This is an optimization exercise on Yosys and OpenROAD, whose aim is small area, not a production implementation. At most, simulation tests tie the RTL to the original design; equivalence was not proved. The series may have gaps, and a smaller design here may also do less where the tests do not look. Only the layout flow was run in run 5; the RTL was not checked for function there.

## design/flow/config.mk

```make
export PLATFORM = sky130hd
export DESIGN_NAME = vending_machine
export DESIGN_NICKNAME = vending_machine
export VERILOG_FILES = /design/flow/design.v
export SDC_FILE = /design/flow/constraint.sdc
export NUM_CORES = 4
export LEC_CHECK = 0
export CAP_MARGIN = 20
export CORE_MARGIN = 2
export CORE_UTILIZATION = 40
export SLEW_MARGIN = 20
```

## design/flow/constraint.sdc

```tcl
create_clock -name core_clock -period 7.0 [get_ports {clk}]
set_input_delay 1.4000 -clock core_clock [delete_from_list [all_inputs] [get_ports {clk}]]
set_output_delay 1.4000 -clock core_clock [all_outputs]
set_load 0.01 [all_outputs]
```

## design/flow/design.v

```verilog
module vending_machine (
	clk,							 
	reset_n,						 
	i_input_coin,				 
	i_select_item,				 
	i_trigger_return,			 
	o_available_item,			 
	o_output_item,			 
	o_return_coin				 
);
	input clk;
	input reset_n;
	input [3-1:0] i_input_coin;
	input [4-1:0] i_select_item;
	input i_trigger_return;
	output reg [4-1:0] o_available_item;
	output reg [4-1:0] o_output_item;
	output reg [3-1:0] o_return_coin;
	wire [31:0] kkItemPrice [4-1:0];	 
	wire [31:0] kkCoinValue [3-1:0];	 
	assign kkItemPrice[0] = 400;
	assign kkItemPrice[1] = 500;
	assign kkItemPrice[2] = 1000;
	assign kkItemPrice[3] = 2000;
	assign kkCoinValue[0] = 100;
	assign kkCoinValue[1] = 500;
	assign kkCoinValue[2] = 1000;
	reg [31-1:0] current_total;
	reg [3:0] stopwatch;                         
	reg returning;                               
	reg [31-1:0] current_total_nxt;
	reg [4-1:0] withdrawl_items_nxt;
	reg [3:0] stopwatch_nxt;
	reg returning_nxt;
	reg action;                                  
	always @(*) begin
		current_total_nxt = current_total;
		withdrawl_items_nxt = 0;
		stopwatch_nxt = stopwatch;
		returning_nxt = returning;
		action = 0;
		if (returning) begin
			stopwatch_nxt = 10;
			if (current_total >= kkCoinValue[2][31-1:0])
				current_total_nxt = current_total - kkCoinValue[2][31-1:0];
			else if (current_total >= kkCoinValue[1][31-1:0])
				current_total_nxt = current_total - kkCoinValue[1][31-1:0];
			else if (current_total >= kkCoinValue[0][31-1:0])
				current_total_nxt = current_total - kkCoinValue[0][31-1:0];
			else
				returning_nxt = 0;
		end
		else if (i_trigger_return) begin
			returning_nxt = 1;
			stopwatch_nxt = 10;
		end
		else begin
			action = 1;
			if (i_input_coin[0])
				current_total_nxt = current_total + kkCoinValue[0][31-1:0];
			else if (i_input_coin[1])
				current_total_nxt = current_total + kkCoinValue[1][31-1:0];
			else if (i_input_coin[2])
				current_total_nxt = current_total + kkCoinValue[2][31-1:0];
			else if (i_select_item[0]) begin
				if (current_total >= kkItemPrice[0][31-1:0]) begin
					current_total_nxt = current_total - kkItemPrice[0][31-1:0];
					withdrawl_items_nxt[0] = 1;
				end
			end
			else if (i_select_item[1]) begin
				if (current_total >= kkItemPrice[1][31-1:0]) begin
					current_total_nxt = current_total - kkItemPrice[1][31-1:0];
					withdrawl_items_nxt[1] = 1;
				end
			end
			else if (i_select_item[2]) begin
				if (current_total >= kkItemPrice[2][31-1:0]) begin
					current_total_nxt = current_total - kkItemPrice[2][31-1:0];
					withdrawl_items_nxt[2] = 1;
				end
			end
			else if (i_select_item[3]) begin
				if (current_total >= kkItemPrice[3][31-1:0]) begin
					current_total_nxt = current_total - kkItemPrice[3][31-1:0];
					withdrawl_items_nxt[3] = 1;
				end
			end
			else
				action = 0;
			if (action || current_total == 0)
				stopwatch_nxt = 10;
			else if (stopwatch == 0) begin
				returning_nxt = 1;
				stopwatch_nxt = 10;
			end
			else
				stopwatch_nxt = stopwatch - 4'd1;
		end
	end
	always @(*) begin
		o_available_item[0] = current_total >= kkItemPrice[0][31-1:0];
		o_available_item[1] = current_total >= kkItemPrice[1][31-1:0];
		o_available_item[2] = current_total >= kkItemPrice[2][31-1:0];
		o_available_item[3] = current_total >= kkItemPrice[3][31-1:0];
		o_return_coin = 0;
		if (returning) begin
			if (current_total >= kkCoinValue[2][31-1:0]) o_return_coin[2] = 1;
			else if (current_total >= kkCoinValue[1][31-1:0]) o_return_coin[1] = 1;
			else if (current_total >= kkCoinValue[0][31-1:0]) o_return_coin[0] = 1;
		end
	end
	always @(posedge clk) begin
		if (!reset_n) begin
			current_total <= 0;
			o_output_item <= 0;
			stopwatch <= 10;
			returning <= 0;
		end
		else begin
			current_total <= current_total_nxt;
			o_output_item <= withdrawl_items_nxt;
			stopwatch <= stopwatch_nxt;
			returning <= returning_nxt;
		end
	end
endmodule
```

## design/flow/run.sh

```bash
#!/bin/bash
# synth_recipe.tcl (not shown) runs the flow's synth.tcl, then flattens the netlist and writes it again
# the make line also repeats each setting of config.mk as NAME=value (left out here)
make -C /OpenROAD-flow-scripts/flow DESIGN_CONFIG=/design/flow/config.mk WORK_HOME=/design/flow/orfs CLKGATE_MAP_FILE= SYNTH_SCRIPT=/design/flow/synth_recipe.tcl finish
```

run_1/pdn.png
Pins as bars on the die edge.
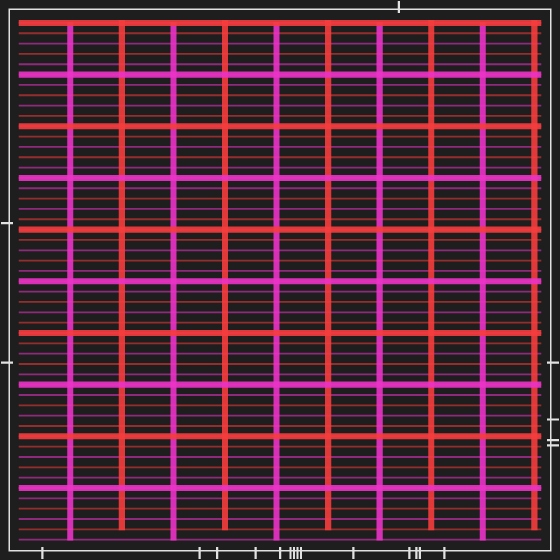
legend:
  red:
    net: VDD
  magenta:
    net: VSS
met1 rails: 51
signal pins: 21
rows: 50

run_1/cell_classes.png
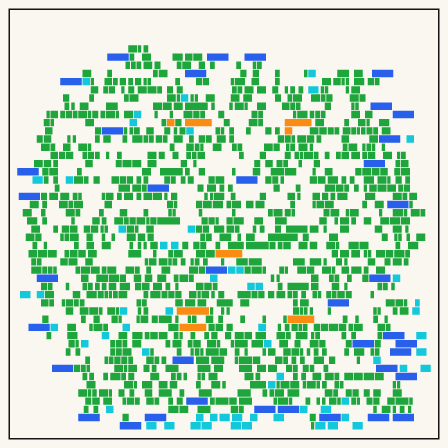
legend:
  green:
    class: all other logic
    cells: 976
    share_of_their_area: 82%
  orange:
    class: clock drivers and dummy loads
    cells: 8
    share_of_their_area: 2.2%
  blue:
    class: flops
    cells: 38
    share_of_their_area: 9.7%
  cyan:
    class: other buffers and delay cells
    cells: 60
    share_of_their_area: 6.3%

==> results.py, run 1 <==
metrics = {
    "run_status": {
        "status": "no timing/DRC/antenna violations",
    },
    "worst_setup_path": {
        "crit_path_start_kind": "register",
        "crit_path_max_incr_delay_ps": 780,
        "reg2reg_to": "current_total[19]",
        "reg2reg_from": "current_total[4]",
        "cp_common_cell": "inv_2",
        "path_cells": "inv_1 > ha_1 > nor2b_1 > a211oi_4 > and4_1 > buf_4 > inv_2 > nand2_1 > inv_2 > clkdlybuf4s50_1",
        "crit_slowest_cell": "dfxtp_1",
        "crit_required_ps": 5600,
        "worstSetupPathType": "register to output pin",
    },
    "clock_tree": {
        "clk_pin_slew_worst_paths_ps": 70,
        "post_cts_buffers": 0,
        "clkSinkCount": 38,
        "cts-buffers-inserted": 5,
        "cts_root_buffer": "clkbuf_16",
    },
    "sta": {
        "rsz0062_at_grt": "no",
        "fmax_ghz": 0.1689,
    },
    "synth": {
        "synth_compound_area_share_pct": 39.45,
        "synth_area_sq_mm": 0.007631,
        "synth_seq_cells": 38,
        "yosys.area_share.simple_pct": 29.86,
        "ys_top_cells_by_area": "dfxtp_1 (10%), xnor2_1 (6.2%), a21oi_1 (5.5%), o21ai_0 (4.9%), clkbuf_1 (4.5%)",
        "yosysSeqAreaShare_pct": 9.969,
        "yosysTopAreaCell": "dfxtp_1",
    },
    "layout": {
        "final_layout_size_suffix_gt1_share_pct": 8.688,
        "postLayoutCellArea_sq_mm": 0.008112,
        "antenna_cells": 0,
        "multi_input_area_sq_mm": 0.006269,
    },
    "hold_path": {
        "min_to": "stopwatch[0]",
    },
    "detailed_routing": {
        "vias": 9994,
        "wirelength_mm": 37.64,
        "dr.pass1.iters": 6,
    },
    "global_routing": {
        "antenna_found_initial": 1,
        "grtUsageTotal_pct": 36.46,
        "grt.overflow.total": 0,
    },
    "die": {
        "die_x_um": 142.1,
        "die_y_um": 142.1,
        "io-pin-count": 21,
        "initial_utilization_pct": 40.80,
    },
    "placement": {
        "dpl_cell_area_sq_mm": 0.007933,
    },
    "flow_run": {
        "maxCapViolCount": 0,
    },
}
run_1/clock_map.png
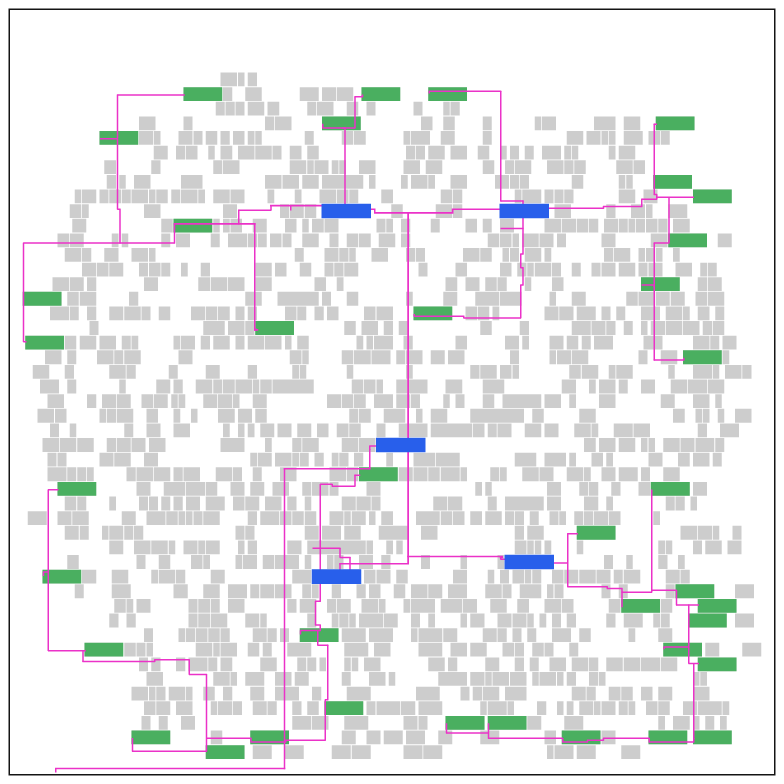
legend:
  magenta:
    item: clock wires
    length: 974 um
  blue:
    item: cells driving clock nets
    count: 5
  green:
    item: flip-flops
    count: 38
routed clock nets: 6

==> run 1: layout by cell type (no fill, tap or decap), drive strengths merged, types with 15 or more instances in the layout <==
cell           count
inv               29
nor3              56
o21ai             80
a31oi             21
nand4             37
xor2              20
ha                15
or3               19
nor4              28
clkdlybuf4s50     19
xnor2             54
nand3             38
a211oi            29
or4               18
nor2              78
a21oi             84
nand2             78
buf               41
o211ai            29
dfxtp             38
==> run 1: area by class of cell <==
| cell class | count | area share (%) |
|---|---|---|
| repair buffers | 60 | 6.108 |
| clock inverters | 3 | 0.5553 |
| inverters | 33 | 1.527 |
| flip-flops and latches | 38 | 9.378 |
| multi-input cells | 943 | 77.28 |
| clock buffers | 5 | 1.542 |
| well taps | 234 | 3.609 |
==> run 1: state kept, by name, indices dropped and copies added, names as in the netlist <==
| register | cells |
|---|---|
| current_total | 29 |
| o_output_item | 4 |
| stopwatch | 4 |
| returning | 1 |
==> run 1: worst max-delay path: cells and delay by family (launching register included) <==
kind,cells,cell delay [ps]
buffers and inverters,5,1640
AND/OR/NAND/NOR,3,1180
flip-flops,1,780
adder cells (fa/ha/maj),1,390
AO/OA/AOI/OAI,1,220
==> run 1: per-stage QoR <==
step                std cells  hold slack [ps]
floorplan                1135            413.2
global placement         1308            432.3
detailed placement       1308            439.4
CTS                      1316            455.8
global route             1316            474.0
finish                   1316            444.8
==> run 1: cell usage after synthesis, types with 12 or more instances <==
master	count
a211oi_1	26
a21oi_1	84
a211o_1	13
o211ai_1	29
or4_1	17
o31ai_1	12
a221o_1	13
o21ai_0	75
clkbuf_1	91
buf_1	14
ha_1	15
buf_2	14
nor4_1	21
dfxtp_1	38
nand2_1	77
nor3_1	55
a221oi_1	13
xor2_1	20
nand4_1	37
or3_1	19
a21o_1	12
a31oi_1	21
inv_1	27
nand3_1	38
xnor2_1	54
nor2_1	78
==> run 1: metal layers <==
layer	wire length, um	GRT usage (%)	up-vias
li1	-	-	4289
met1	14590	50.82	4680
met2	15360	52.40	833
met3	5210	7.234	192
met4	2476	19.79	0
met5	0	0	-
==> run 1: cell families (layout without fill, tap and decap cells) <==
group | Yosys count | after routing
AOI/OAI and AO/OA | 422 | 422
and+or+nand+nor | 419 | 419
buffers and inverters | 154 | 101
xor gates and xnor gates | 74 | 74
DFF | 38 | 38
adders and majority gates | 15 | 15
muxes | 13 | 13
==> run 1: how the worst max path moves through the flow <==
stage / startpoint / to / slack, ps / cells after the start
5_1_grt: current_total[4] / o_return_coin[2] / 960 / 10
6_report: current_total[4] / o_return_coin[2] / 1080 / 10
4_1_cts: current_total[4] / o_return_coin[2] / 1190 / 10
3_5_place_dp: current_total[4] / o_return_coin[2] / 1560 / 10
2_1_floorplan: current_total[4] / o_available_item[2] / 3020 / 9
3_3_place_gp: current_total[4] / o_return_coin[2] / 1760 / 10
run_1/final_congestion.png
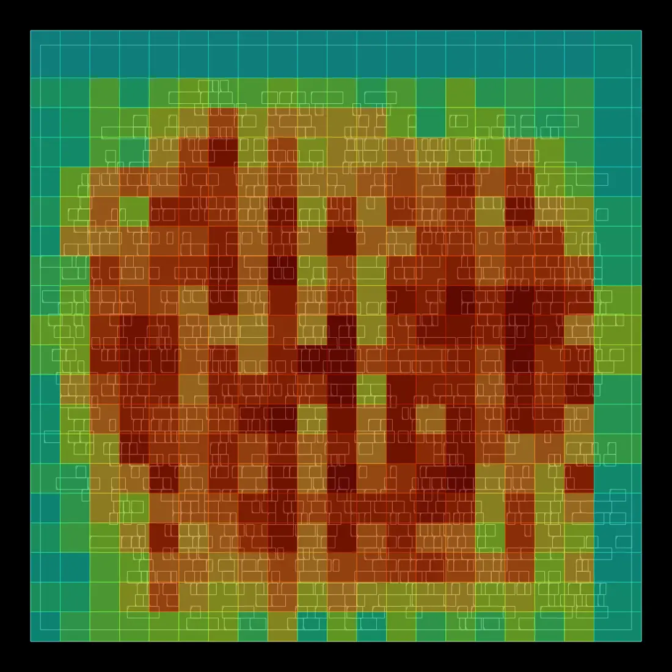

==> run 2: changes to the inputs <==
==> design/flow/design.v (replaced) <==
module vending_machine (
	clk,
	reset_n,
	i_input_coin,
	i_select_item,
	i_trigger_return,
	o_available_item,
	o_output_item,
	o_return_coin
);
	input clk;
	input reset_n;
	input [3-1:0] i_input_coin;
	input [4-1:0] i_select_item;
	input i_trigger_return;
	output [4-1:0] o_available_item;
	output [4-1:0] o_output_item;
	output [3-1:0] o_return_coin;
	localparam [3:0] S_T0  = 4'd0;
	localparam [3:0] S_T10 = 4'd10;
	localparam [3:0] S_O0  = 4'd11;
	localparam [3:0] S_O1  = 4'd12;
	localparam [3:0] S_O2  = 4'd13;
	localparam [3:0] S_O3  = 4'd14;
	localparam [3:0] S_RET = 4'd15;
	localparam HB = 25 - 6;            
	reg [25-1:0] credit;               
	reg [3:0] state;
	wire [5:0] lo = credit[5:0];
	wire [HB-1:0] hi = credit[25-1:6];
	wire hi_nz = |hi;
	wire ge1  = hi_nz | (|lo);
	wire ge4  = hi_nz | (|lo[5:2]);
	wire ge5  = hi_nz | (|lo[5:3]) | (lo[2] & (lo[1] | lo[0]));
	wire ge10 = hi_nz | (|lo[5:4]) | (lo[3] & (lo[2] | lo[1]));
	wire ge20 = hi_nz | lo[5] | (lo[4] & (lo[3] | lo[2]));
	wire returning = (state == S_RET);
	reg [5:0] delta;
	reg [3:0] state_nxt;
	reg [3:0] s_dec;
	always @(*) begin
		case (state)
			4'd1: s_dec = 4'd0;
			4'd2: s_dec = 4'd1;
			4'd3: s_dec = 4'd2;
			4'd4: s_dec = 4'd3;
			4'd5: s_dec = 4'd4;
			4'd6: s_dec = 4'd5;
			4'd7: s_dec = 4'd6;
			4'd8: s_dec = 4'd7;
			4'd9: s_dec = 4'd8;
			4'd10: s_dec = 4'd9;
			4'd11: s_dec = 4'd9;
			4'd12: s_dec = 4'd9;
			4'd13: s_dec = 4'd9;
			4'd14: s_dec = 4'd9;
			default: s_dec = 4'd9;
		endcase
	end
	always @(*) begin
		delta = 6'd0;
		if (returning) begin
			if (ge10) delta = -6'sd10;
			else if (ge5) delta = -6'sd5;
			else if (ge1) delta = -6'sd1;
			state_nxt = ge1 ? S_RET : S_T10;
		end
		else if (i_trigger_return)
			state_nxt = S_RET;
		else if (i_input_coin[0]) begin
			delta = 6'd1;
			state_nxt = S_T10;
		end
		else if (i_input_coin[1]) begin
			delta = 6'd5;
			state_nxt = S_T10;
		end
		else if (i_input_coin[2]) begin
			delta = 6'd10;
			state_nxt = S_T10;
		end
		else if (i_select_item[0]) begin
			if (ge4) delta = -6'sd4;
			state_nxt = ge4 ? S_O0 : S_T10;
		end
		else if (i_select_item[1]) begin
			if (ge5) delta = -6'sd5;
			state_nxt = ge5 ? S_O1 : S_T10;
		end
		else if (i_select_item[2]) begin
			if (ge10) delta = -6'sd10;
			state_nxt = ge10 ? S_O2 : S_T10;
		end
		else if (i_select_item[3]) begin
			if (ge20) delta = -6'sd20;
			state_nxt = ge20 ? S_O3 : S_T10;
		end
		else if (!ge1)
			state_nxt = S_T10;
		else if (state == S_T0)
			state_nxt = S_RET;
		else
			state_nxt = s_dec;
	end
	wire [6:0] lo_sum = {1'b0, lo} + {1'b0, delta};
	wire neg = delta[5];
	wire up = lo_sum[6] & ~neg;
	wire dn = ~lo_sum[6] & neg;
	wire [HB:0] tog;
	assign tog[0] = up | dn;
	genvar i;
	generate
		for (i = 0; i < HB; i = i + 1) begin : g_cnt
			assign tog[i+1] = tog[i] & (hi[i] ^ dn);
		end
	endgenerate
	wire [HB-1:0] hi_nxt = hi ^ tog[HB-1:0];
	always @(posedge clk) begin
		if (!reset_n) begin
			credit <= 0;
			state <= S_T10;
		end
		else begin
			credit <= {hi_nxt, lo_sum[5:0]};
			state <= state_nxt;
		end
	end
	assign o_available_item = {ge20, ge10, ge5, ge4};
	assign o_output_item = {state == S_O3, state == S_O2, state == S_O1, state == S_O0};
	assign o_return_coin = returning ? {ge10, ~ge10 & ge5, ~ge5 & ge1} : 3'b000;
endmodule
run_2/final_congestion.png
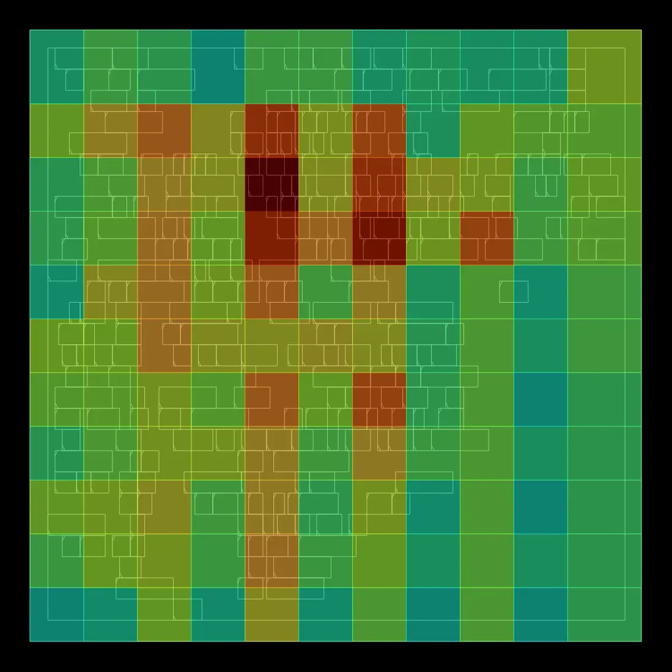
Global Route Usage Sum: 16.64%
GR Util met2: 24.22%
DR WL/cell: 13.17 um
GR Util met1: 24.40%
GR peak layer: met1

run_2/cell_classes.png
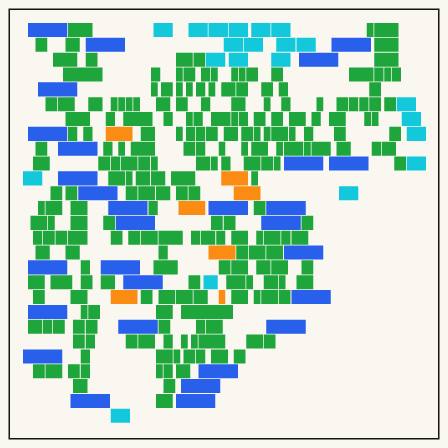
legend:
  cyan:
    class: other buffers and delay cells
    cells: 21
    share_of_their_area: 8.6%
  green:
    class: all other logic
    cells: 229
    share_of_their_area: 64%
  orange:
    class: clock drivers and dummy loads
    cells: 7
    share_of_their_area: 3.6%
  blue:
    class: flops
    cells: 29
    share_of_their_area: 24%

==> run 2 against run 1 <==
- global-route usage shrank 20 points
- clock-buffer cell count grew 2
- cell area shrank 69%
- utilization grew 2.6 points
- worst setup slack gained 130 ps
- clock skew shrank 4.8 ps
- hold slack gained 37 ps
- critical path depth grew 9
- sequential share of layout area grew 14 points
- area after synthesis shrank 71%
- first-iteration DRC count shrank 94%
- critical path type is now register to register
- highest routed layer unchanged
==> results.py, run 2 <==
metrics = {
    "global_routing": {
        "grt.overflow.total": 0,
        "antenna_found_initial": 0,
    },
    "sta": {
        "finalMaxSlewViolations": 0,
        "setup_violations": 0,
        "rsz0062_at_grt": "no",
        "fmax_ghz": 0.1726,
    },
    "clock_tree": {
        "clk_pin_slew_worst_paths_ps": 60,
        "cts-buffers-inserted": 5,
        "cts_root_buffer": "clkbuf_8",
        "post_cts_buffers": 0,
        "htreeDepth": 2,
        "clkSinkCount": 29,
    },
    "placement": {
        "port_buffers": 20,
        "dpl.cell_count": 351,
    },
    "layout": {
        "final_layout_size_suffix_gt1_share_pct": 5.594,
        "most-common-layout-cells": "dfxtp_1 (29), and2_1 (23), clkdlybuf4s50_1 (20)",
        "fin_cells": 358,
        "antenna_cells": 0,
        "multi_input_area_sq_mm": 0.001503,
        "layout_commonest_cell": "dfxtp_1",
        "largest_reg_flops": 25,
        "top_regs": "credit x25, state x4",
    },
    "synth": {
        "synthTopCellsByCount": "dfxtp_1 (29), and2_1 (23), nor2_1 (19)",
        "ys_top_cells_by_area": "dfxtp_1 (26%), and2_1 (6.5%), ha_1 (6.2%), xnor2_1 (5.5%), xor2_1 (5.1%)",
        "yosysTopAreaCell": "dfxtp_1",
        "synth_area_sq_mm": 0.002218,
        "synth_top_area_share_pct": 26.17,
        "yosysSeqAreaShare_pct": 26.17,
        "synth_seq_cells": 29,
    },
    "worst_setup_path": {
        "crit_path_start_kind": "register",
        "path_buf_inv": 0,
        "crit_slowest_cell": "or4_1",
        "crit_path_max_incr_delay_ps": 740,
        "crit_required_ps": 7210,
        "path_cells": "nor4_1 > nand4_1 > or4_1 > and2_1 > nand2_1 > o221ai_1 > ha_1 > fa_1 > a21oi_1 > o21bai_1 > a21o_1 > a21oi_1 > ha_1 > or4b_4 > a221oi_4 > and3_1 > nand2_4 > or3_1 > a21boi_1",
        "worstSetupPathType": "register to register",
        "crit_family": "simple AND/OR/NAND/NOR gates",
    },
    "die": {
        "initial_utilization_pct": 40.79,
        "die_y_um": 78.47,
        "die_x_um": 78.47,
        "io-pin-count": 21,
    },
    "detailed_routing": {
        "dr.pass1.iters": 4,
        "wirelength_mm": 4.715,
        "vias": 1924,
    },
    "run_status": {
        "status": "no timing/DRC/antenna violations",
    },
    "flow_run": {
        "maxCapViolCount": 0,
    },
}
run_2/metal_stack.png
The bar under the picture is 20 um long.
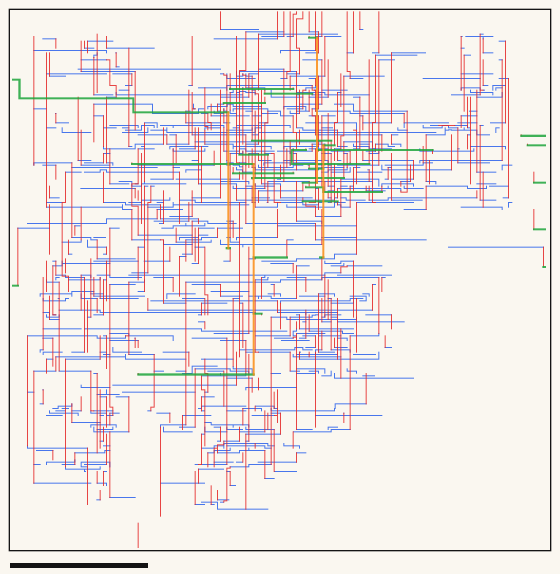
legend:
  green:
    layer: met3
    wire_length: 203 um
  red:
    layer: met2
    wire_length: 1,980 um
  blue:
    layer: met1
    wire_length: 2,440 um
  orange:
    layer: met4
    wire_length: 87.7 um

run_2/pdn.png
Pins as bars on the die edge.
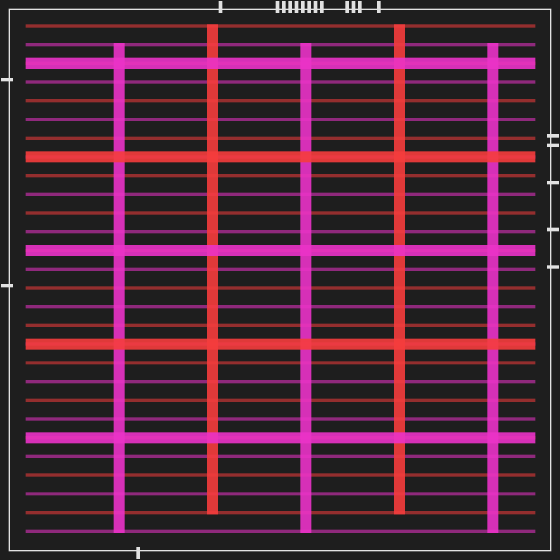
legend:
  red:
    net: VDD
  magenta:
    net: VSS
met4 straps: 5
met5 straps: 5
signal pins: 21
met1 rails: 28

[run 2: changes by cell type after synthesis, sizes merged, moves of 40 or more]
| cell | change |
|---|---|
| xnor2 | -40 |
| nand2 | -60 |
| clkbuf | -82 |
| a21oi | -71 |
| nor2 | -59 |
| nor3 | -47 |
| o21ai | -66 |
[run 2: metal layers]
| layer | vias up | share of wire [%] | GRT usage, % |
|---|---|---|---|
| li1 | 983 | - | - |
| met1 | 887 | 52 | 24.40 |
| met2 | 43 | 42 | 24.22 |
| met3 | 11 | 4.3 | 3.448 |
| met4 | 0 | 1.8 | 5.263 |
| met5 | - | 0 | 0 |
[run 2: kinds of logic (layout without fill, tap and decap cells)]
| group | count (synthesis) | count (layout) | synth area share (%) |
|---|---|---|---|
| AO/OA/AOI/OAI | 57 | 57 | 17.48 |
| XOR/XNOR | 27 | 27 | 10.66 |
| adder cells (fa/ha/maj) | 12 | 12 | 7.107 |
| buffers and inverters | 27 | 37 | 6.091 |
| flip-flops | 29 | 29 | 26.17 |
| multiplexers | 1 | 1 | 0.4512 |
| AND/OR/NAND/NOR | 123 | 123 | 32.04 |
[run 2: cell type report]
class | count | area share (%)
timing repair buffer | 21 | 8.304
multi-input combinational | 220 | 60.08
sequential | 29 | 23.21
clock buffer | 7 | 3.452
inverter | 9 | 1.351
tap | 72 | 3.602
[run 2: worst register-to-register path, stage by stage, from the launching register on]
cell	delay, ps
dfxtp_1	380
nor4_1	370
nand4_1	310
or4_1	740
and2_1	260
nand2_1	90
o221ai_1	130
ha_1	230
fa_1	400
a21oi_1	190
o21bai_1	110
a21o_1	190
a21oi_1	140
ha_1	330
or4b_4	530
a221oi_4	350
and3_1	380
nand2_4	110
or3_1	350
a21boi_1	130
[run 2: final timing paths]
path               from          to  slack, ps  cells after the start
min reg2reg  credit[24]  credit[24]        480                      2
max          credit[21]  credit[22]       1210                     19
min          credit[24]  credit[24]        480                      2
max reg2reg  credit[21]  credit[22]       1210                     19
[run 2: metrics by stage]
stage	instance area, sq um	hold slack [ps]	setup slack (ps)
after floorplan	2218	456.5	2020
after global placement	2415	471.1	1076
after detailed placement	2415	475.6	1067
after CTS	2501	484.9	1151
after global routing	2501	548.5	727.4
final	2501	482.0	1205
run_2/clock_map.png
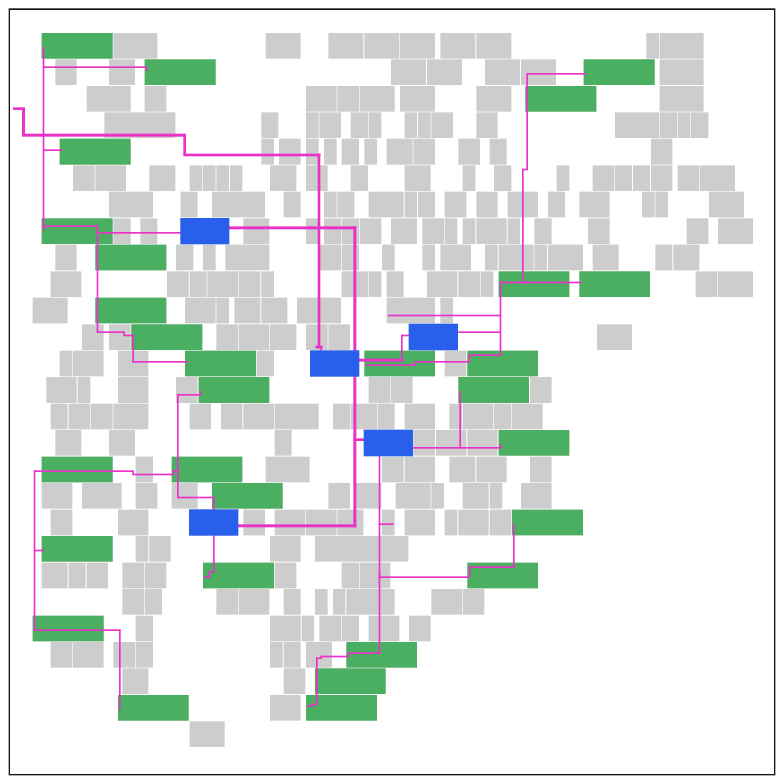

==> run 3: changes to the inputs <==
==> design/flow/flow/run.sh (new file) <==
#!/bin/bash
# The standard ORFS layout (standard.sh), with two changes to what it inserts:
# the port buffers are the smallest buffer cell, and the clock tree is built
# from few buffers without dummy loads.
set -euo pipefail
export BUFFER_PORTS_ARGS="-buffer_cell sky130_fd_sc_hd__buf_1"
export CTS_ARGS="-sink_clustering_enable -repair_clock_nets -dont_use_dummy_load -sink_clustering_size 50 -sink_clustering_max_diameter 500 -buf_list sky130_fd_sc_hd__clkbuf_8 -root_buf sky130_fd_sc_hd__clkbuf_8"
bash standard.sh finish > standard.log 2>&1
==> design/flow/standard.sh (new file) <==
#!/bin/bash
# synth_recipe.tcl (not shown) runs the flow's synth.tcl, then flattens the netlist and writes it again
# the make line also repeats each setting of config.mk as NAME=value (left out here)
make -C /OpenROAD-flow-scripts/flow DESIGN_CONFIG=/design/flow/config.mk WORK_HOME=/design/flow/orfs CLKGATE_MAP_FILE= SYNTH_SCRIPT=/design/flow/synth_recipe.tcl "${@:-finish}"
removed: design/flow/run.sh
run_3/clock_map.png
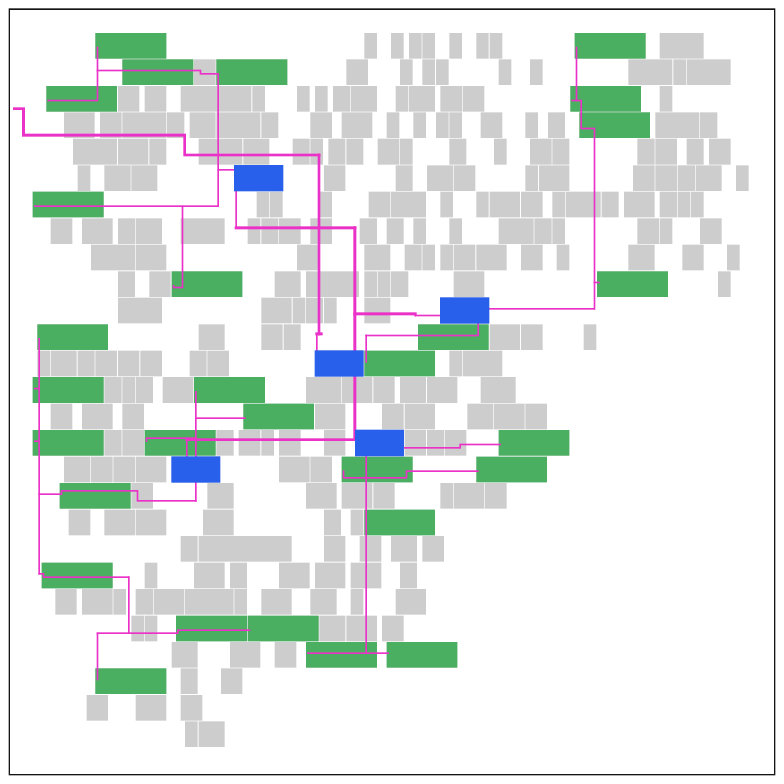
legend:
  blue:
    item: cells driving clock nets
    count: 5
  green:
    item: flip-flops
    count: 29
  magenta:
    item: clock wires
    length: 421 um
flops lie: spread over the die

run_3/final_congestion.png
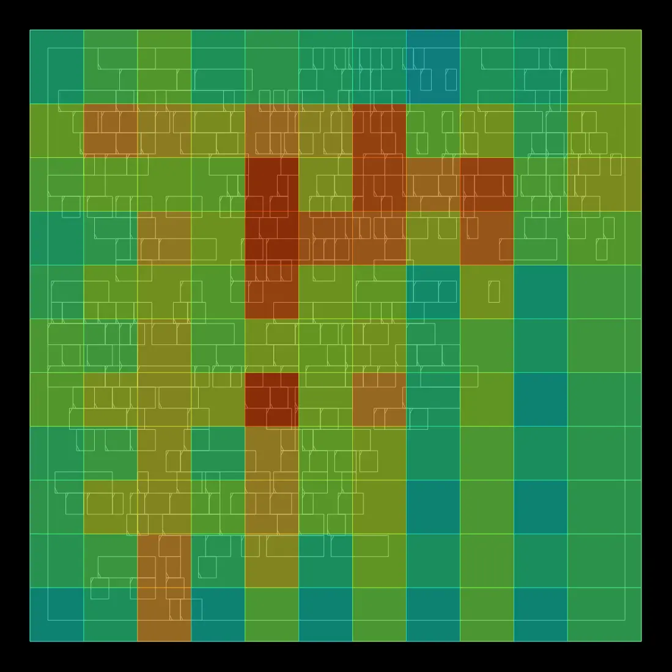
Global Route Usage Sum: 15.83%
GR Util met2: 25.34%
GR Util met1: 21.73%
DR WL/cell: 12.93 um

==> run 3 against run 2 <==
- still clean
- final cell count decreased by 0.56%
- clock skew increased by 16 ps
- die area unchanged
- synthesized cell count unchanged
- wire length decreased by 2.4%
- critical path depth unchanged
- highest routed layer unchanged
- critical endpoint is now credit[23]
- fmax decreased by 3.7%
- area after synthesis unchanged
- sequential cell count unchanged
- hold slack improved by 7.6 ps
==> results.py, run 3 <==
metrics = {
    "die": {
        "die_x_um": 78.47,
        "initial_utilization_pct": 40.79,
        "core_sq_mm": 0.005439,
        "die_y_um": 78.47,
        "die_area_sq_mm": 0.006158,
        "io-pin-count": 21,
    },
    "global_routing": {
        "antenna_found_initial": 0,
        "grt.overflow.total": 0,
        "grt_max_degree": 28,
    },
    "layout": {
        "layout_commonest_cell": "dfxtp_1",
        "multi_input_area_sq_mm": 0.001503,
        "antenna_cells": 0,
        "final_net_count": 308,
        "final_layout_size_suffix_gt1_share_pct": 5.282,
        "regMostFlops": "credit",
        "most-common-layout-cells": "dfxtp_1 (29), and2_1 (23), buf_1 (20)",
        "largest_reg_flops": 25,
        "top_regs": "credit x25, state x4",
    },
    "synth": {
        "yosysTopAreaCell": "dfxtp_1",
        "synth_area_sq_mm": 0.002218,
        "yosysSeqAreaShare_pct": 26.17,
        "synthTopCellsByCount": "dfxtp_1 (29), and2_1 (23), nor2_1 (19)",
        "ys_top_cells_by_area": "dfxtp_1 (26%), and2_1 (6.5%), ha_1 (6.2%), xnor2_1 (5.5%), xor2_1 (5.1%)",
        "synth_seq_cells": 29,
        "synth_top_area_share_pct": 26.17,
        "post-synth-top-count-cell": "dfxtp_1",
        "synth-edff-count": 0,
    },
    "run_status": {
        "status": "no timing/DRC/antenna violations",
    },
    "worst_setup_path": {
        "path_cells": "nor4_1 > nand4_1 > or4_1 > and2_1 > nand2_1 > o221ai_1 > ha_1 > fa_1 > a21oi_1 > o21bai_1 > a21o_1 > a21oi_1 > ha_1 > or4b_4 > a221oi_4 > and3_1 > nand2_4 > or3_1 > a21boi_1",
        "crit_required_ps": 7220,
        "crit_path_start_kind": "register",
        "end_kind": "register",
        "worstSetupPathType": "register to register",
        "crit_path_max_incr_delay_ps": 710,
        "crit_slowest_cell": "or4_1",
    },
    "placement": {
        "port_buffers": 20,
        "gp_congestion": 0.8687,
    },
    "clock_tree": {
        "cts-buffers-inserted": 5,
        "cts_root_buffer": "clkbuf_8",
        "cts_resized": 0,
        "clkSinkCount": 29,
        "htreeDepth": 2,
        "post_cts_buffers": 0,
    },
    "sta": {
        "fmax_ghz": 0.1662,
        "finalMaxSlewViolations": 0,
        "setup_violations": 0,
        "rsz0062_at_grt": "no",
    },
    "flow_run": {
        "maxCapViolCount": 0,
    },
    "detailed_routing": {
        "vias": 1897,
        "wirelength_mm": 4.603,
        "dr.pass1.iters": 5,
    },
}
run_3/metal_stack.png
The bar under the picture is 20 um long.
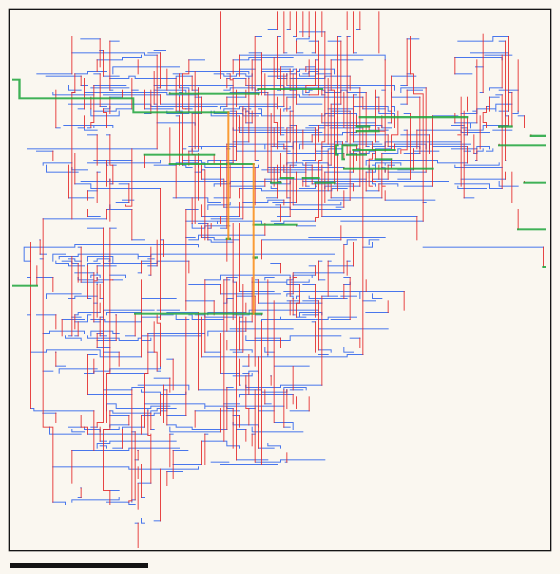
legend:
  green:
    layer: met3
    wire_length: 186 um
  orange:
    layer: met4
    wire_length: 40.1 um
  blue:
    layer: met1
    wire_length: 2,340 um
  red:
    layer: met2
    wire_length: 2,030 um

run_3/cell_classes.png
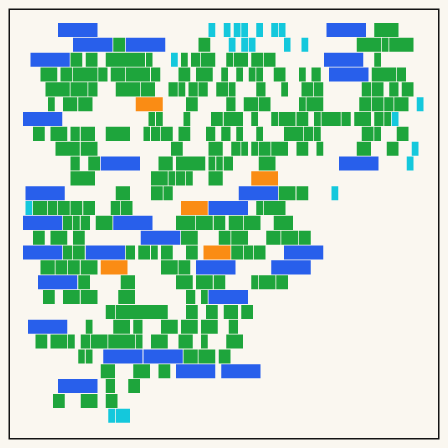
legend:
  blue:
    class: flops
    cells: 29
    share_of_their_area: 26%
  orange:
    class: cells driving clock nets
    cells: 5
    share_of_their_area: 3.0%
  cyan:
    class: other buffers and delay cells
    cells: 21
    share_of_their_area: 3.6%
  green:
    class: all other logic
    cells: 229
    share_of_their_area: 68%

run 3: cell counts after synthesis:
Identical to the previous run, type by type.
run 3: per-layer routing:
| metal | global-route usage [%] | part of all wire [%] | vias up |
|---|---|---|---|
| met3 | 3.448 | 4.0 | 6 |
| met2 | 25.34 | 44 | 47 |
| met4 | 3.684 | 0.87 | 0 |
| li1 | - | - | 982 |
| met5 | 0 | 0 | - |
| met1 | 21.73 | 51 | 862 |
run 3: layout make-up:
class | instances | area share [%]
clock buffer | 5 | 2.918
timing repair buffer | 21 | 3.501
sequential | 29 | 24.62
tap | 72 | 3.820
inverter | 9 | 1.432
multi-input combinational | 220 | 63.71
run 3: worst paths after layout:
kind	end	start	depth (start not counted)	slack, ps
setup / recovery	credit[23]	credit[21]	19	980
hold / removal	credit[24]	credit[24]	2	490
setup reg to reg	credit[23]	credit[21]	19	980
hold reg to reg	credit[24]	credit[24]	2	490
run 3: stage by stage:
step	cell area, sq um	hold slack (ps)	instances	worst slack [ps]
floorplan	2218	456.5	276	2020
global placement	2290	480.1	351	1011
detailed placement	2290	483.7	351	968.4
CTS	2359	496.9	356	967.2
global route	2359	516.3	356	410.0
finish	2359	489.6	356	981.5
run 3: critical path: cells and delay by family, from the launching register on:
| kind | cells | cell delay, ps |
|---|---|---|
| adders and majority gates | 3 | 1340 |
| AOI/OAI and AO/OA | 7 | 1170 |
| DFF | 1 | 380 |
| and+or+nand+nor | 9 | 3060 |
run 3: cell families (layout without fill, tap and decap cells):
logic type	Yosys count	count (layout)	share of synthesized area, %
AO/OA/AOI/OAI	57	57	17.48
adder cells (fa/ha/maj)	12	12	7.107
flip-flops	29	29	26.17
XOR/XNOR	27	27	10.66
buffers and inverters	27	35	6.091
AND/OR/NAND/NOR	123	123	32.04
multiplexers	1	1	0.4512
==> run 4: changes to the inputs <==
==> design/flow/flow/run.sh (replaced) <==
#!/bin/bash
# Own layout flow: the standard ORFS flow (standard.sh) with three changes.
#  - Synthesis runs the standard flow's synthesis script unchanged, except that ABC maps
#    the logic with flow/area.abc (deep AIG optimisation, then area-oriented
#    mapping) and Yosys's full/half-adder extraction is off
#    (ADDER_MAP_FILE empty). Registers are mapped before ABC, as before.
#  - Every port gets a buffer, of the smallest buffer cell (buf_1).
#  - The clock tree is built from clkbuf_4 cells, without dummy loads.
set -euo pipefail
W=$PWD
cat "$W/flow/abc_override.tcl" "$W/synth_recipe.tcl" > "$W/own_synth.tcl"
export MY_ABC_SCRIPT="$W/flow/area.abc"
export BUFFER_PORTS_ARGS="-buffer_cell sky130_fd_sc_hd__buf_1"
export CTS_ARGS="-sink_clustering_enable -repair_clock_nets -dont_use_dummy_load -buf_list sky130_fd_sc_hd__clkbuf_4 -root_buf sky130_fd_sc_hd__clkbuf_4"
bash standard.sh SYNTH_SCRIPT="$W/own_synth.tcl" ADDER_MAP_FILE= finish > "$W/standard.log" 2>&1
==> design/flow/flow/abc_override.tcl (new file) <==
# Run ABC with the script named by MY_ABC_SCRIPT instead of ORFS's.
proc abc {args} {
  set i [lsearch -exact $args -script]
  if { $i >= 0 } { lset args [expr {$i + 1}] $::env(MY_ABC_SCRIPT) }
  yosys abc {*}$args
}
==> design/flow/flow/area.abc (new file) <==
strash
&get -n
&deepsyn -J 100 -T 100
&put
dch -f
amap
run_4/metal_stack.png
The bar under the picture is 20 um long.
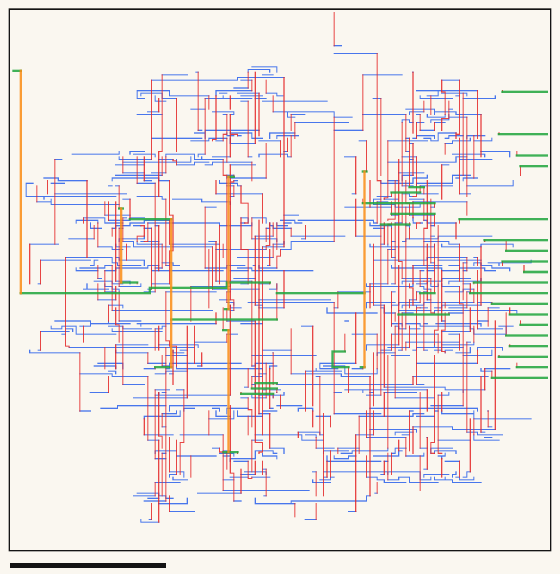
legend:
  blue:
    layer: met1
    wire_length: 1,870 um
  green:
    layer: met3
    wire_length: 234 um
  orange:
    layer: met4
    wire_length: 115 um
  red:
    layer: met2
    wire_length: 1,600 um

run_4/pdn.png
Pins as bars on the die edge.
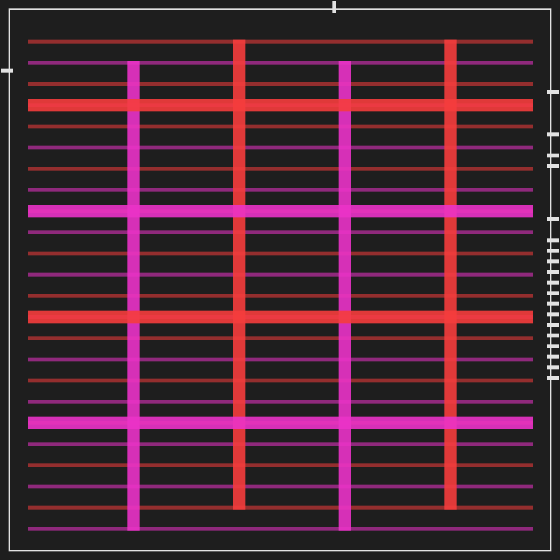
legend:
  red:
    net: VDD
  magenta:
    net: VSS
met5 straps: 4
met4 straps: 4
rows: 23
signal pins: 21

run_4/final_congestion.png
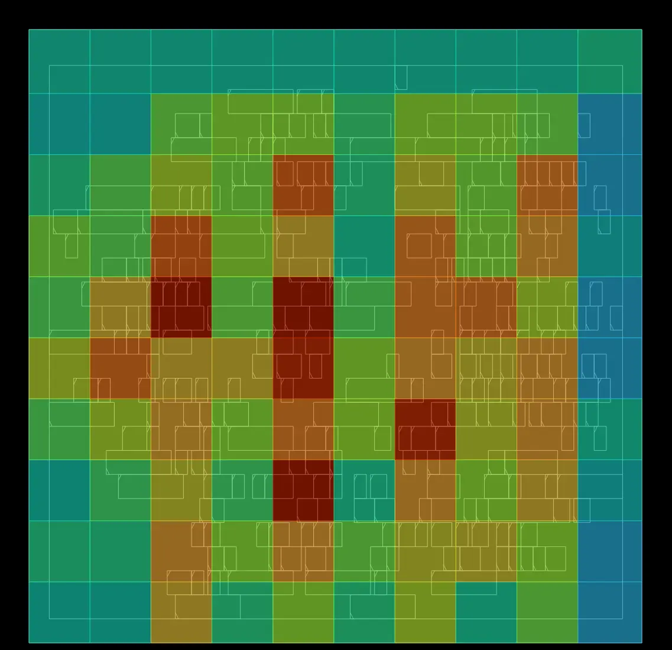
GR Util met1: 20.75%
DR WL/cell: 11.60 um

run_4/clock_map.png
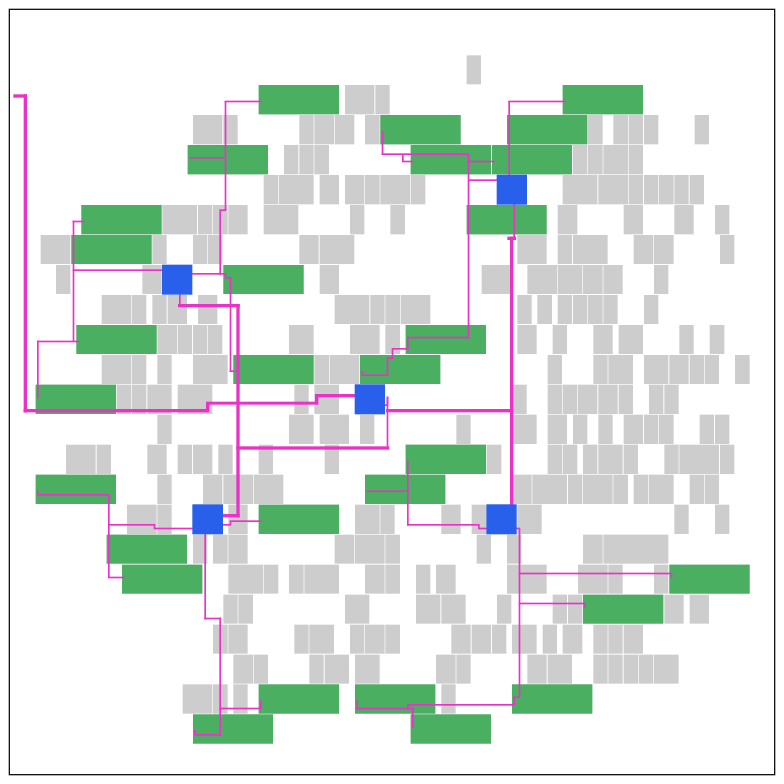
legend:
  green:
    item: flip-flops
    count: 29
  blue:
    item: cells driving clock nets
    count: 5
  magenta:
    item: clock wires
    length: 414 um
routed clock nets: 6

==> run 4 against run 3 <==
- still clean
- register-to-register slack got worse by 170 ps
- hold slack worse by 8.8 ps
- sequential share of layout area is 6.3 points higher
- fmax fell by 2.8%
- critical path type unchanged
- highest routed layer unchanged
==> results.py, run 4 <==
metrics = {
    "worst_setup_path": {
        "crit_slowest_cell": "or4_1",
        "reg2reg_slack_ps": 810,
        "crit_end": "credit[24]",
        "crit_required_ps": 7240,
        "reg2reg_depth": 35,
        "critPathLaunch": "credit[14]",
        "crit_path_start_kind": "register",
        "crit_path_max_incr_delay_ps": 570,
        "cp_common_cell": "nor2_1",
        "reg2reg_from": "credit[14]",
        "worstSetupPathType": "register to register",
        "end_kind": "register",
    },
    "synth": {
        "synth-xor-area-share_pct": 0,
        "synth_top_area_share_pct": 33.99,
        "synth_seq_cells": 29,
        "yosysTopAreaCell": "dfxtp_1",
        "synth_fa_ha_area_share_pct": 0,
        "synth_area_sq_mm": 0.001708,
        "synthTopCellsByCount": "nor2_1 (57), clkinv_1 (40), dfxtp_1 (29)",
        "synth_compound_area_share_pct": 25.27,
        "post-synth-top-count-cell": "nor2_1",
        "synth.mux.area_fraction_pct": 0,
        "synth-edff-count": 0,
        "ys_top_cells_by_area": "dfxtp_1 (34%), nor2_1 (13%), clkinv_1 (8.8%), a211oi_1 (6.2%), nor3_1 (6.2%)",
    },
    "die": {
        "die_area_sq_mm": 0.004809,
        "io-pin-count": 21,
        "initial_utilization_pct": 42.09,
        "die_x_um": 69.35,
        "core_sq_mm": 0.004058,
    },
    "layout": {
        "postLayoutCellArea_sq_mm": 0.001881,
        "antenna_cells": 0,
        "largest_reg_flops": 25,
        "final_net_count": 291,
        "layout_commonest_cell": "nor2_1",
        "fin_cells": 329,
        "multi_input_area_sq_um": 974.7,
    },
    "placement": {
        "dpl_cell_area_sq_mm": 0.001815,
        "port_buffers": 20,
        "dpl.cell_count": 324,
        "gp_congestion": 0.8639,
    },
    "global_routing": {
        "antenna_found_initial": 0,
        "grt_max_degree": 25,
        "grtUsageTotal_pct": 16.71,
        "grt.overflow.total": 0,
    },
    "clock_tree": {
        "htreeDepth": 2,
        "cts_root_buffer": "clkbuf_4",
        "clk_pin_slew_worst_paths_ps": 90,
        "clkSinkCount": 29,
        "cts-buffers-inserted": 5,
    },
    "detailed_routing": {
        "vias": 1764,
        "wirelength_mm": 3.815,
        "dr.pass1.iters": 4,
        "wl_met3_um": 233,
        "route.met2.wl_mm": 1.596,
        "wl_met1_mm": 1.869,
    },
    "sta": {
        "setup_violations": 0,
        "finalMaxSlewViolations": 0,
        "rsz0062_at_grt": "no",
    },
    "run_status": {
        "status": "no timing/DRC/antenna violations",
    },
}
-- run 4: cell count changes after synthesis, sizes merged, moves of 9 or more --
cell    delta
a211oi    +12
inv        -9
nor3      +12
xnor2     -14
clkinv    +40
nor2      +38
ha        -11
clkbuf     -9
xor2      -13
and2      -21
-- run 4: stage by stage --
stage | util (%) | hold WS (ps) | setup WS, ps
after floorplan | - | 437.6 | 1416
after global placement | 44.74 | 471.5 | 611.8
after detailed placement | 44.74 | 469.0 | 524.9
after CTS | 45.67 | 484.3 | 484.4
after global routing | 46.35 | 518.4 | 0.2518
final | 46.35 | 480.8 | 810.2
-- run 4: area by class of cell --
| class | instances | area share (%) |
|---|---|---|
| multi-input cells | 185 | 51.83 |
| flip-flops and latches | 29 | 30.87 |
| inverters | 40 | 7.984 |
| repair buffers | 20 | 3.992 |
| well taps | 50 | 3.327 |
| clock buffers | 5 | 1.996 |
-- run 4: cell families (layout without fill, tap and decap cells) --
family | after synthesis | after routing
DFF | 29 | 29
AOI/OAI and AO/OA | 66 | 66
buffers and inverters | 44 | 65
and+or+nand+nor | 119 | 119
-- run 4: metal layers --
layer | track usage, % | vias to the layer above
met2 | 25.21 | 56
li1 | - | 955
met5 | 0 | -
met3 | 4.942 | 14
met4 | 10.46 | 0
met1 | 20.75 | 739
-- run 4: how the worst min path moves through the flow --
| stage | depth (start not counted) | endpoint | slack [ps] | from |
|---|---|---|---|---|
| finish | 2 | credit[9] | 480 | credit[9] |
| global route | 2 | credit[10] | 520 | credit[10] |
| CTS | 2 | credit[9] | 480 | credit[9] |
| detailed placement | 1 | credit[24] | 470 | credit[24] |
| global placement | 2 | credit[21] | 470 | credit[21] |
| floorplan | 1 | credit[24] | 440 | credit[24] |
-- run 4: what timing repair did --
action | 4_1_cts | 5_1_grt
gates resized for setup | 0 | 7
buffers inserted | 0 | 0
setup endpoints to repair | 0 | 2
-- run 4: worst max-delay path: cells and delay by family (launching register included) --
kind / cells / cell delay, ps
AND/OR/NAND/NOR: 18 / 3260
flip-flops: 1 / 350
buffers and inverters: 4 / 410
AO/OA/AOI/OAI: 13 / 2060
run_4/cell_classes.png
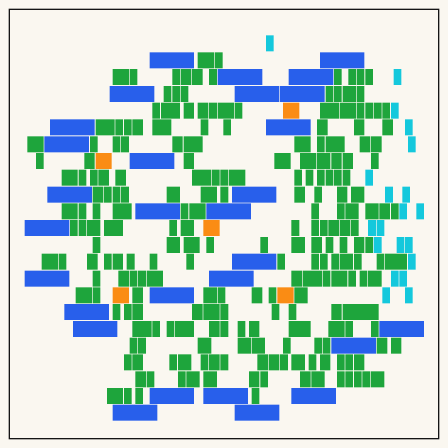

==> run 5: changes to the inputs <==
==> design/flow/design.v (replaced) <==
module vending_machine (
	clk,
	reset_n,
	i_input_coin,
	i_select_item,
	i_trigger_return,
	o_available_item,
	o_output_item,
	o_return_coin
);
	input clk;
	input reset_n;
	input [3-1:0] i_input_coin;
	input [4-1:0] i_select_item;
	input i_trigger_return;
	output [4-1:0] o_available_item;
	output [4-1:0] o_output_item;
	output [3-1:0] o_return_coin;
	localparam [3:0] S_T0  = 4'd4;
	localparam [3:0] S_T10 = 4'd14;
	localparam [3:0] S_O0  = 4'd0;
	localparam [3:0] S_O1  = 4'd1;
	localparam [3:0] S_O2  = 4'd2;
	localparam [3:0] S_O3  = 4'd3;
	localparam [3:0] S_RET = 4'd15;
	localparam LB = 5;                       
	localparam HB = 25 - LB;           
	reg [25-1:0] credit;               
	reg [3:0] state;
	wire [LB-1:0] lo = credit[LB-1:0];
	wire [HB-1:0] hi = credit[25-1:LB];
	wire hi_nz = |hi;
	wire ge1  = hi_nz | (lo >= 1);
	wire ge4  = hi_nz | (lo >= 4);
	wire ge5  = hi_nz | (lo >= 5);
	wire ge10 = hi_nz | (lo >= 10);
	wire ge20 = hi_nz | (lo >= 20);
	wire returning = (state == S_RET);
	reg [LB-1:0] delta;
	reg neg;
	reg [3:0] state_nxt;
	reg [3:0] s_dec;
	always @(*) begin
		case (state)
			4'd5: s_dec = 4'd4;
			4'd6: s_dec = 4'd5;
			4'd7: s_dec = 4'd6;
			4'd8: s_dec = 4'd7;
			4'd9: s_dec = 4'd8;
			4'd10: s_dec = 4'd9;
			4'd11: s_dec = 4'd10;
			4'd12: s_dec = 4'd11;
			4'd13: s_dec = 4'd12;
			4'd14: s_dec = 4'd13;
			4'd0: s_dec = 4'd13;
			4'd1: s_dec = 4'd13;
			4'd2: s_dec = 4'd13;
			4'd3: s_dec = 4'd13;
			default: s_dec = 4'd13;
		endcase
	end
	always @(*) begin
		delta = 0;
		neg = 0;
		if (returning) begin
			if (ge10) begin delta = -10; neg = 1; end
			else if (ge5) begin delta = -5; neg = 1; end
			else if (ge1) begin delta = -1; neg = 1; end
			state_nxt = ge1 ? S_RET : S_T10;
		end
		else if (i_trigger_return)
			state_nxt = S_RET;
		else if (i_input_coin[0]) begin
			delta = 1;
			state_nxt = S_T10;
		end
		else if (i_input_coin[1]) begin
			delta = 5;
			state_nxt = S_T10;
		end
		else if (i_input_coin[2]) begin
			delta = 10;
			state_nxt = S_T10;
		end
		else if (i_select_item[0]) begin
			if (ge4) begin delta = -4; neg = 1; end
			state_nxt = ge4 ? S_O0 : S_T10;
		end
		else if (i_select_item[1]) begin
			if (ge5) begin delta = -5; neg = 1; end
			state_nxt = ge5 ? S_O1 : S_T10;
		end
		else if (i_select_item[2]) begin
			if (ge10) begin delta = -10; neg = 1; end
			state_nxt = ge10 ? S_O2 : S_T10;
		end
		else if (i_select_item[3]) begin
			if (ge20) begin delta = -20; neg = 1; end
			state_nxt = ge20 ? S_O3 : S_T10;
		end
		else if (!ge1)
			state_nxt = S_T10;
		else if (state == S_T0)
			state_nxt = S_RET;
		else
			state_nxt = s_dec;
	end
	wire [LB:0] lo_sum = {1'b0, lo} + {1'b0, delta};
	wire up = lo_sum[LB] & ~neg;
	wire dn = ~lo_sum[LB] & neg;
	wire fwd_in = ~(hi[HB-1] ^ hi[2]);
	wire bwd_in = ~(hi[0] ^ hi[3]);
	wire [HB-1:0] hi_up = {hi[HB-2:0], fwd_in};
	wire [HB-1:0] hi_dn = {bwd_in, hi[HB-1:1]};
	wire [HB-1:0] hi_nxt = up ? hi_up : dn ? hi_dn : hi;
	always @(posedge clk) begin
		if (!reset_n) begin
			credit <= 0;
			state <= S_T10;
		end
		else begin
			credit <= {hi_nxt, lo_sum[LB-1:0]};
			state <= state_nxt;
		end
	end
	assign o_available_item = {ge20, ge10, ge5, ge4};
	assign o_output_item = {state == S_O3, state == S_O2, state == S_O1, state == S_O0};
	assign o_return_coin = returning ? {ge10, ~ge10 & ge5, ~ge5 & ge1} : 3'b000;
endmodule
run_5/cell_classes.png
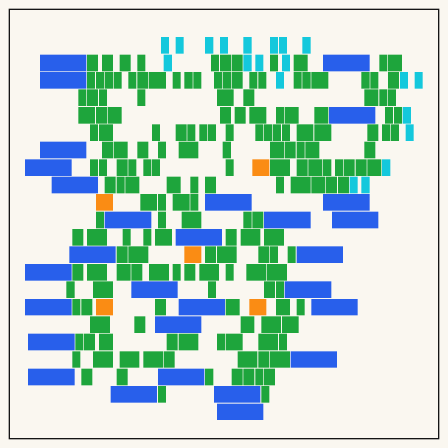
legend:
  green:
    class: all other logic
    cells: 183
    share_of_their_area: 58%
  blue:
    class: flops
    cells: 29
    share_of_their_area: 35%
  orange:
    class: cells driving clock nets
    cells: 5
    share_of_their_area: 2.3%
  cyan:
    class: other buffers and delay cells
    cells: 20
    share_of_their_area: 4.5%

run_5/clock_map.png
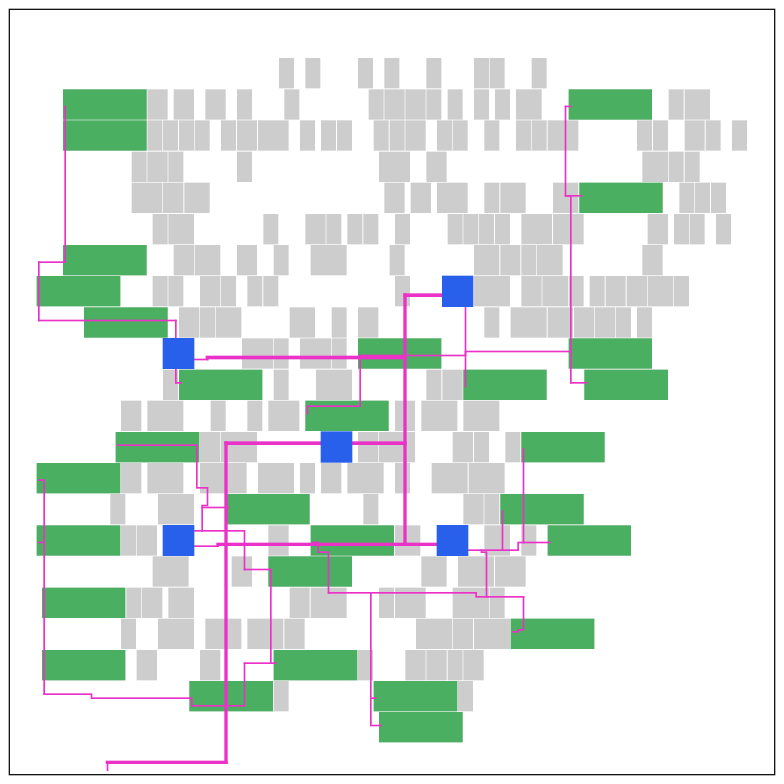
legend:
  magenta:
    item: clock wires
    length: 373 um
  green:
    item: flip-flops
    count: 29
  blue:
    item: cells driving clock nets
    count: 5
flops lie: spread over the die

==> run 5 against run 4 <==
- still clean
- hold slack got worse by 9.6 ps
- worst setup slack improved by 960 ps
- critical path depth fell by 15
- first-iteration DRC count fell by 45%
- critical path type is now primary input to register
- largest cell class unchanged
- highest routed layer unchanged
==> results.py, run 5 <==
metrics = {
    "synth": {
        "synth_compound_area_share_pct": 31.48,
        "synth_seq_cells": 29,
        "yosysTopAreaCell": "dfxtp_1",
        "synth.mux.area_fraction_pct": 0,
        "yosysSeqAreaShare_pct": 36.88,
        "synth_top_area_share_pct": 36.88,
        "synth_fa_ha_area_share_pct": 0,
        "synthTopCellsByCount": "clkinv_1 (38), o21ai_0 (33), dfxtp_1 (29), nor2_1 (29), o22a_1 (20)",
        "yosys.area_share.simple_pct": 20.67,
        "ys_top_cells_by_area": "dfxtp_1 (37%), o22a_1 (11%), o21ai_0 (10%), clkinv_1 (9.1%), nor2_1 (6.9%)",
        "synth-edff-count": 0,
        "synth_area_sq_mm": 0.001574,
        "synth-xor-area-share_pct": 0,
        "synth_top_family_by_area": "compound AO/OA/AOI/OAI gates",
        "post-synth-top-count-cell": "clkinv_1",
    },
    "run_status": {
        "status": "no timing/DRC/antenna violations",
    },
    "sta": {
        "timing.hold.ws_ps": 471.2,
        "fmax_ghz": 0.1912,
    },
    "die": {
        "die_x_um": 66.73,
        "core_sq_mm": 0.003716,
        "io-pin-count": 21,
        "die_area_sq_mm": 0.004453,
        "die_y_um": 66.73,
        "initial_utilization_pct": 42.36,
    },
    "layout": {
        "final_layout_size_suffix_gt1_share_pct": 2.110,
        "regMostFlops": "credit",
        "most-common-layout-cells": "clkinv_1 (38), o21ai_0 (33), nor2_1 (29), dfxtp_1 (29)",
        "final_util_pct": 46.20,
        "antenna_cells": 0,
        "final_net_count": 249,
        "multi_input_area_sq_um": 820.8,
        "layout_commonest_cell": "clkinv_1",
    },
    "worst_setup_path": {
        "path_cells": "buf_1 > clkinv_1 > nor2_1 > nor2_1 > o21ai_0 > clkinv_1 > nor2_1 > nor2_1 > o21ai_0 > a21oi_1 > nand2_1 > o21ai_0 > nor2b_1 > or2_0 > o22ai_1 > nor2_1 > nand4_1 > nand3b_1 > o22a_1 > o21ai_0",
        "crit_slowest_cell": "nand3b_1",
        "crit_path_max_incr_delay_ps": 870,
        "crit_family": "simple AND/OR/NAND/NOR gates",
        "reg2reg_depth": 25,
        "crit_path_start_kind": "primary input",
        "cp_common_cell": "nor2_1",
        "path_buf_inv": 3,
        "end_kind": "register",
    },
    "placement": {
        "gp_congestion": 0.8449,
        "port_buffers": 20,
    },
    "global_routing": {
        "grt_max_degree": 22,
        "antenna_found_initial": 0,
        "grtUsageTotal_pct": 17.42,
        "grt.overflow.total": 0,
    },
    "clock_tree": {
        "cts_tree": "built",
        "cts-buffers-inserted": 5,
        "cts_resized": 0,
        "clkSinkCount": 29,
        "cts_root_buffer": "clkbuf_4",
        "clk_pin_slew_worst_paths_ps": 80,
        "post_cts_buffers": 0,
    },
    "detailed_routing": {
        "routedWlPerCell_um": 11.89,
        "vias": 1508,
        "dr.pass1.iters": 4,
    },
    "flow_run": {
        "maxCapViolCount": 0,
    },
    "hold_path": {
        "holdPathStages": 1,
    },
}
run_5/pdn.png
Pins as bars on the die edge.
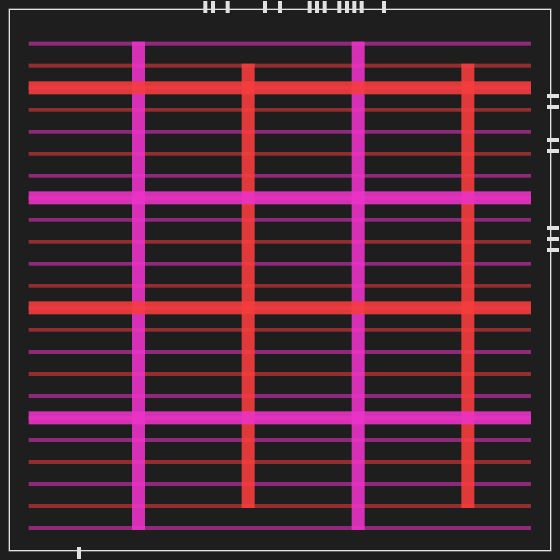
legend:
  red:
    net: VDD
  magenta:
    net: VSS
signal pins: 21
rows: 22
met5 straps: 4
met1 rails: 23
met4 straps: 4

run_5/metal_stack.png
The bar under the picture is 20 um long.
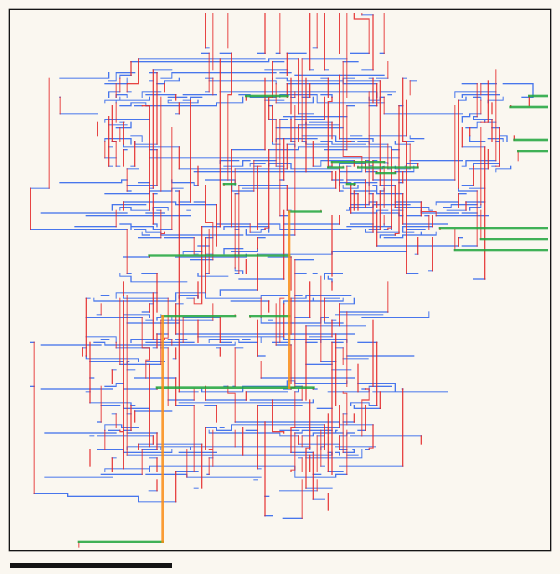
legend:
  orange:
    layer: met4
    wire_length: 49.6 um
  red:
    layer: met2
    wire_length: 1,400 um
  green:
    layer: met3
    wire_length: 137 um
  blue:
    layer: met1
    wire_length: 1,810 um

## run 5: changes by cell type after synthesis, moves of 5 or more
cell	change
nor2_1	-28
a211oi_1	-11
o22ai_1	-5
o22a_1	+20
o21ai_0	+17
a21oi_1	-6
nand2_1	-12
nor3_1	-13
## run 5: cell type report
class                   instances  area share [%]
clock buffers                   5           2.187
inverters                      38           8.309
multi-input cells             145           47.81
flip-flops and latches         29           33.82
well taps                      48           3.499
repair buffers                 20           4.373
## run 5: worst paths after layout
path | startpoint | to | slack, ps
worst min register to register | credit[0] | credit[0] | 470
worst max register to register | credit[22] | credit[24] | 1990
worst min-delay path | credit[0] | credit[0] | 470
worst max-delay path | i_select_item[1] | credit[24] | 1770
## run 5: per-stage QoR
step,setup slack [ps],area (sq um),cells
final,1769,1717,285
after floorplan,2529,1574,216
after global placement,1657,1679,280
after CTS,1825,1717,285
after detailed placement,1539,1679,280
after global routing,1161,1717,285
## run 5: cell families after synthesis
family / Yosys count
and+or+nand+nor: 70
buffers and inverters: 42
AOI/OAI and AO/OA: 75
DFF: 29
## run 5: routing by layer
| metal | GRT usage (%) | wire length [um] | vias up | part of all wire, % |
|---|---|---|---|---|
| met4 | 6.122 | 49 | 0 | 1.4 |
| li1 | - | - | 809 | - |
| met3 | 5.405 | 136 | 6 | 4.0 |
| met2 | 25.37 | 1395 | 29 | 41 |
| met1 | 24.12 | 1806 | 664 | 53 |
| met5 | 0 | 0 | - | 0 |
run_5/final_congestion.png
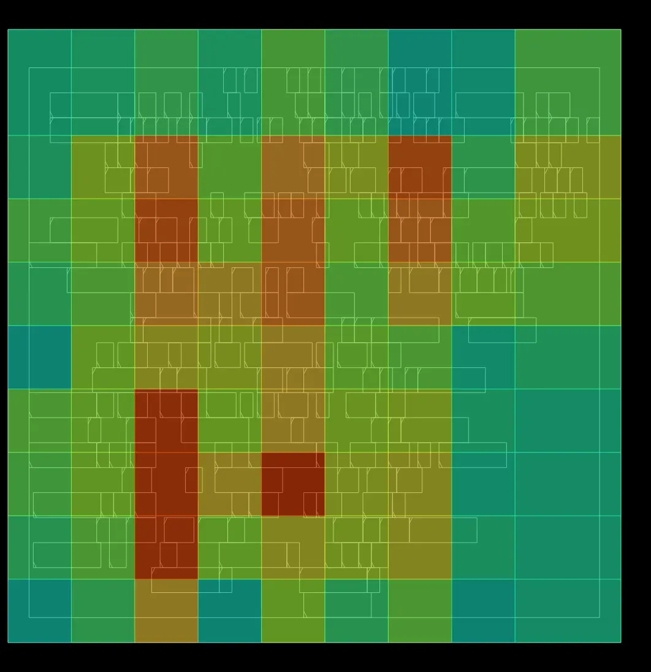

--- run 6 (changed files replaced; the others as in run 5) ---
==> design/flow/design.v <==
module vending_machine (
	clk,
	reset_n,
	i_input_coin,
	i_select_item,
	i_trigger_return,
	o_available_item,
	o_output_item,
	o_return_coin
);
	input clk;
	input reset_n;
	input [3-1:0] i_input_coin;
	input [4-1:0] i_select_item;
	input i_trigger_return;
	output [4-1:0] o_available_item;
	output [4-1:0] o_output_item;
	output [3-1:0] o_return_coin;
	localparam [3:0] S_T0  = 4'd4;
	localparam [3:0] S_T1  = 4'd5;
	localparam [3:0] S_T2  = 4'd6;
	localparam [3:0] S_T3  = 4'd7;
	localparam [3:0] S_T4  = 4'd8;
	localparam [3:0] S_T5  = 4'd9;
	localparam [3:0] S_T6  = 4'd10;
	localparam [3:0] S_T7  = 4'd11;
	localparam [3:0] S_T8  = 4'd12;
	localparam [3:0] S_T9  = 4'd13;
	localparam [3:0] S_T10 = 4'd14;
	localparam [3:0] S_O0  = 4'd0;
	localparam [3:0] S_O1  = 4'd1;
	localparam [3:0] S_O2  = 4'd2;
	localparam [3:0] S_O3  = 4'd3;
	localparam [3:0] S_RET = 4'd15;
	localparam HB = 21;
	localparam [2:0] RC0 = 3'd0;
	localparam [2:0] RC1 = 3'd1;
	localparam [2:0] RC2 = 3'd3;
	localparam [2:0] RC3 = 3'd2;
	localparam [2:0] RC4 = 3'd6;
	reg [HB-1:0] h;
	reg [1:0] m;
	reg [2:0] r;                                 
	reg [3:0] state;
	wire h_nz = |h;
	wire r4 = (r == RC4);
	wire r_nz = (r != RC0);
	wire ge5  = h_nz | (m != 2'd0);
	wire ge1  = ge5 | r_nz;
	wire ge4  = ge5 | r4;
	wire ge10 = h_nz | m[1];
	wire ge20 = h_nz;
	wire returning = (state == S_RET);
	reg op_p1, op_p5, op_p10, op_m1, op_m4, op_m5, op_m10, op_m20;
	reg [3:0] state_nxt;
	reg [3:0] s_dec;
	always @(*) begin
		case (state)
			S_T1: s_dec = S_T0;
			S_T2: s_dec = S_T1;
			S_T3: s_dec = S_T2;
			S_T4: s_dec = S_T3;
			S_T5: s_dec = S_T4;
			S_T6: s_dec = S_T5;
			S_T7: s_dec = S_T6;
			S_T8: s_dec = S_T7;
			S_T9: s_dec = S_T8;
			S_T10: s_dec = S_T9;
			default: s_dec = S_T9;
		endcase
	end
	always @(*) begin
		{op_p1, op_p5, op_p10, op_m1, op_m4, op_m5, op_m10, op_m20} = 8'b0;
		if (returning) begin
			if (ge10) op_m10 = 1'b1;
			else if (ge5) op_m5 = 1'b1;
			else if (ge1) op_m1 = 1'b1;
			state_nxt = ge1 ? S_RET : S_T10;
		end
		else if (i_trigger_return)
			state_nxt = S_RET;
		else if (i_input_coin[0]) begin
			op_p1 = 1'b1;
			state_nxt = S_T10;
		end
		else if (i_input_coin[1]) begin
			op_p5 = 1'b1;
			state_nxt = S_T10;
		end
		else if (i_input_coin[2]) begin
			op_p10 = 1'b1;
			state_nxt = S_T10;
		end
		else if (i_select_item[0]) begin
			op_m4 = ge4;
			state_nxt = ge4 ? S_O0 : S_T10;
		end
		else if (i_select_item[1]) begin
			op_m5 = ge5;
			state_nxt = ge5 ? S_O1 : S_T10;
		end
		else if (i_select_item[2]) begin
			op_m10 = ge10;
			state_nxt = ge10 ? S_O2 : S_T10;
		end
		else if (i_select_item[3]) begin
			op_m20 = ge20;
			state_nxt = ge20 ? S_O3 : S_T10;
		end
		else if (!ge1)
			state_nxt = S_T10;
		else if (state == S_T0)
			state_nxt = S_RET;
		else
			state_nxt = s_dec;
	end
	wire r_inc = op_p1 | op_m4;
	wire r_dec = op_m1;
	reg [2:0] r_nxt;
	always @(*) begin
		r_nxt = r;
		if (r_inc)
			case (r)
				RC0: r_nxt = RC1;
				RC1: r_nxt = RC2;
				RC2: r_nxt = RC3;
				RC3: r_nxt = RC4;
				default: r_nxt = RC0;
			endcase
		else if (r_dec)
			case (r)
				RC1: r_nxt = RC0;
				RC2: r_nxt = RC1;
				RC3: r_nxt = RC2;
				RC4: r_nxt = RC3;
				default: r_nxt = RC4;
			endcase
	end
	wire m_p1 = (op_p1 & r4) | op_p5;
	wire m_m1 = (op_m1 & ~r_nz) | (op_m4 & ~r4) | op_m5;
	wire [3:0] m_sum = {2'b00, m} + (op_p10 ? 4'd2 : m_p1 ? 4'd1 : m_m1 ? 4'b1111 : op_m10 ? 4'b1110 : 4'd0);
	wire up = m_sum[3:2] == 2'b01;
	wire dn = (m_sum[3] == 1'b1) | op_m20;
	wire fwd_in = ~(h[HB-1] ^ h[HB-3]);
	wire bwd_in = ~(h[0] ^ h[HB-2]);
	wire [HB-1:0] h_nxt = up ? {h[HB-2:0], fwd_in} : dn ? {bwd_in, h[HB-1:1]} : h;
	always @(posedge clk) begin
		if (!reset_n) begin
			h <= 0;
			m <= 0;
			r <= RC0;
			state <= S_T10;
		end
		else begin
			h <= h_nxt;
			m <= m_sum[1:0];
			r <= r_nxt;
			state <= state_nxt;
		end
	end
	assign o_available_item = {ge20, ge10, ge5, ge4};
	assign o_output_item = {state == S_O3, state == S_O2, state == S_O1, state == S_O0};
	assign o_return_coin = returning ? {ge10, ~ge10 & ge5, ~ge5 & ge1} : 3'b000;
endmodule
==> design/flow/flow/run.sh <==
#!/bin/bash
# Own layout flow: the standard ORFS flow (standard.sh) with three changes.
#  - Synthesis runs the standard flow's synthesis script unchanged, except that ABC maps
#    the logic with flow/area.abc (deep AIG optimisation, then area-oriented
#    mapping) and Yosys's full/half-adder extraction is off
#    (ADDER_MAP_FILE empty). Registers are mapped before ABC, as before.
#  - Every port gets a buffer, of the smallest buffer cell (buf_1).
#  - The clock tree is built from clkbuf_4 cells, without dummy loads.
#  - Global placement is not timing-driven (the design meets timing with
#    room to spare), and the buffers synthesis puts on ports are removed at
#    floorplan instead.
set -euo pipefail
W=$PWD
cat "$W/flow/abc_override.tcl" "$W/synth_recipe.tcl" > "$W/own_synth.tcl"
export MY_ABC_SCRIPT="$W/flow/area.abc"
export BUFFER_PORTS_ARGS="-buffer_cell sky130_fd_sc_hd__buf_1"
export REMOVE_ABC_BUFFERS=1
export CTS_ARGS="-sink_clustering_enable -repair_clock_nets -dont_use_dummy_load -buf_list sky130_fd_sc_hd__clkbuf_4 -root_buf sky130_fd_sc_hd__clkbuf_4"
bash standard.sh SYNTH_SCRIPT="$W/own_synth.tcl" ADDER_MAP_FILE= finish > "$W/standard.log" 2>&1
==> design/flow/config.mk <==
export PLATFORM = sky130hd
export DESIGN_NAME = vending_machine
export DESIGN_NICKNAME = vending_machine
export VERILOG_FILES = /design/flow/design.v
export SDC_FILE = /design/flow/constraint.sdc
export NUM_CORES = 4
export LEC_CHECK = 0
export CAP_MARGIN = 20
export CORE_MARGIN = 2
export CORE_UTILIZATION = 40
export GPL_TIMING_DRIVEN = 0
export SLEW_MARGIN = 20
run_6/final_congestion.png
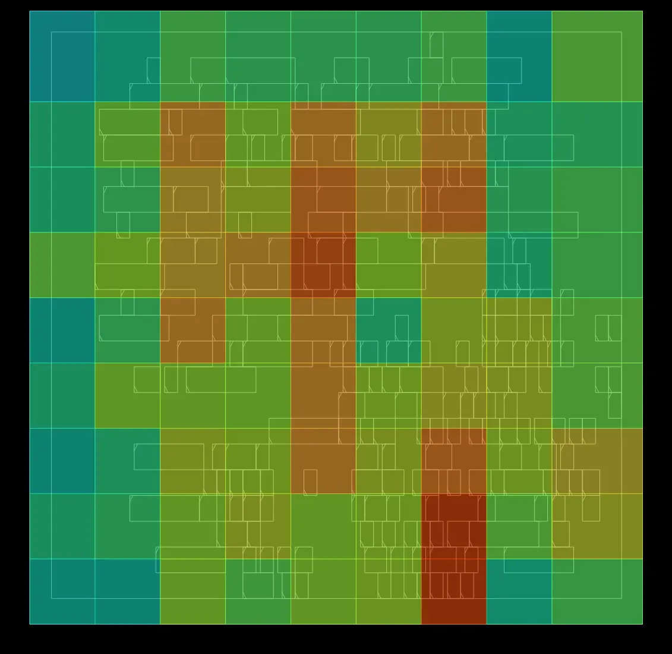
GR peak layer: met2
DR WL/cell: 12.18 um
final core occ: 45.56%

run_6/pdn.png
Pins as bars on the die edge.
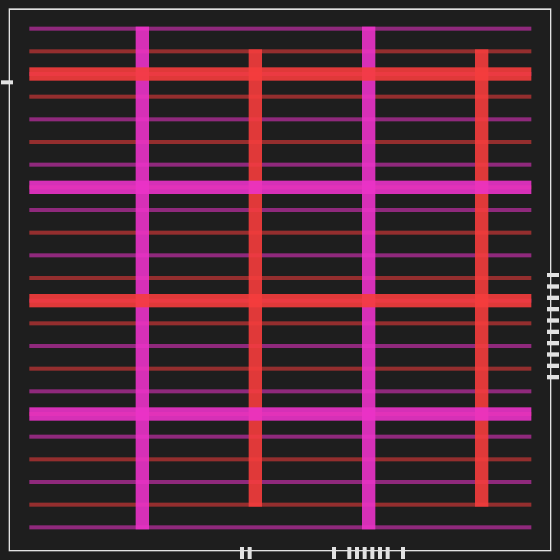
legend:
  red:
    net: VDD
  magenta:
    net: VSS
met1 rails: 23
met4 straps: 4
met5 straps: 4
rows: 22

run_6/metal_stack.png
The bar under the picture is 20 um long.
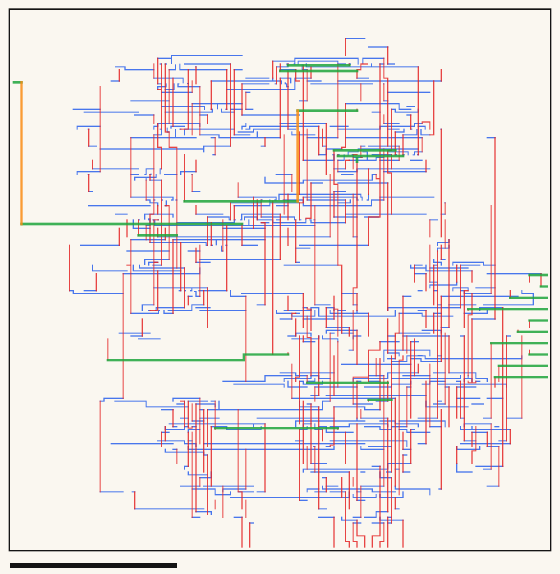
legend:
  blue:
    layer: met1
    wire_length: 1,540 um
  red:
    layer: met2
    wire_length: 1,430 um
  orange:
    layer: met4
    wire_length: 27.9 um
  green:
    layer: met3
    wire_length: 177 um

run_6/cell_classes.png
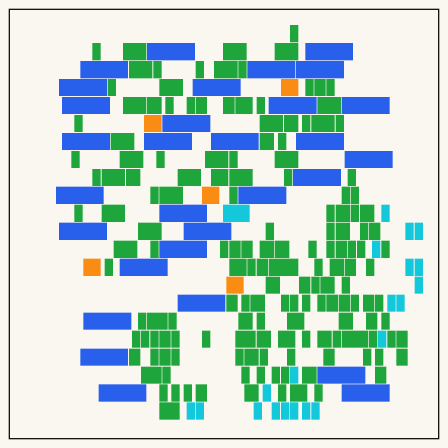
legend:
  cyan:
    class: other buffers and delay cells
    cells: 21
    share_of_their_area: 5.5%
  green:
    class: all other logic
    cells: 157
    share_of_their_area: 54%
  orange:
    class: cells driving clock nets
    cells: 5
    share_of_their_area: 2.4%
  blue:
    class: flops
    cells: 30
    share_of_their_area: 38%

==> run 6 against run 5 <==
- hold slack improved by 25 ps
- sequential share of layout area rose by 2.7 points
- sequential cell count rose by 1
- register-to-register slack improved by 150 ps
- global-route usage fell by 0.066 points
- clock skew fell by 2.0 ps
- worst setup slack improved by 370 ps
- cell area fell by 4.3%
- via count fell by 5.0%
- area after synthesis fell by 6.1%
- highest routed layer unchanged
==> results.py, run 6 <==
metrics = {
    "synth": {
        "synthTopCellsByCount": "clkinv_1 (46), dfxtp_1 (30), nor2_1 (27)",
        "synth_seq_cells": 30,
        "synth_top_area_share_pct": 40.64,
        "post-synth-top-count-cell": "clkinv_1",
    },
    "hold_path": {
        "hold_start": "r[0]",
    },
    "sta": {
        "finalMaxSlewViolations": 0,
        "rsz0062_at_grt": "no",
    },
    "global_routing": {
        "antenna_found_initial": 0,
        "grt_max_degree": 22,
        "grt.overflow.total": 0,
    },
    "worst_setup_path": {
        "reg2reg_from": "h[18]",
        "reg2reg_to": "h[7]",
        "path_cells": "or4_1 > nor3_1 > nand4_1 > nor2_1 > clkinv_1 > nor2_1 > clkinv_1 > nor2_1 > nor3b_1 > a211oi_1 > o221ai_1 > and2_0 > o21ai_0 > nor2_1 > a21oi_1 > clkinv_1 > nor2_2 > a222oi_1 > clkinv_1",
        "worstSetupPathType": "register to register",
        "crit_path_start_kind": "register",
        "crit_required_ps": 7260,
    },
    "layout": {
        "most-common-layout-cells": "clkinv_1 (46), dfxtp_1 (30), nor2_1 (25)",
        "largest_reg_flops": 21,
        "antenna_cells": 0,
    },
    "die": {
        "io-pin-count": 21,
        "initial_utilization_pct": 40.98,
        "die_x_um": 64.78,
        "die_y_um": 64.78,
    },
    "placement": {
        "port_buffers": 20,
        "dpl_cell_area_sq_mm": 0.001605,
        "gp_congestion": 0.7865,
    },
    "clock_tree": {
        "cts_tree": "built",
        "post_cts_buffers": 0,
        "clk_pin_slew_worst_paths_ps": 100,
    },
    "flow_run": {
        "maxCapViolCount": 0,
    },
    "run_status": {
        "status": "no timing/DRC/antenna violations",
    },
}
## run 6: cell types whose count changed in the layout (fill, tap and decap cells not counted), sizes merged, moves of 3 or more
| cell | change |
|---|---|
| o21ai | -24 |
| a222oi | +21 |
| o22a | -20 |
| clkinv | +8 |
| nand4 | -5 |
| a31oi | +4 |
| or2 | -4 |
| a21oi | -3 |
| nand2b | +3 |
| o21a | -3 |
## run 6: area by class of cell
type                       count  area (sq um)  share of cell area, %
tap                           48         60.06                  3.656
inverter                      46         172.7                  10.51
multi-input combinational    111         685.7                  41.74
sequential                    30         600.6                  36.56
timing repair buffer          21         86.33                  5.255
clock buffer                   5         37.54                  2.285
## run 6: stage by stage
step / hold slack, ps / worst slack (ps)
after global routing: 532.8 / 1402
after detailed placement: 486.3 / 1870
after CTS: 497.6 / 2177
after global placement: 482.6 / 1545
after floorplan: 461.5 / 2310
final: 496.4 / 2143
## run 6: cell families (layout without fill, tap and decap cells)
kind of cell           count (synthesis)  count (layout)  share of synthesized area (%)
AO/OA/AOI/OAI                         46              46                          25.06
buffers and inverters                 50              72                          13.72
flip-flops                            30              30                          40.64
AND/OR/NAND/NOR                       65              65                          20.58
## run 6: worst max-delay path by stage
stage	startpoint	endpoint	slack (ps)	depth (start not counted)
after floorplan	i_trigger_return	h[0]	2310	18
after global placement	i_trigger_return	h[11]	1540	19
after detailed placement	i_trigger_return	h[0]	1870	19
after CTS	h[18]	h[13]	2180	19
after global routing	h[18]	h[5]	1400	19
final	h[18]	h[7]	2140	19
## run 6: layer usage
metal / share of wire [%] / vias up / wire length [um] / track usage, %
met5: 0 / - / 0 / 0
met4: 0.85 / 0 / 27 / 5.585
met3: 5.6 / 4 / 177 / 5.382
met2: 45 / 36 / 1429 / 26.80
met1: 49 / 654 / 1543 / 23.03
li1: - / 739 / - / -
## run 6: worst register-to-register path: cells and delay by family, from the launching register on
kind / cells / cell delay (ps)
DFF: 1 / 380
AOI/OAI and AO/OA: 5 / 1280
and+or+nand+nor: 10 / 2560
buffers and inverters: 4 / 580
run_6/clock_map.png
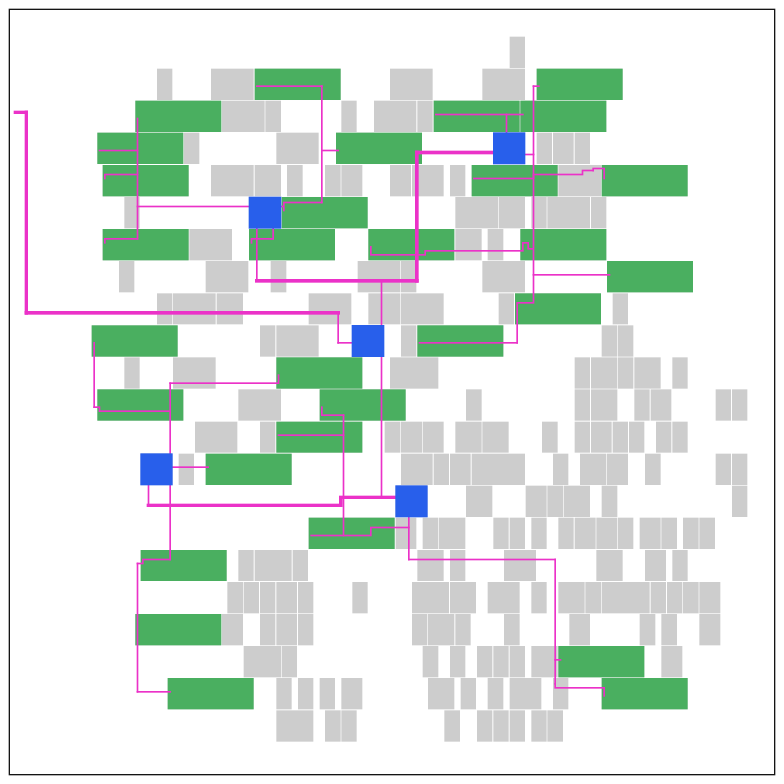

==> run 7: changes to the inputs <==
--- a/design/flow/flow/run.sh
+++ b/design/flow/flow/run.sh
@@ -6,14 +6,10 @@
 #    (ADDER_MAP_FILE empty). Registers are mapped before ABC, as before.
 #  - Every port gets a buffer, of the smallest buffer cell (buf_1).
 #  - The clock tree is built from clkbuf_4 cells, without dummy loads.
-#  - Global placement is not timing-driven (the design meets timing with
-#    room to spare), and the buffers synthesis puts on ports are removed at
-#    floorplan instead.
 set -euo pipefail
 W=$PWD
 cat "$W/flow/abc_override.tcl" "$W/synth_recipe.tcl" > "$W/own_synth.tcl"
 export MY_ABC_SCRIPT="$W/flow/area.abc"
 export BUFFER_PORTS_ARGS="-buffer_cell sky130_fd_sc_hd__buf_1"
-export REMOVE_ABC_BUFFERS=1
 export CTS_ARGS="-sink_clustering_enable -repair_clock_nets -dont_use_dummy_load -buf_list sky130_fd_sc_hd__clkbuf_4 -root_buf sky130_fd_sc_hd__clkbuf_4"
 bash standard.sh SYNTH_SCRIPT="$W/own_synth.tcl" ADDER_MAP_FILE= finish > "$W/standard.log" 2>&1
--- a/design/flow/config.mk
+++ b/design/flow/config.mk
@@ -8,5 +8,4 @@
 export CAP_MARGIN = 20
 export CORE_MARGIN = 2
 export CORE_UTILIZATION = 40
-export GPL_TIMING_DRIVEN = 0
 export SLEW_MARGIN = 20
run_7/clock_map.png
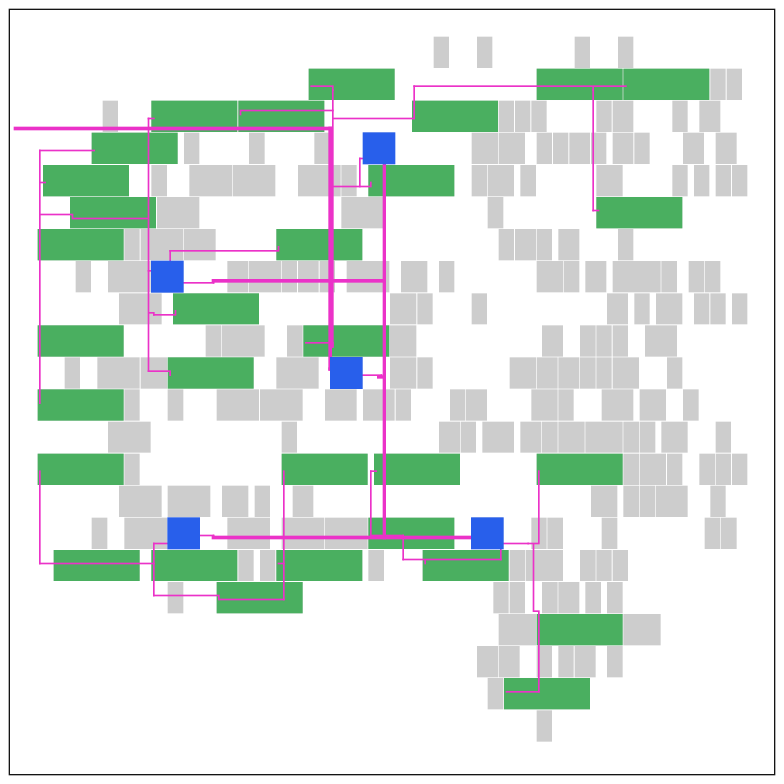
legend:
  green:
    item: flip-flops
    count: 30
  blue:
    item: cells driving clock nets
    count: 5
  magenta:
    item: clock wires
    length: 381 um
routed clock nets: 6

run_7/final_congestion.png
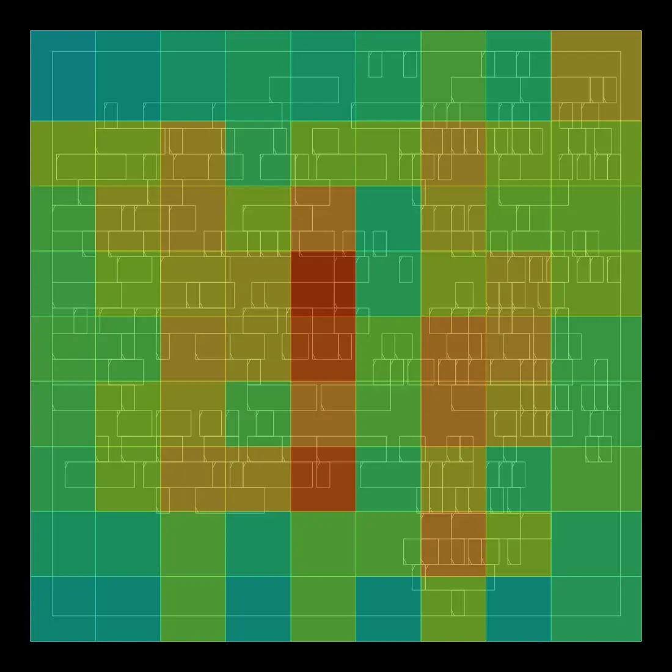
GR Util met2: 25.64%
final core occ: 45.42%

==> run 7 against run 6 <==
- still clean on timing, DRC and antenna
- clock skew about the same
- critical path depth unchanged
- sequential cell count unchanged
- global-route usage down 1.4 points
- sequential share of layout area up 0.11 points
==> results.py, run 7 <==
metrics = {
    "synth": {
        "synthTopCellsByCount": "clkinv_1 (46), dfxtp_1 (30), nor2_1 (27)",
        "synth-edff-count": 0,
        "synth_area_sq_mm": 0.001478,
        "yosysTopAreaCell": "dfxtp_1",
        "synth_seq_cells": 30,
        "post-synth-top-count-cell": "clkinv_1",
        "ys_top_cells_by_area": "dfxtp_1 (41%), a222oi_1 (14%), clkinv_1 (12%), nor2_1 (6.9%), nor3_1 (3.0%)",
        "yosysSeqAreaShare_pct": 40.64,
        "synth_top_area_share_pct": 40.64,
    },
    "layout": {
        "regMostFlops": "h",
        "layout_commonest_cell": "clkinv_1",
        "final_net_count": 226,
        "regArea_sq_um": 600.6,
        "fin_cells": 262,
        "antenna_cells": 0,
        "top_regs": "h x21, state x4, r x3",
        "multi_input_area_sq_um": 676.9,
        "largest_reg_flops": 21,
        "most-common-layout-cells": "clkinv_1 (46), dfxtp_1 (30), nor2_1 (26)",
        "final_layout_size_suffix_gt1_share_pct": 3.738,
    },
    "sta": {
        "tightest_slew_ps": 752.1,
        "setup_violations": 0,
        "fmax_ghz": 0.2119,
        "finalMaxSlewViolations": 0,
        "rsz0062_at_grt": "no",
        "fin_ws_ps": 2281,
    },
    "clock_tree": {
        "clkSinkCount": 30,
        "cts_root_buffer": "clkbuf_4",
        "post_cts_buffers": 0,
        "htreeDepth": 2,
        "cts_tree": "built",
        "clk_pin_slew_worst_paths_ps": 90,
        "cts_resized": 0,
        "clk_latency_ps": 330,
        "cts-buffers-inserted": 5,
    },
    "placement": {
        "dp_hpwl_mm": 2.254,
        "port_buffers": 20,
        "place_ws_ps": 2078,
        "gp_congestion": 0.8039,
        "dpl.cell_count": 257,
    },
    "detailed_routing": {
        "wirelength_mm": 3.069,
        "dr.pass1.iters": 6,
        "drtIter0Drc": 145,
        "routedWlPerCell_um": 11.71,
        "vias": 1427,
    },
    "global_routing": {
        "grt_max_degree": 22,
        "grtUsageTotal_pct": 15.93,
        "antenna_found_initial": 0,
    },
    "worst_setup_path": {
        "end_kind": "register",
        "worstSetupPathType": "register to register",
        "crit_path_start_kind": "register",
    },
    "die": {
        "die_x_um": 64.78,
        "io-pin-count": 21,
        "die_y_um": 64.78,
        "core_sq_mm": 0.003606,
        "initial_utilization_pct": 40.98,
    },
    "run_status": {
        "status": "no timing/DRC/antenna violations",
    },
    "flow_run": {
        "maxCapViolCount": 0,
    },
}
run_7/cell_classes.png
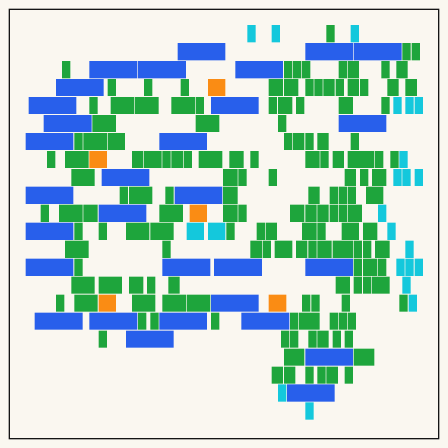
legend:
  cyan:
    class: other buffers and delay cells
    cells: 22
    share_of_their_area: 5.7%
  orange:
    class: cells driving clock nets
    cells: 5
    share_of_their_area: 2.4%
  blue:
    class: flops
    cells: 30
    share_of_their_area: 38%
  green:
    class: all other logic
    cells: 157
    share_of_their_area: 54%

run_7/metal_stack.png
The bar under the picture is 20 um long.
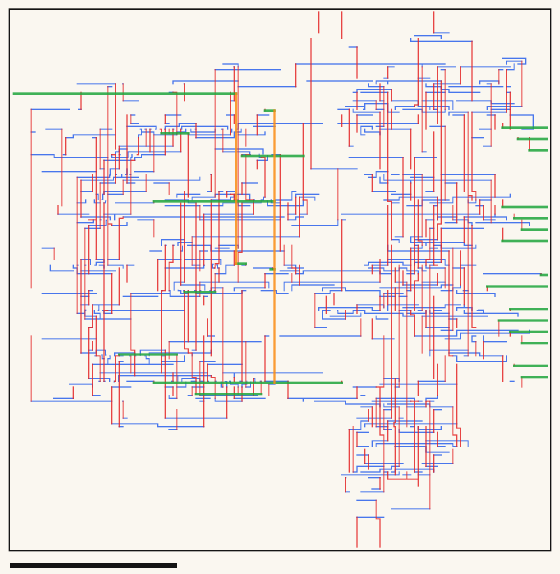
legend:
  orange:
    layer: met4
    wire_length: 53.0 um
  green:
    layer: met3
    wire_length: 155 um
  red:
    layer: met2
    wire_length: 1,370 um
  blue:
    layer: met1
    wire_length: 1,490 um

[run 7: cell count changes in the layout (fill, tap and decap cells not counted), sizes merged]
cell / before / now
buf: 21 / 22
[run 7: layout make-up]
cell class                 count  area share, %
inverter                      46          10.54
timing repair buffer          22          5.500
multi-input combinational    111          41.33
tap                           48          3.667
sequential                    30          36.67
clock buffer                   5          2.292
[run 7: critical path: stages, from the launching register on]
cell,delay [ps]
dfxtp_1,360
or4_1,530
nor3_1,240
nand4_1,190
nor2_1,220
clkinv_1,180
nor2_1,160
clkinv_1,140
nor2_1,180
nor3b_1,100
a211oi_1,310
o221ai_1,190
and2_0,240
o21ai_0,230
nor2_1,80
a21oi_1,220
clkinv_1,140
nor2_2,620
a222oi_1,250
clkinv_1,70
[run 7: stage by stage]
stage	hold slack [ps]	cell area, sq um
after global placement	484.6	1598
after CTS	501.2	1638
final	504.3	1638
after global routing	519.1	1638
after detailed placement	485.0	1600
after floorplan	461.5	1478
[run 7: kinds of logic (layout without fill, tap and decap cells)]
family | Yosys count | in the layout | synth area share (%)
simple gates | 65 | 65 | 20.58
compound gates | 46 | 46 | 25.06
buf+inv | 50 | 73 | 13.72
flops | 30 | 30 | 40.64
[run 7: path summary, 6_finish.rpt]
check / startpoint / to / slack, ps / depth (start not counted)
worst min-delay path: r[0] / r[0] / 500 / 2
worst max register to register: h[18] / h[7] / 2280 / 19
worst min register to register: r[0] / r[0] / 500 / 2
worst max-delay path: h[18] / h[7] / 2280 / 19
[run 7: per-layer routing]
metal / wire length [um] / track usage (%)
met5: 0 / 0
met4: 53 / 6.383
met3: 155 / 5.208
met2: 1373 / 25.64
met1: 1487 / 19.57
run_7/pdn.png
Pins as bars on the die edge.
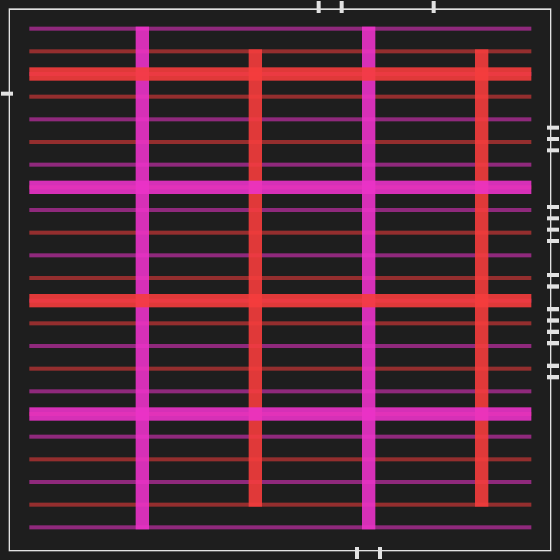

==> run 8: changes to the inputs <==
--- a/design/flow/design.v
+++ b/design/flow/design.v
@@ -16,22 +16,22 @@
 	output [4-1:0] o_available_item;
 	output [4-1:0] o_output_item;
 	output [3-1:0] o_return_coin;
-	localparam [3:0] S_T0  = 4'd4;
-	localparam [3:0] S_T1  = 4'd5;
-	localparam [3:0] S_T2  = 4'd6;
-	localparam [3:0] S_T3  = 4'd7;
-	localparam [3:0] S_T4  = 4'd8;
-	localparam [3:0] S_T5  = 4'd9;
-	localparam [3:0] S_T6  = 4'd10;
-	localparam [3:0] S_T7  = 4'd11;
-	localparam [3:0] S_T8  = 4'd12;
-	localparam [3:0] S_T9  = 4'd13;
-	localparam [3:0] S_T10 = 4'd14;
+	localparam [3:0] S_T0  = 4'd12;
+	localparam [3:0] S_T1  = 4'd6;
+	localparam [3:0] S_T2  = 4'd11;
+	localparam [3:0] S_T3  = 4'd5;
+	localparam [3:0] S_T4  = 4'd10;
+	localparam [3:0] S_T5  = 4'd13;
+	localparam [3:0] S_T6  = 4'd14;
+	localparam [3:0] S_T7  = 4'd15;
+	localparam [3:0] S_T8  = 4'd7;
+	localparam [3:0] S_T9  = 4'd3;
+	localparam [3:0] S_T10 = 4'd1;
 	localparam [3:0] S_O0  = 4'd0;
-	localparam [3:0] S_O1  = 4'd1;
-	localparam [3:0] S_O2  = 4'd2;
-	localparam [3:0] S_O3  = 4'd3;
-	localparam [3:0] S_RET = 4'd15;
+	localparam [3:0] S_O1  = 4'd2;
+	localparam [3:0] S_O2  = 4'd9;
+	localparam [3:0] S_O3  = 4'd8;
+	localparam [3:0] S_RET = 4'd4;
 	localparam HB = 21;
 	localparam [2:0] RC0 = 3'd0;
 	localparam [2:0] RC1 = 3'd1;
--- a/design/flow/config.mk
+++ b/design/flow/config.mk
@@ -7,5 +7,5 @@
 export LEC_CHECK = 0
 export CAP_MARGIN = 20
 export CORE_MARGIN = 2
-export CORE_UTILIZATION = 40
+export CORE_UTILIZATION = 65
 export SLEW_MARGIN = 20
run_8/pdn.png
Pins as bars on the die edge.
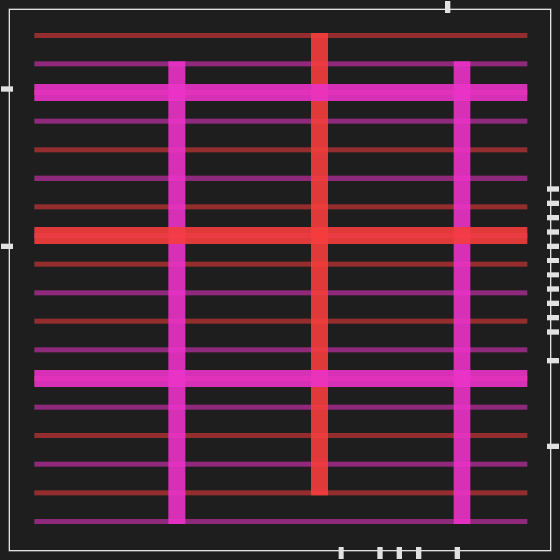
legend:
  magenta:
    net: VSS
  red:
    net: VDD
met5 straps: 3
met4 straps: 3
rows: 17
signal pins: 21

run_8/clock_map.png
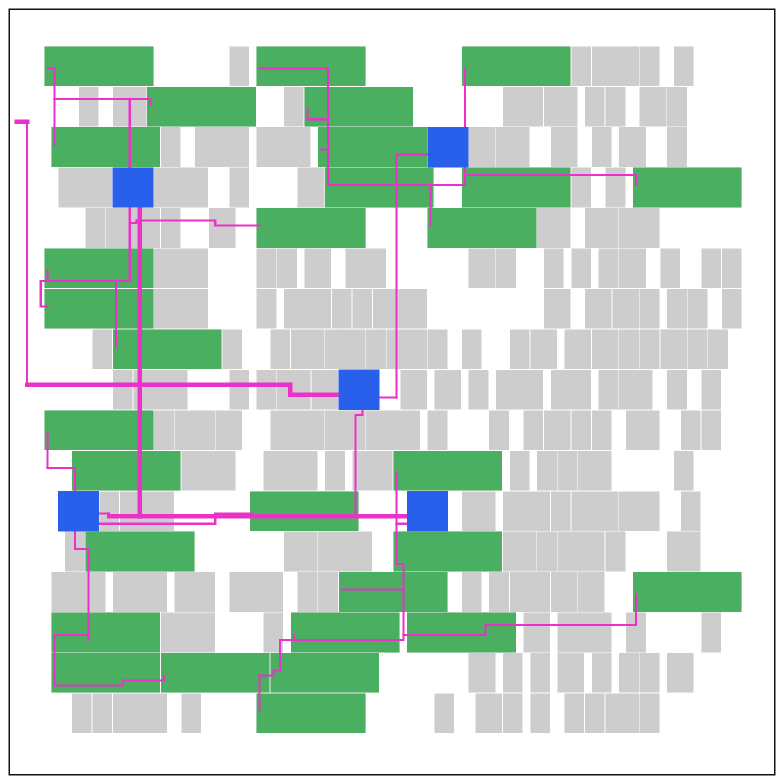
legend:
  blue:
    item: cells driving clock nets
    count: 5
  green:
    item: flip-flops
    count: 30
  magenta:
    item: clock wires
    length: 308 um
routed clock nets: 6

==> run 8 against run 7 <==
- die area is 37% lower
- area after synthesis is 1.3% lower
- critical path type unchanged
- highest routed layer unchanged
- still clean
- first-iteration DRC count is 18% lower
==> results.py, run 8 <==
metrics = {
    "die": {
        "die_y_um": 51.38,
        "initial_utilization_pct": 67.24,
        "io-pin-count": 21,
        "die_area_sq_mm": 0.002639,
    },
    "synth": {
        "synth_area_sq_mm": 0.001459,
        "synth-edff-count": 0,
        "ys_top_cells_by_area": "dfxtp_1 (41%), a222oi_1 (12%), clkinv_1 (9.5%), nor2_1 (6.2%), nor3_1 (3.4%)",
        "synthTopCellsByCount": "clkinv_1 (37), dfxtp_1 (30), nor2_1 (24)",
        "synth_seq_cells": 30,
        "yosysTopAreaCell": "dfxtp_1",
        "yosysSeqAreaShare_pct": 41.17,
        "synth_top_area_share_pct": 41.17,
    },
    "placement": {
        "gp_congestion": 0.9086,
        "dpl.cell_count": 231,
        "port_buffers": 20,
        "dp_hpwl_mm": 2.315,
    },
    "detailed_routing": {
        "vias": 1427,
        "dr.pass1.iters": 5,
        "wirelength_mm": 3.136,
        "routedWlPerCell_um": 13.29,
    },
    "layout": {
        "antenna_cells": 0,
        "layout_commonest_cell": "clkinv_1",
        "regMostFlops": "h",
        "most-common-layout-cells": "clkinv_1 (37), dfxtp_1 (30), nor2_1 (24)",
        "top_regs": "h x21, state x4, r x3",
        "largest_reg_flops": 21,
        "fin_cells": 236,
        "final_layout_size_suffix_gt1_share_pct": 4.327,
    },
    "clock_tree": {
        "clk_pin_slew_worst_paths_ps": 80,
        "cts_tree": "built",
        "cts_root_buffer": "clkbuf_4",
        "clk_latency_ps": 310,
        "clkSinkCount": 30,
    },
    "run_status": {
        "status": "no timing/DRC/antenna violations",
    },
    "flow_run": {
        "maxCapViolCount": 0,
    },
    "global_routing": {
        "grtUsageTotal_pct": 26.74,
        "grt.overflow.total": 0,
        "grt_max_degree": 22,
    },
    "sta": {
        "setup_violations": 0,
        "tightest_slew_ps": 450.7,
        "fmax_ghz": 0.1931,
        "finalMaxSlewViolations": 0,
    },
    "worst_setup_path": {
        "end_kind": "register",
        "path_buf_inv": 5,
        "crit_family": "simple AND/OR/NAND/NOR gates",
        "cp_common_cell": "clkinv_1",
        "worstSetupPathType": "register to register",
    },
}
run_8/metal_stack.png
The bar under the picture is 20 um long.
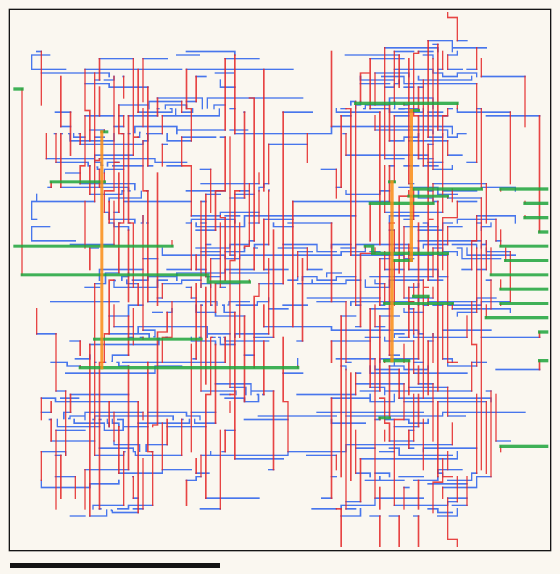
legend:
  green:
    layer: met3
    wire_length: 165 um
  blue:
    layer: met1
    wire_length: 1,390 um
  red:
    layer: met2
    wire_length: 1,530 um
  orange:
    layer: met4
    wire_length: 53.7 um

run_8/cell_classes.png
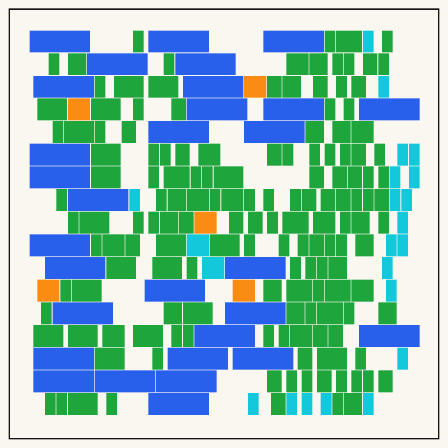
legend:
  green:
    class: all other logic
    cells: 151
    share_of_their_area: 54%
  blue:
    class: flops
    cells: 30
    share_of_their_area: 38%
  cyan:
    class: other buffers and delay cells
    cells: 22
    share_of_their_area: 5.8%
  orange:
    class: cells driving clock nets
    cells: 5
    share_of_their_area: 2.4%

[run 8: cell types whose count changed in the layout (fill, tap and decap cells not counted), sizes merged, moves of 3 or more]
cell    delta
a31oi      -3
a22oi      +3
a222oi     -3
a21oi      +4
or2        +3
nor2       -3
clkinv     -9
[run 8: per-stage QoR]
stage / instance area, sq um / hold WS (ps) / worst slack [ps] / utilization, %
2_1_floorplan: 1459 / 454.9 / 1663 / -
3_3_place_gp: 1564 / 477.9 / 2040 / 72.09
3_5_place_dp: 1564 / 499.8 / 1873 / 72.09
4_1_cts: 1602 / 519.2 / 1847 / 73.82
5_1_grt: 1602 / 546.8 / 1325 / 73.82
6_report: 1602 / 512.3 / 1820 / 73.82
[run 8: cells by family (layout without fill, tap and decap cells)]
family | after synthesis | after routing | share of synthesized area [%]
simple gates | 62 | 62 | 20.07
buf+inv | 41 | 64 | 11.58
flops | 30 | 30 | 41.17
compound gates | 52 | 52 | 27.19
[run 8: path summary, 6_finish.rpt]
kind | slack (ps) | cells past startpoint | end | start
worst max-delay path | 1820 | 22 | h[5] | h[5]
worst min-delay path | 510 | 1 | m[0] | m[0]
worst max register to register | 1820 | 22 | h[5] | h[5]
worst min register to register | 510 | 1 | m[0] | m[0]
[run 8: routing by layer]
metal	part of all wire, %	track usage [%]	vias up
li1	-	-	728
met1	44	30.76	644
met2	49	44.23	49
met3	5.2	8.772	6
met4	1.7	13.16	0
met5	0	0	-
[run 8: layout make-up]
| cell class | count | area (sq um) |
|---|---|---|
| clock buffer | 5 | 37.54 |
| fill | 191 | 568.0 |
| inverter | 37 | 138.9 |
| multi-input combinational | 114 | 699.4 |
| sequential | 30 | 600.6 |
| tap | 28 | 35.03 |
| timing repair buffer | 22 | 90.09 |
run_8/final_congestion.png
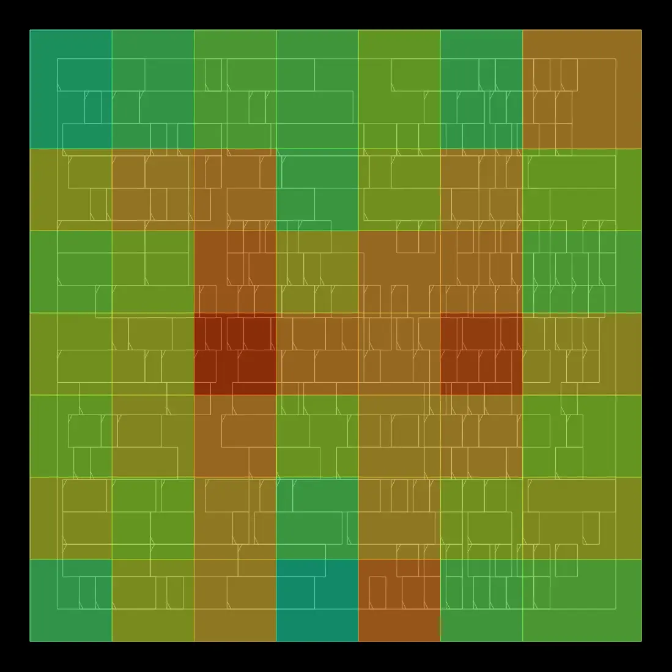

==> run 9: changes to the inputs <==
--- a/design/flow/config.mk
+++ b/design/flow/config.mk
@@ -7,5 +7,6 @@
 export LEC_CHECK = 0
 export CAP_MARGIN = 20
 export CORE_MARGIN = 2
-export CORE_UTILIZATION = 65
+export CORE_UTILIZATION = 55
+export PLACE_DENSITY = 0.75
 export SLEW_MARGIN = 20
run_9/final_congestion.png
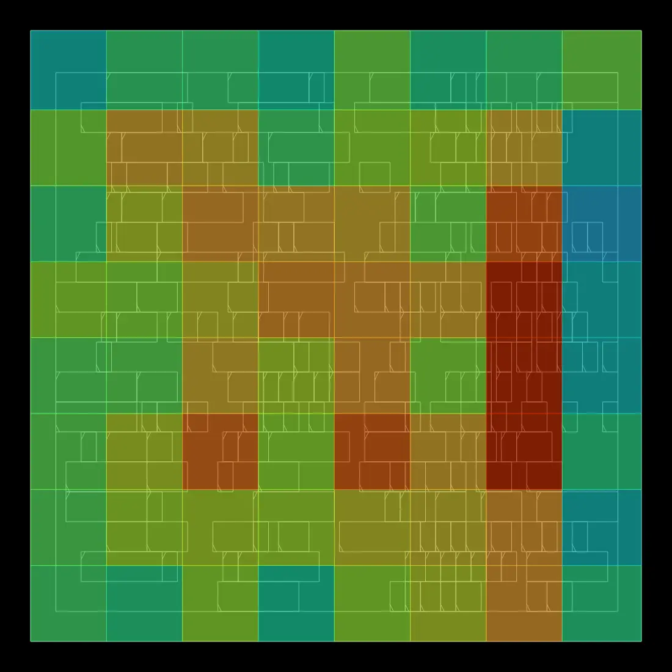
DR WL/cell: 12.86 um
final core occ: 64.16%
GR Util met1: 25.37%

run_9/pdn.png
Pins as bars on the die edge.
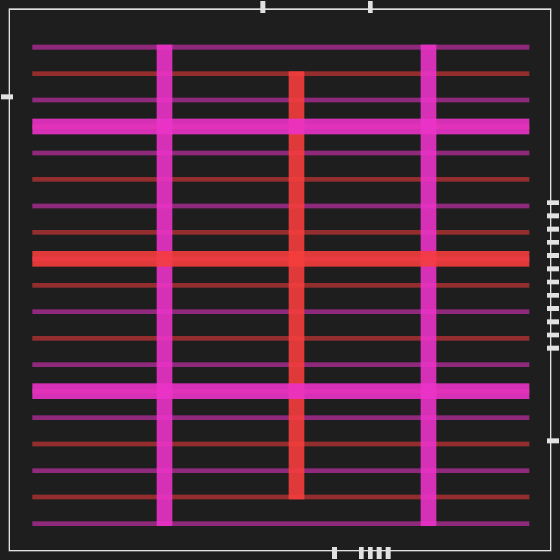
legend:
  magenta:
    net: VSS
  red:
    net: VDD
rows: 18
signal pins: 21

==> run 9 against run 8 <==
- still clean on timing, DRC and antenna
- cell area grew 0.16%
- critical path depth is the same
- clock skew grew 3.4 ps
- critical endpoint is now h[3]
==> results.py, run 9 <==
metrics = {
    "clock_tree": {
        "cts_root_buffer": "clkbuf_4",
        "clk_latency_ps": 310,
        "cts-buffers-inserted": 5,
        "clk_pin_slew_worst_paths_ps": 80,
        "htreeDepth": 2,
        "post_cts_buffers": 0,
    },
    "worst_setup_path": {
        "crit_required_ps": 7190,
        "reg2reg_to": "h[3]",
        "crit_path_start_kind": "register",
        "reg2reg_from": "h[5]",
        "end_kind": "register",
    },
    "layout": {
        "final_net_count": 220,
        "most-common-layout-cells": "clkinv_1 (37), dfxtp_1 (30), nor2_1 (24)",
        "layout_commonest_cell": "clkinv_1",
        "largest_reg_flops": 21,
        "n_fill_cell": 219,
        "final_layout_size_suffix_gt1_share_pct": 4.327,
        "antenna_cells": 0,
        "fin_cells": 238,
    },
    "synth": {
        "yosysTopAreaCell": "dfxtp_1",
        "synthTopCellsByCount": "clkinv_1 (37), dfxtp_1 (30), nor2_1 (24)",
        "synth-edff-count": 0,
        "post-synth-top-count-cell": "clkinv_1",
        "yosysSeqAreaShare_pct": 41.17,
    },
    "placement": {
        "dp_hpwl_mm": 2.314,
        "port_buffers": 20,
    },
    "hold_path": {
        "min_to": "m[0]",
    },
    "sta": {
        "timing.hold.ws_ps": 517.4,
        "tightest_slew_ps": 445.3,
        "setup_violations": 0,
    },
    "flow_run": {
        "maxCapViolCount": 0,
    },
    "die": {
        "die_area_sq_mm": 0.003080,
        "core_sq_mm": 0.002500,
        "die_x_um": 55.50,
        "die_y_um": 55.50,
        "initial_utilization_pct": 58.36,
    },
    "detailed_routing": {
        "drtIter0Drc": 136,
    },
    "run_status": {
        "status": "no timing/DRC/antenna violations",
    },
}
run_9/clock_map.png
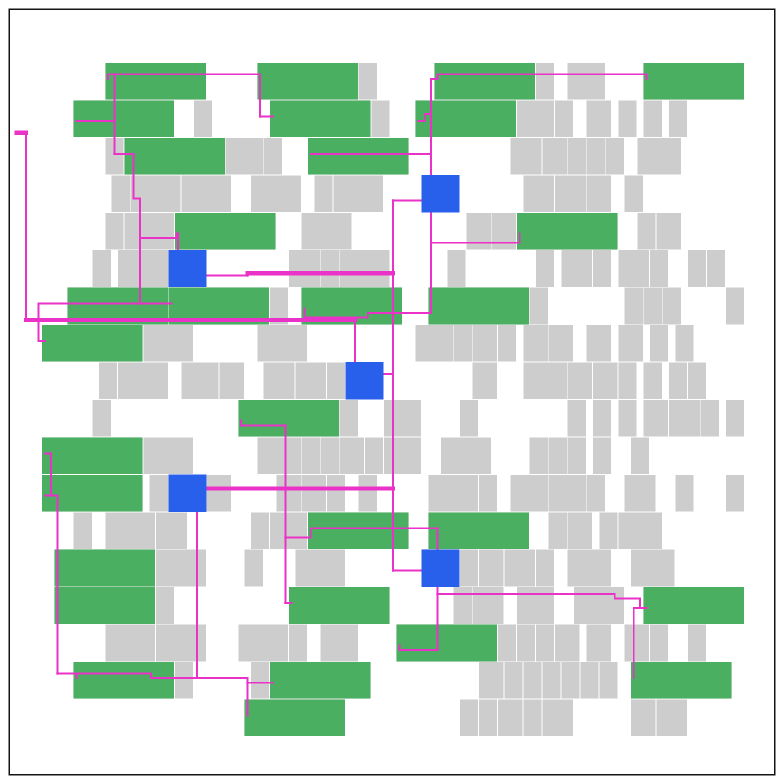
legend:
  magenta:
    item: clock wires
    length: 335 um
  green:
    item: flip-flops
    count: 30
  blue:
    item: cells driving clock nets
    count: 5
flops lie: spread over the die
routed clock nets: 6

run_9/cell_classes.png
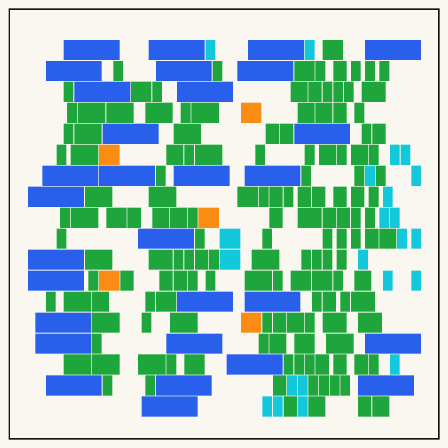
legend:
  blue:
    class: flops
    cells: 30
    share_of_their_area: 38%
  cyan:
    class: other buffers and delay cells
    cells: 22
    share_of_their_area: 5.8%
  orange:
    class: cells driving clock nets
    cells: 5
    share_of_their_area: 2.4%
  green:
    class: all other logic
    cells: 151
    share_of_their_area: 54%

[run 9: cell counts after synthesis]
Identical to the previous run, type by type.
[run 9: worst max path at each step]
| stage | endpoint | from | cells past startpoint | slack (ps) |
|---|---|---|---|---|
| after global routing | h[17] | h[5] | 22 | 1230 |
| after CTS | h[13] | h[5] | 22 | 1830 |
| after global placement | h[14] | h[5] | 22 | 2040 |
| after floorplan | h[0] | i_input_coin[1] | 20 | 1660 |
| final | h[3] | h[5] | 22 | 1860 |
| after detailed placement | h[13] | i_input_coin[0] | 22 | 1860 |
[run 9: per-stage QoR]
stage | setup WS, ps | cell area (sq um)
final | 1863 | 1604
after CTS | 1829 | 1604
after floorplan | 1663 | 1459
after global placement | 2037 | 1567
after detailed placement | 1858 | 1567
after global routing | 1234 | 1604
[run 9: logic make-up after synthesis]
logic type             count (synthesis)  synth area share, %
AOI/OAI and AO/OA                     52                27.19
buffers and inverters                 41                11.58
DFF                                   30                41.17
and+or+nand+nor                       62                20.07
[run 9: layout make-up]
cell class | instances | area (sq um) | area share [%]
Sequential cell | 30 | 600.6 | 37.44
Inverter | 37 | 138.9 | 8.658
Timing Repair Buffer | 22 | 90.09 | 5.616
Clock buffer | 5 | 37.54 | 2.340
Multi-Input combinational cell | 114 | 699.4 | 43.60
Tap cell | 30 | 37.54 | 2.340
[run 9: worst max-delay path, cell delays in order, from the launching register on]
cell and delay (ps):
dfxtp_1 340, or4_1 530, nor3_1 200, nand4_1 220
nor2_1 260, clkinv_1 140, or3_1 380, nand3_1 140
nor3_1 60, nor3_1 170, o21ai_0 160, a31o_1 230
o21ai_0 210, nor2_1 80, a21oi_1 210, clkinv_1 160
nor3_2 130, buf_4 260, nor2_1 80, nand2_1 130
clkinv_1 390, a222oi_1 420, clkinv_1 110
[run 9: routing by layer]
metal	global-route usage [%]	vias to the layer above	share of wire [%]
li1	-	729	-
met1	25.37	648	43
met2	34.52	61	49
met3	7.494	4	6.4
met4	8.711	0	1.2
met5	0	-	0

## what the ideal ports hide
In the flow no input, the clock included, has a driving cell. The finished layouts below were timed again as built, in two steps. Step 1, drivers: a clkbuf_16 drives clk and a buf_2 each remaining input, both assumed. Step 2 times the ports against the registers' clock, not the clock port: input delays grow and output delays shrink by t, the midpoint of the rising clock arrivals with the driver on. Three values: ideal, step 1, step 2; two values: the first two.
run | shift t [ns] | setup WS [ns] | hold WS [ns] | slew at the worst register clock pin (ns) | cell pins on the clock port's net
run 1 | 0.346 | 1.078 / 1.035 / 1.381 | 0.445 / 0.445 / 0.445 | 0.07 / 0.07 | 1
run 2 | 0.302 | 1.205 / 1.205 / 1.055 | 0.482 / 0.482 / 0.482 | 0.06 / 0.06 | 1
run 3 | 0.300 | 0.982 / 0.982 / 0.954 | 0.490 / 0.490 / 0.490 | 0.07 / 0.07 | 1
run 4 | 0.348 | 0.810 / 0.810 / 0.810 | 0.481 / 0.481 / 0.481 | 0.09 / 0.09 | 1
run 5 | 0.333 | 1.769 / 1.760 / 1.427 | 0.471 / 0.471 / 0.471 | 0.09 / 0.09 | 1
run 6 | 0.335 | 2.143 / 2.143 / 1.829 | 0.496 / 0.496 / 0.496 | 0.10 / 0.10 | 1
run 7 | 0.340 | 2.281 / 2.281 / 2.030 | 0.504 / 0.504 / 0.504 | 0.10 / 0.10 | 1
run 8 | 0.330 | 1.820 / 1.820 / 1.780 | 0.512 / 0.512 / 0.512 | 0.08 / 0.08 | 1
run 9 | 0.323 | 1.863 / 1.863 / 1.816 | 0.517 / 0.517 / 0.517 | 0.08 / 0.08 | 1
After both steps setup and hold are still met in every run listed. For run 5, which loses most, drivers alone change the setup slack by -0.009 ns; drivers and shift together by -0.342 ns.
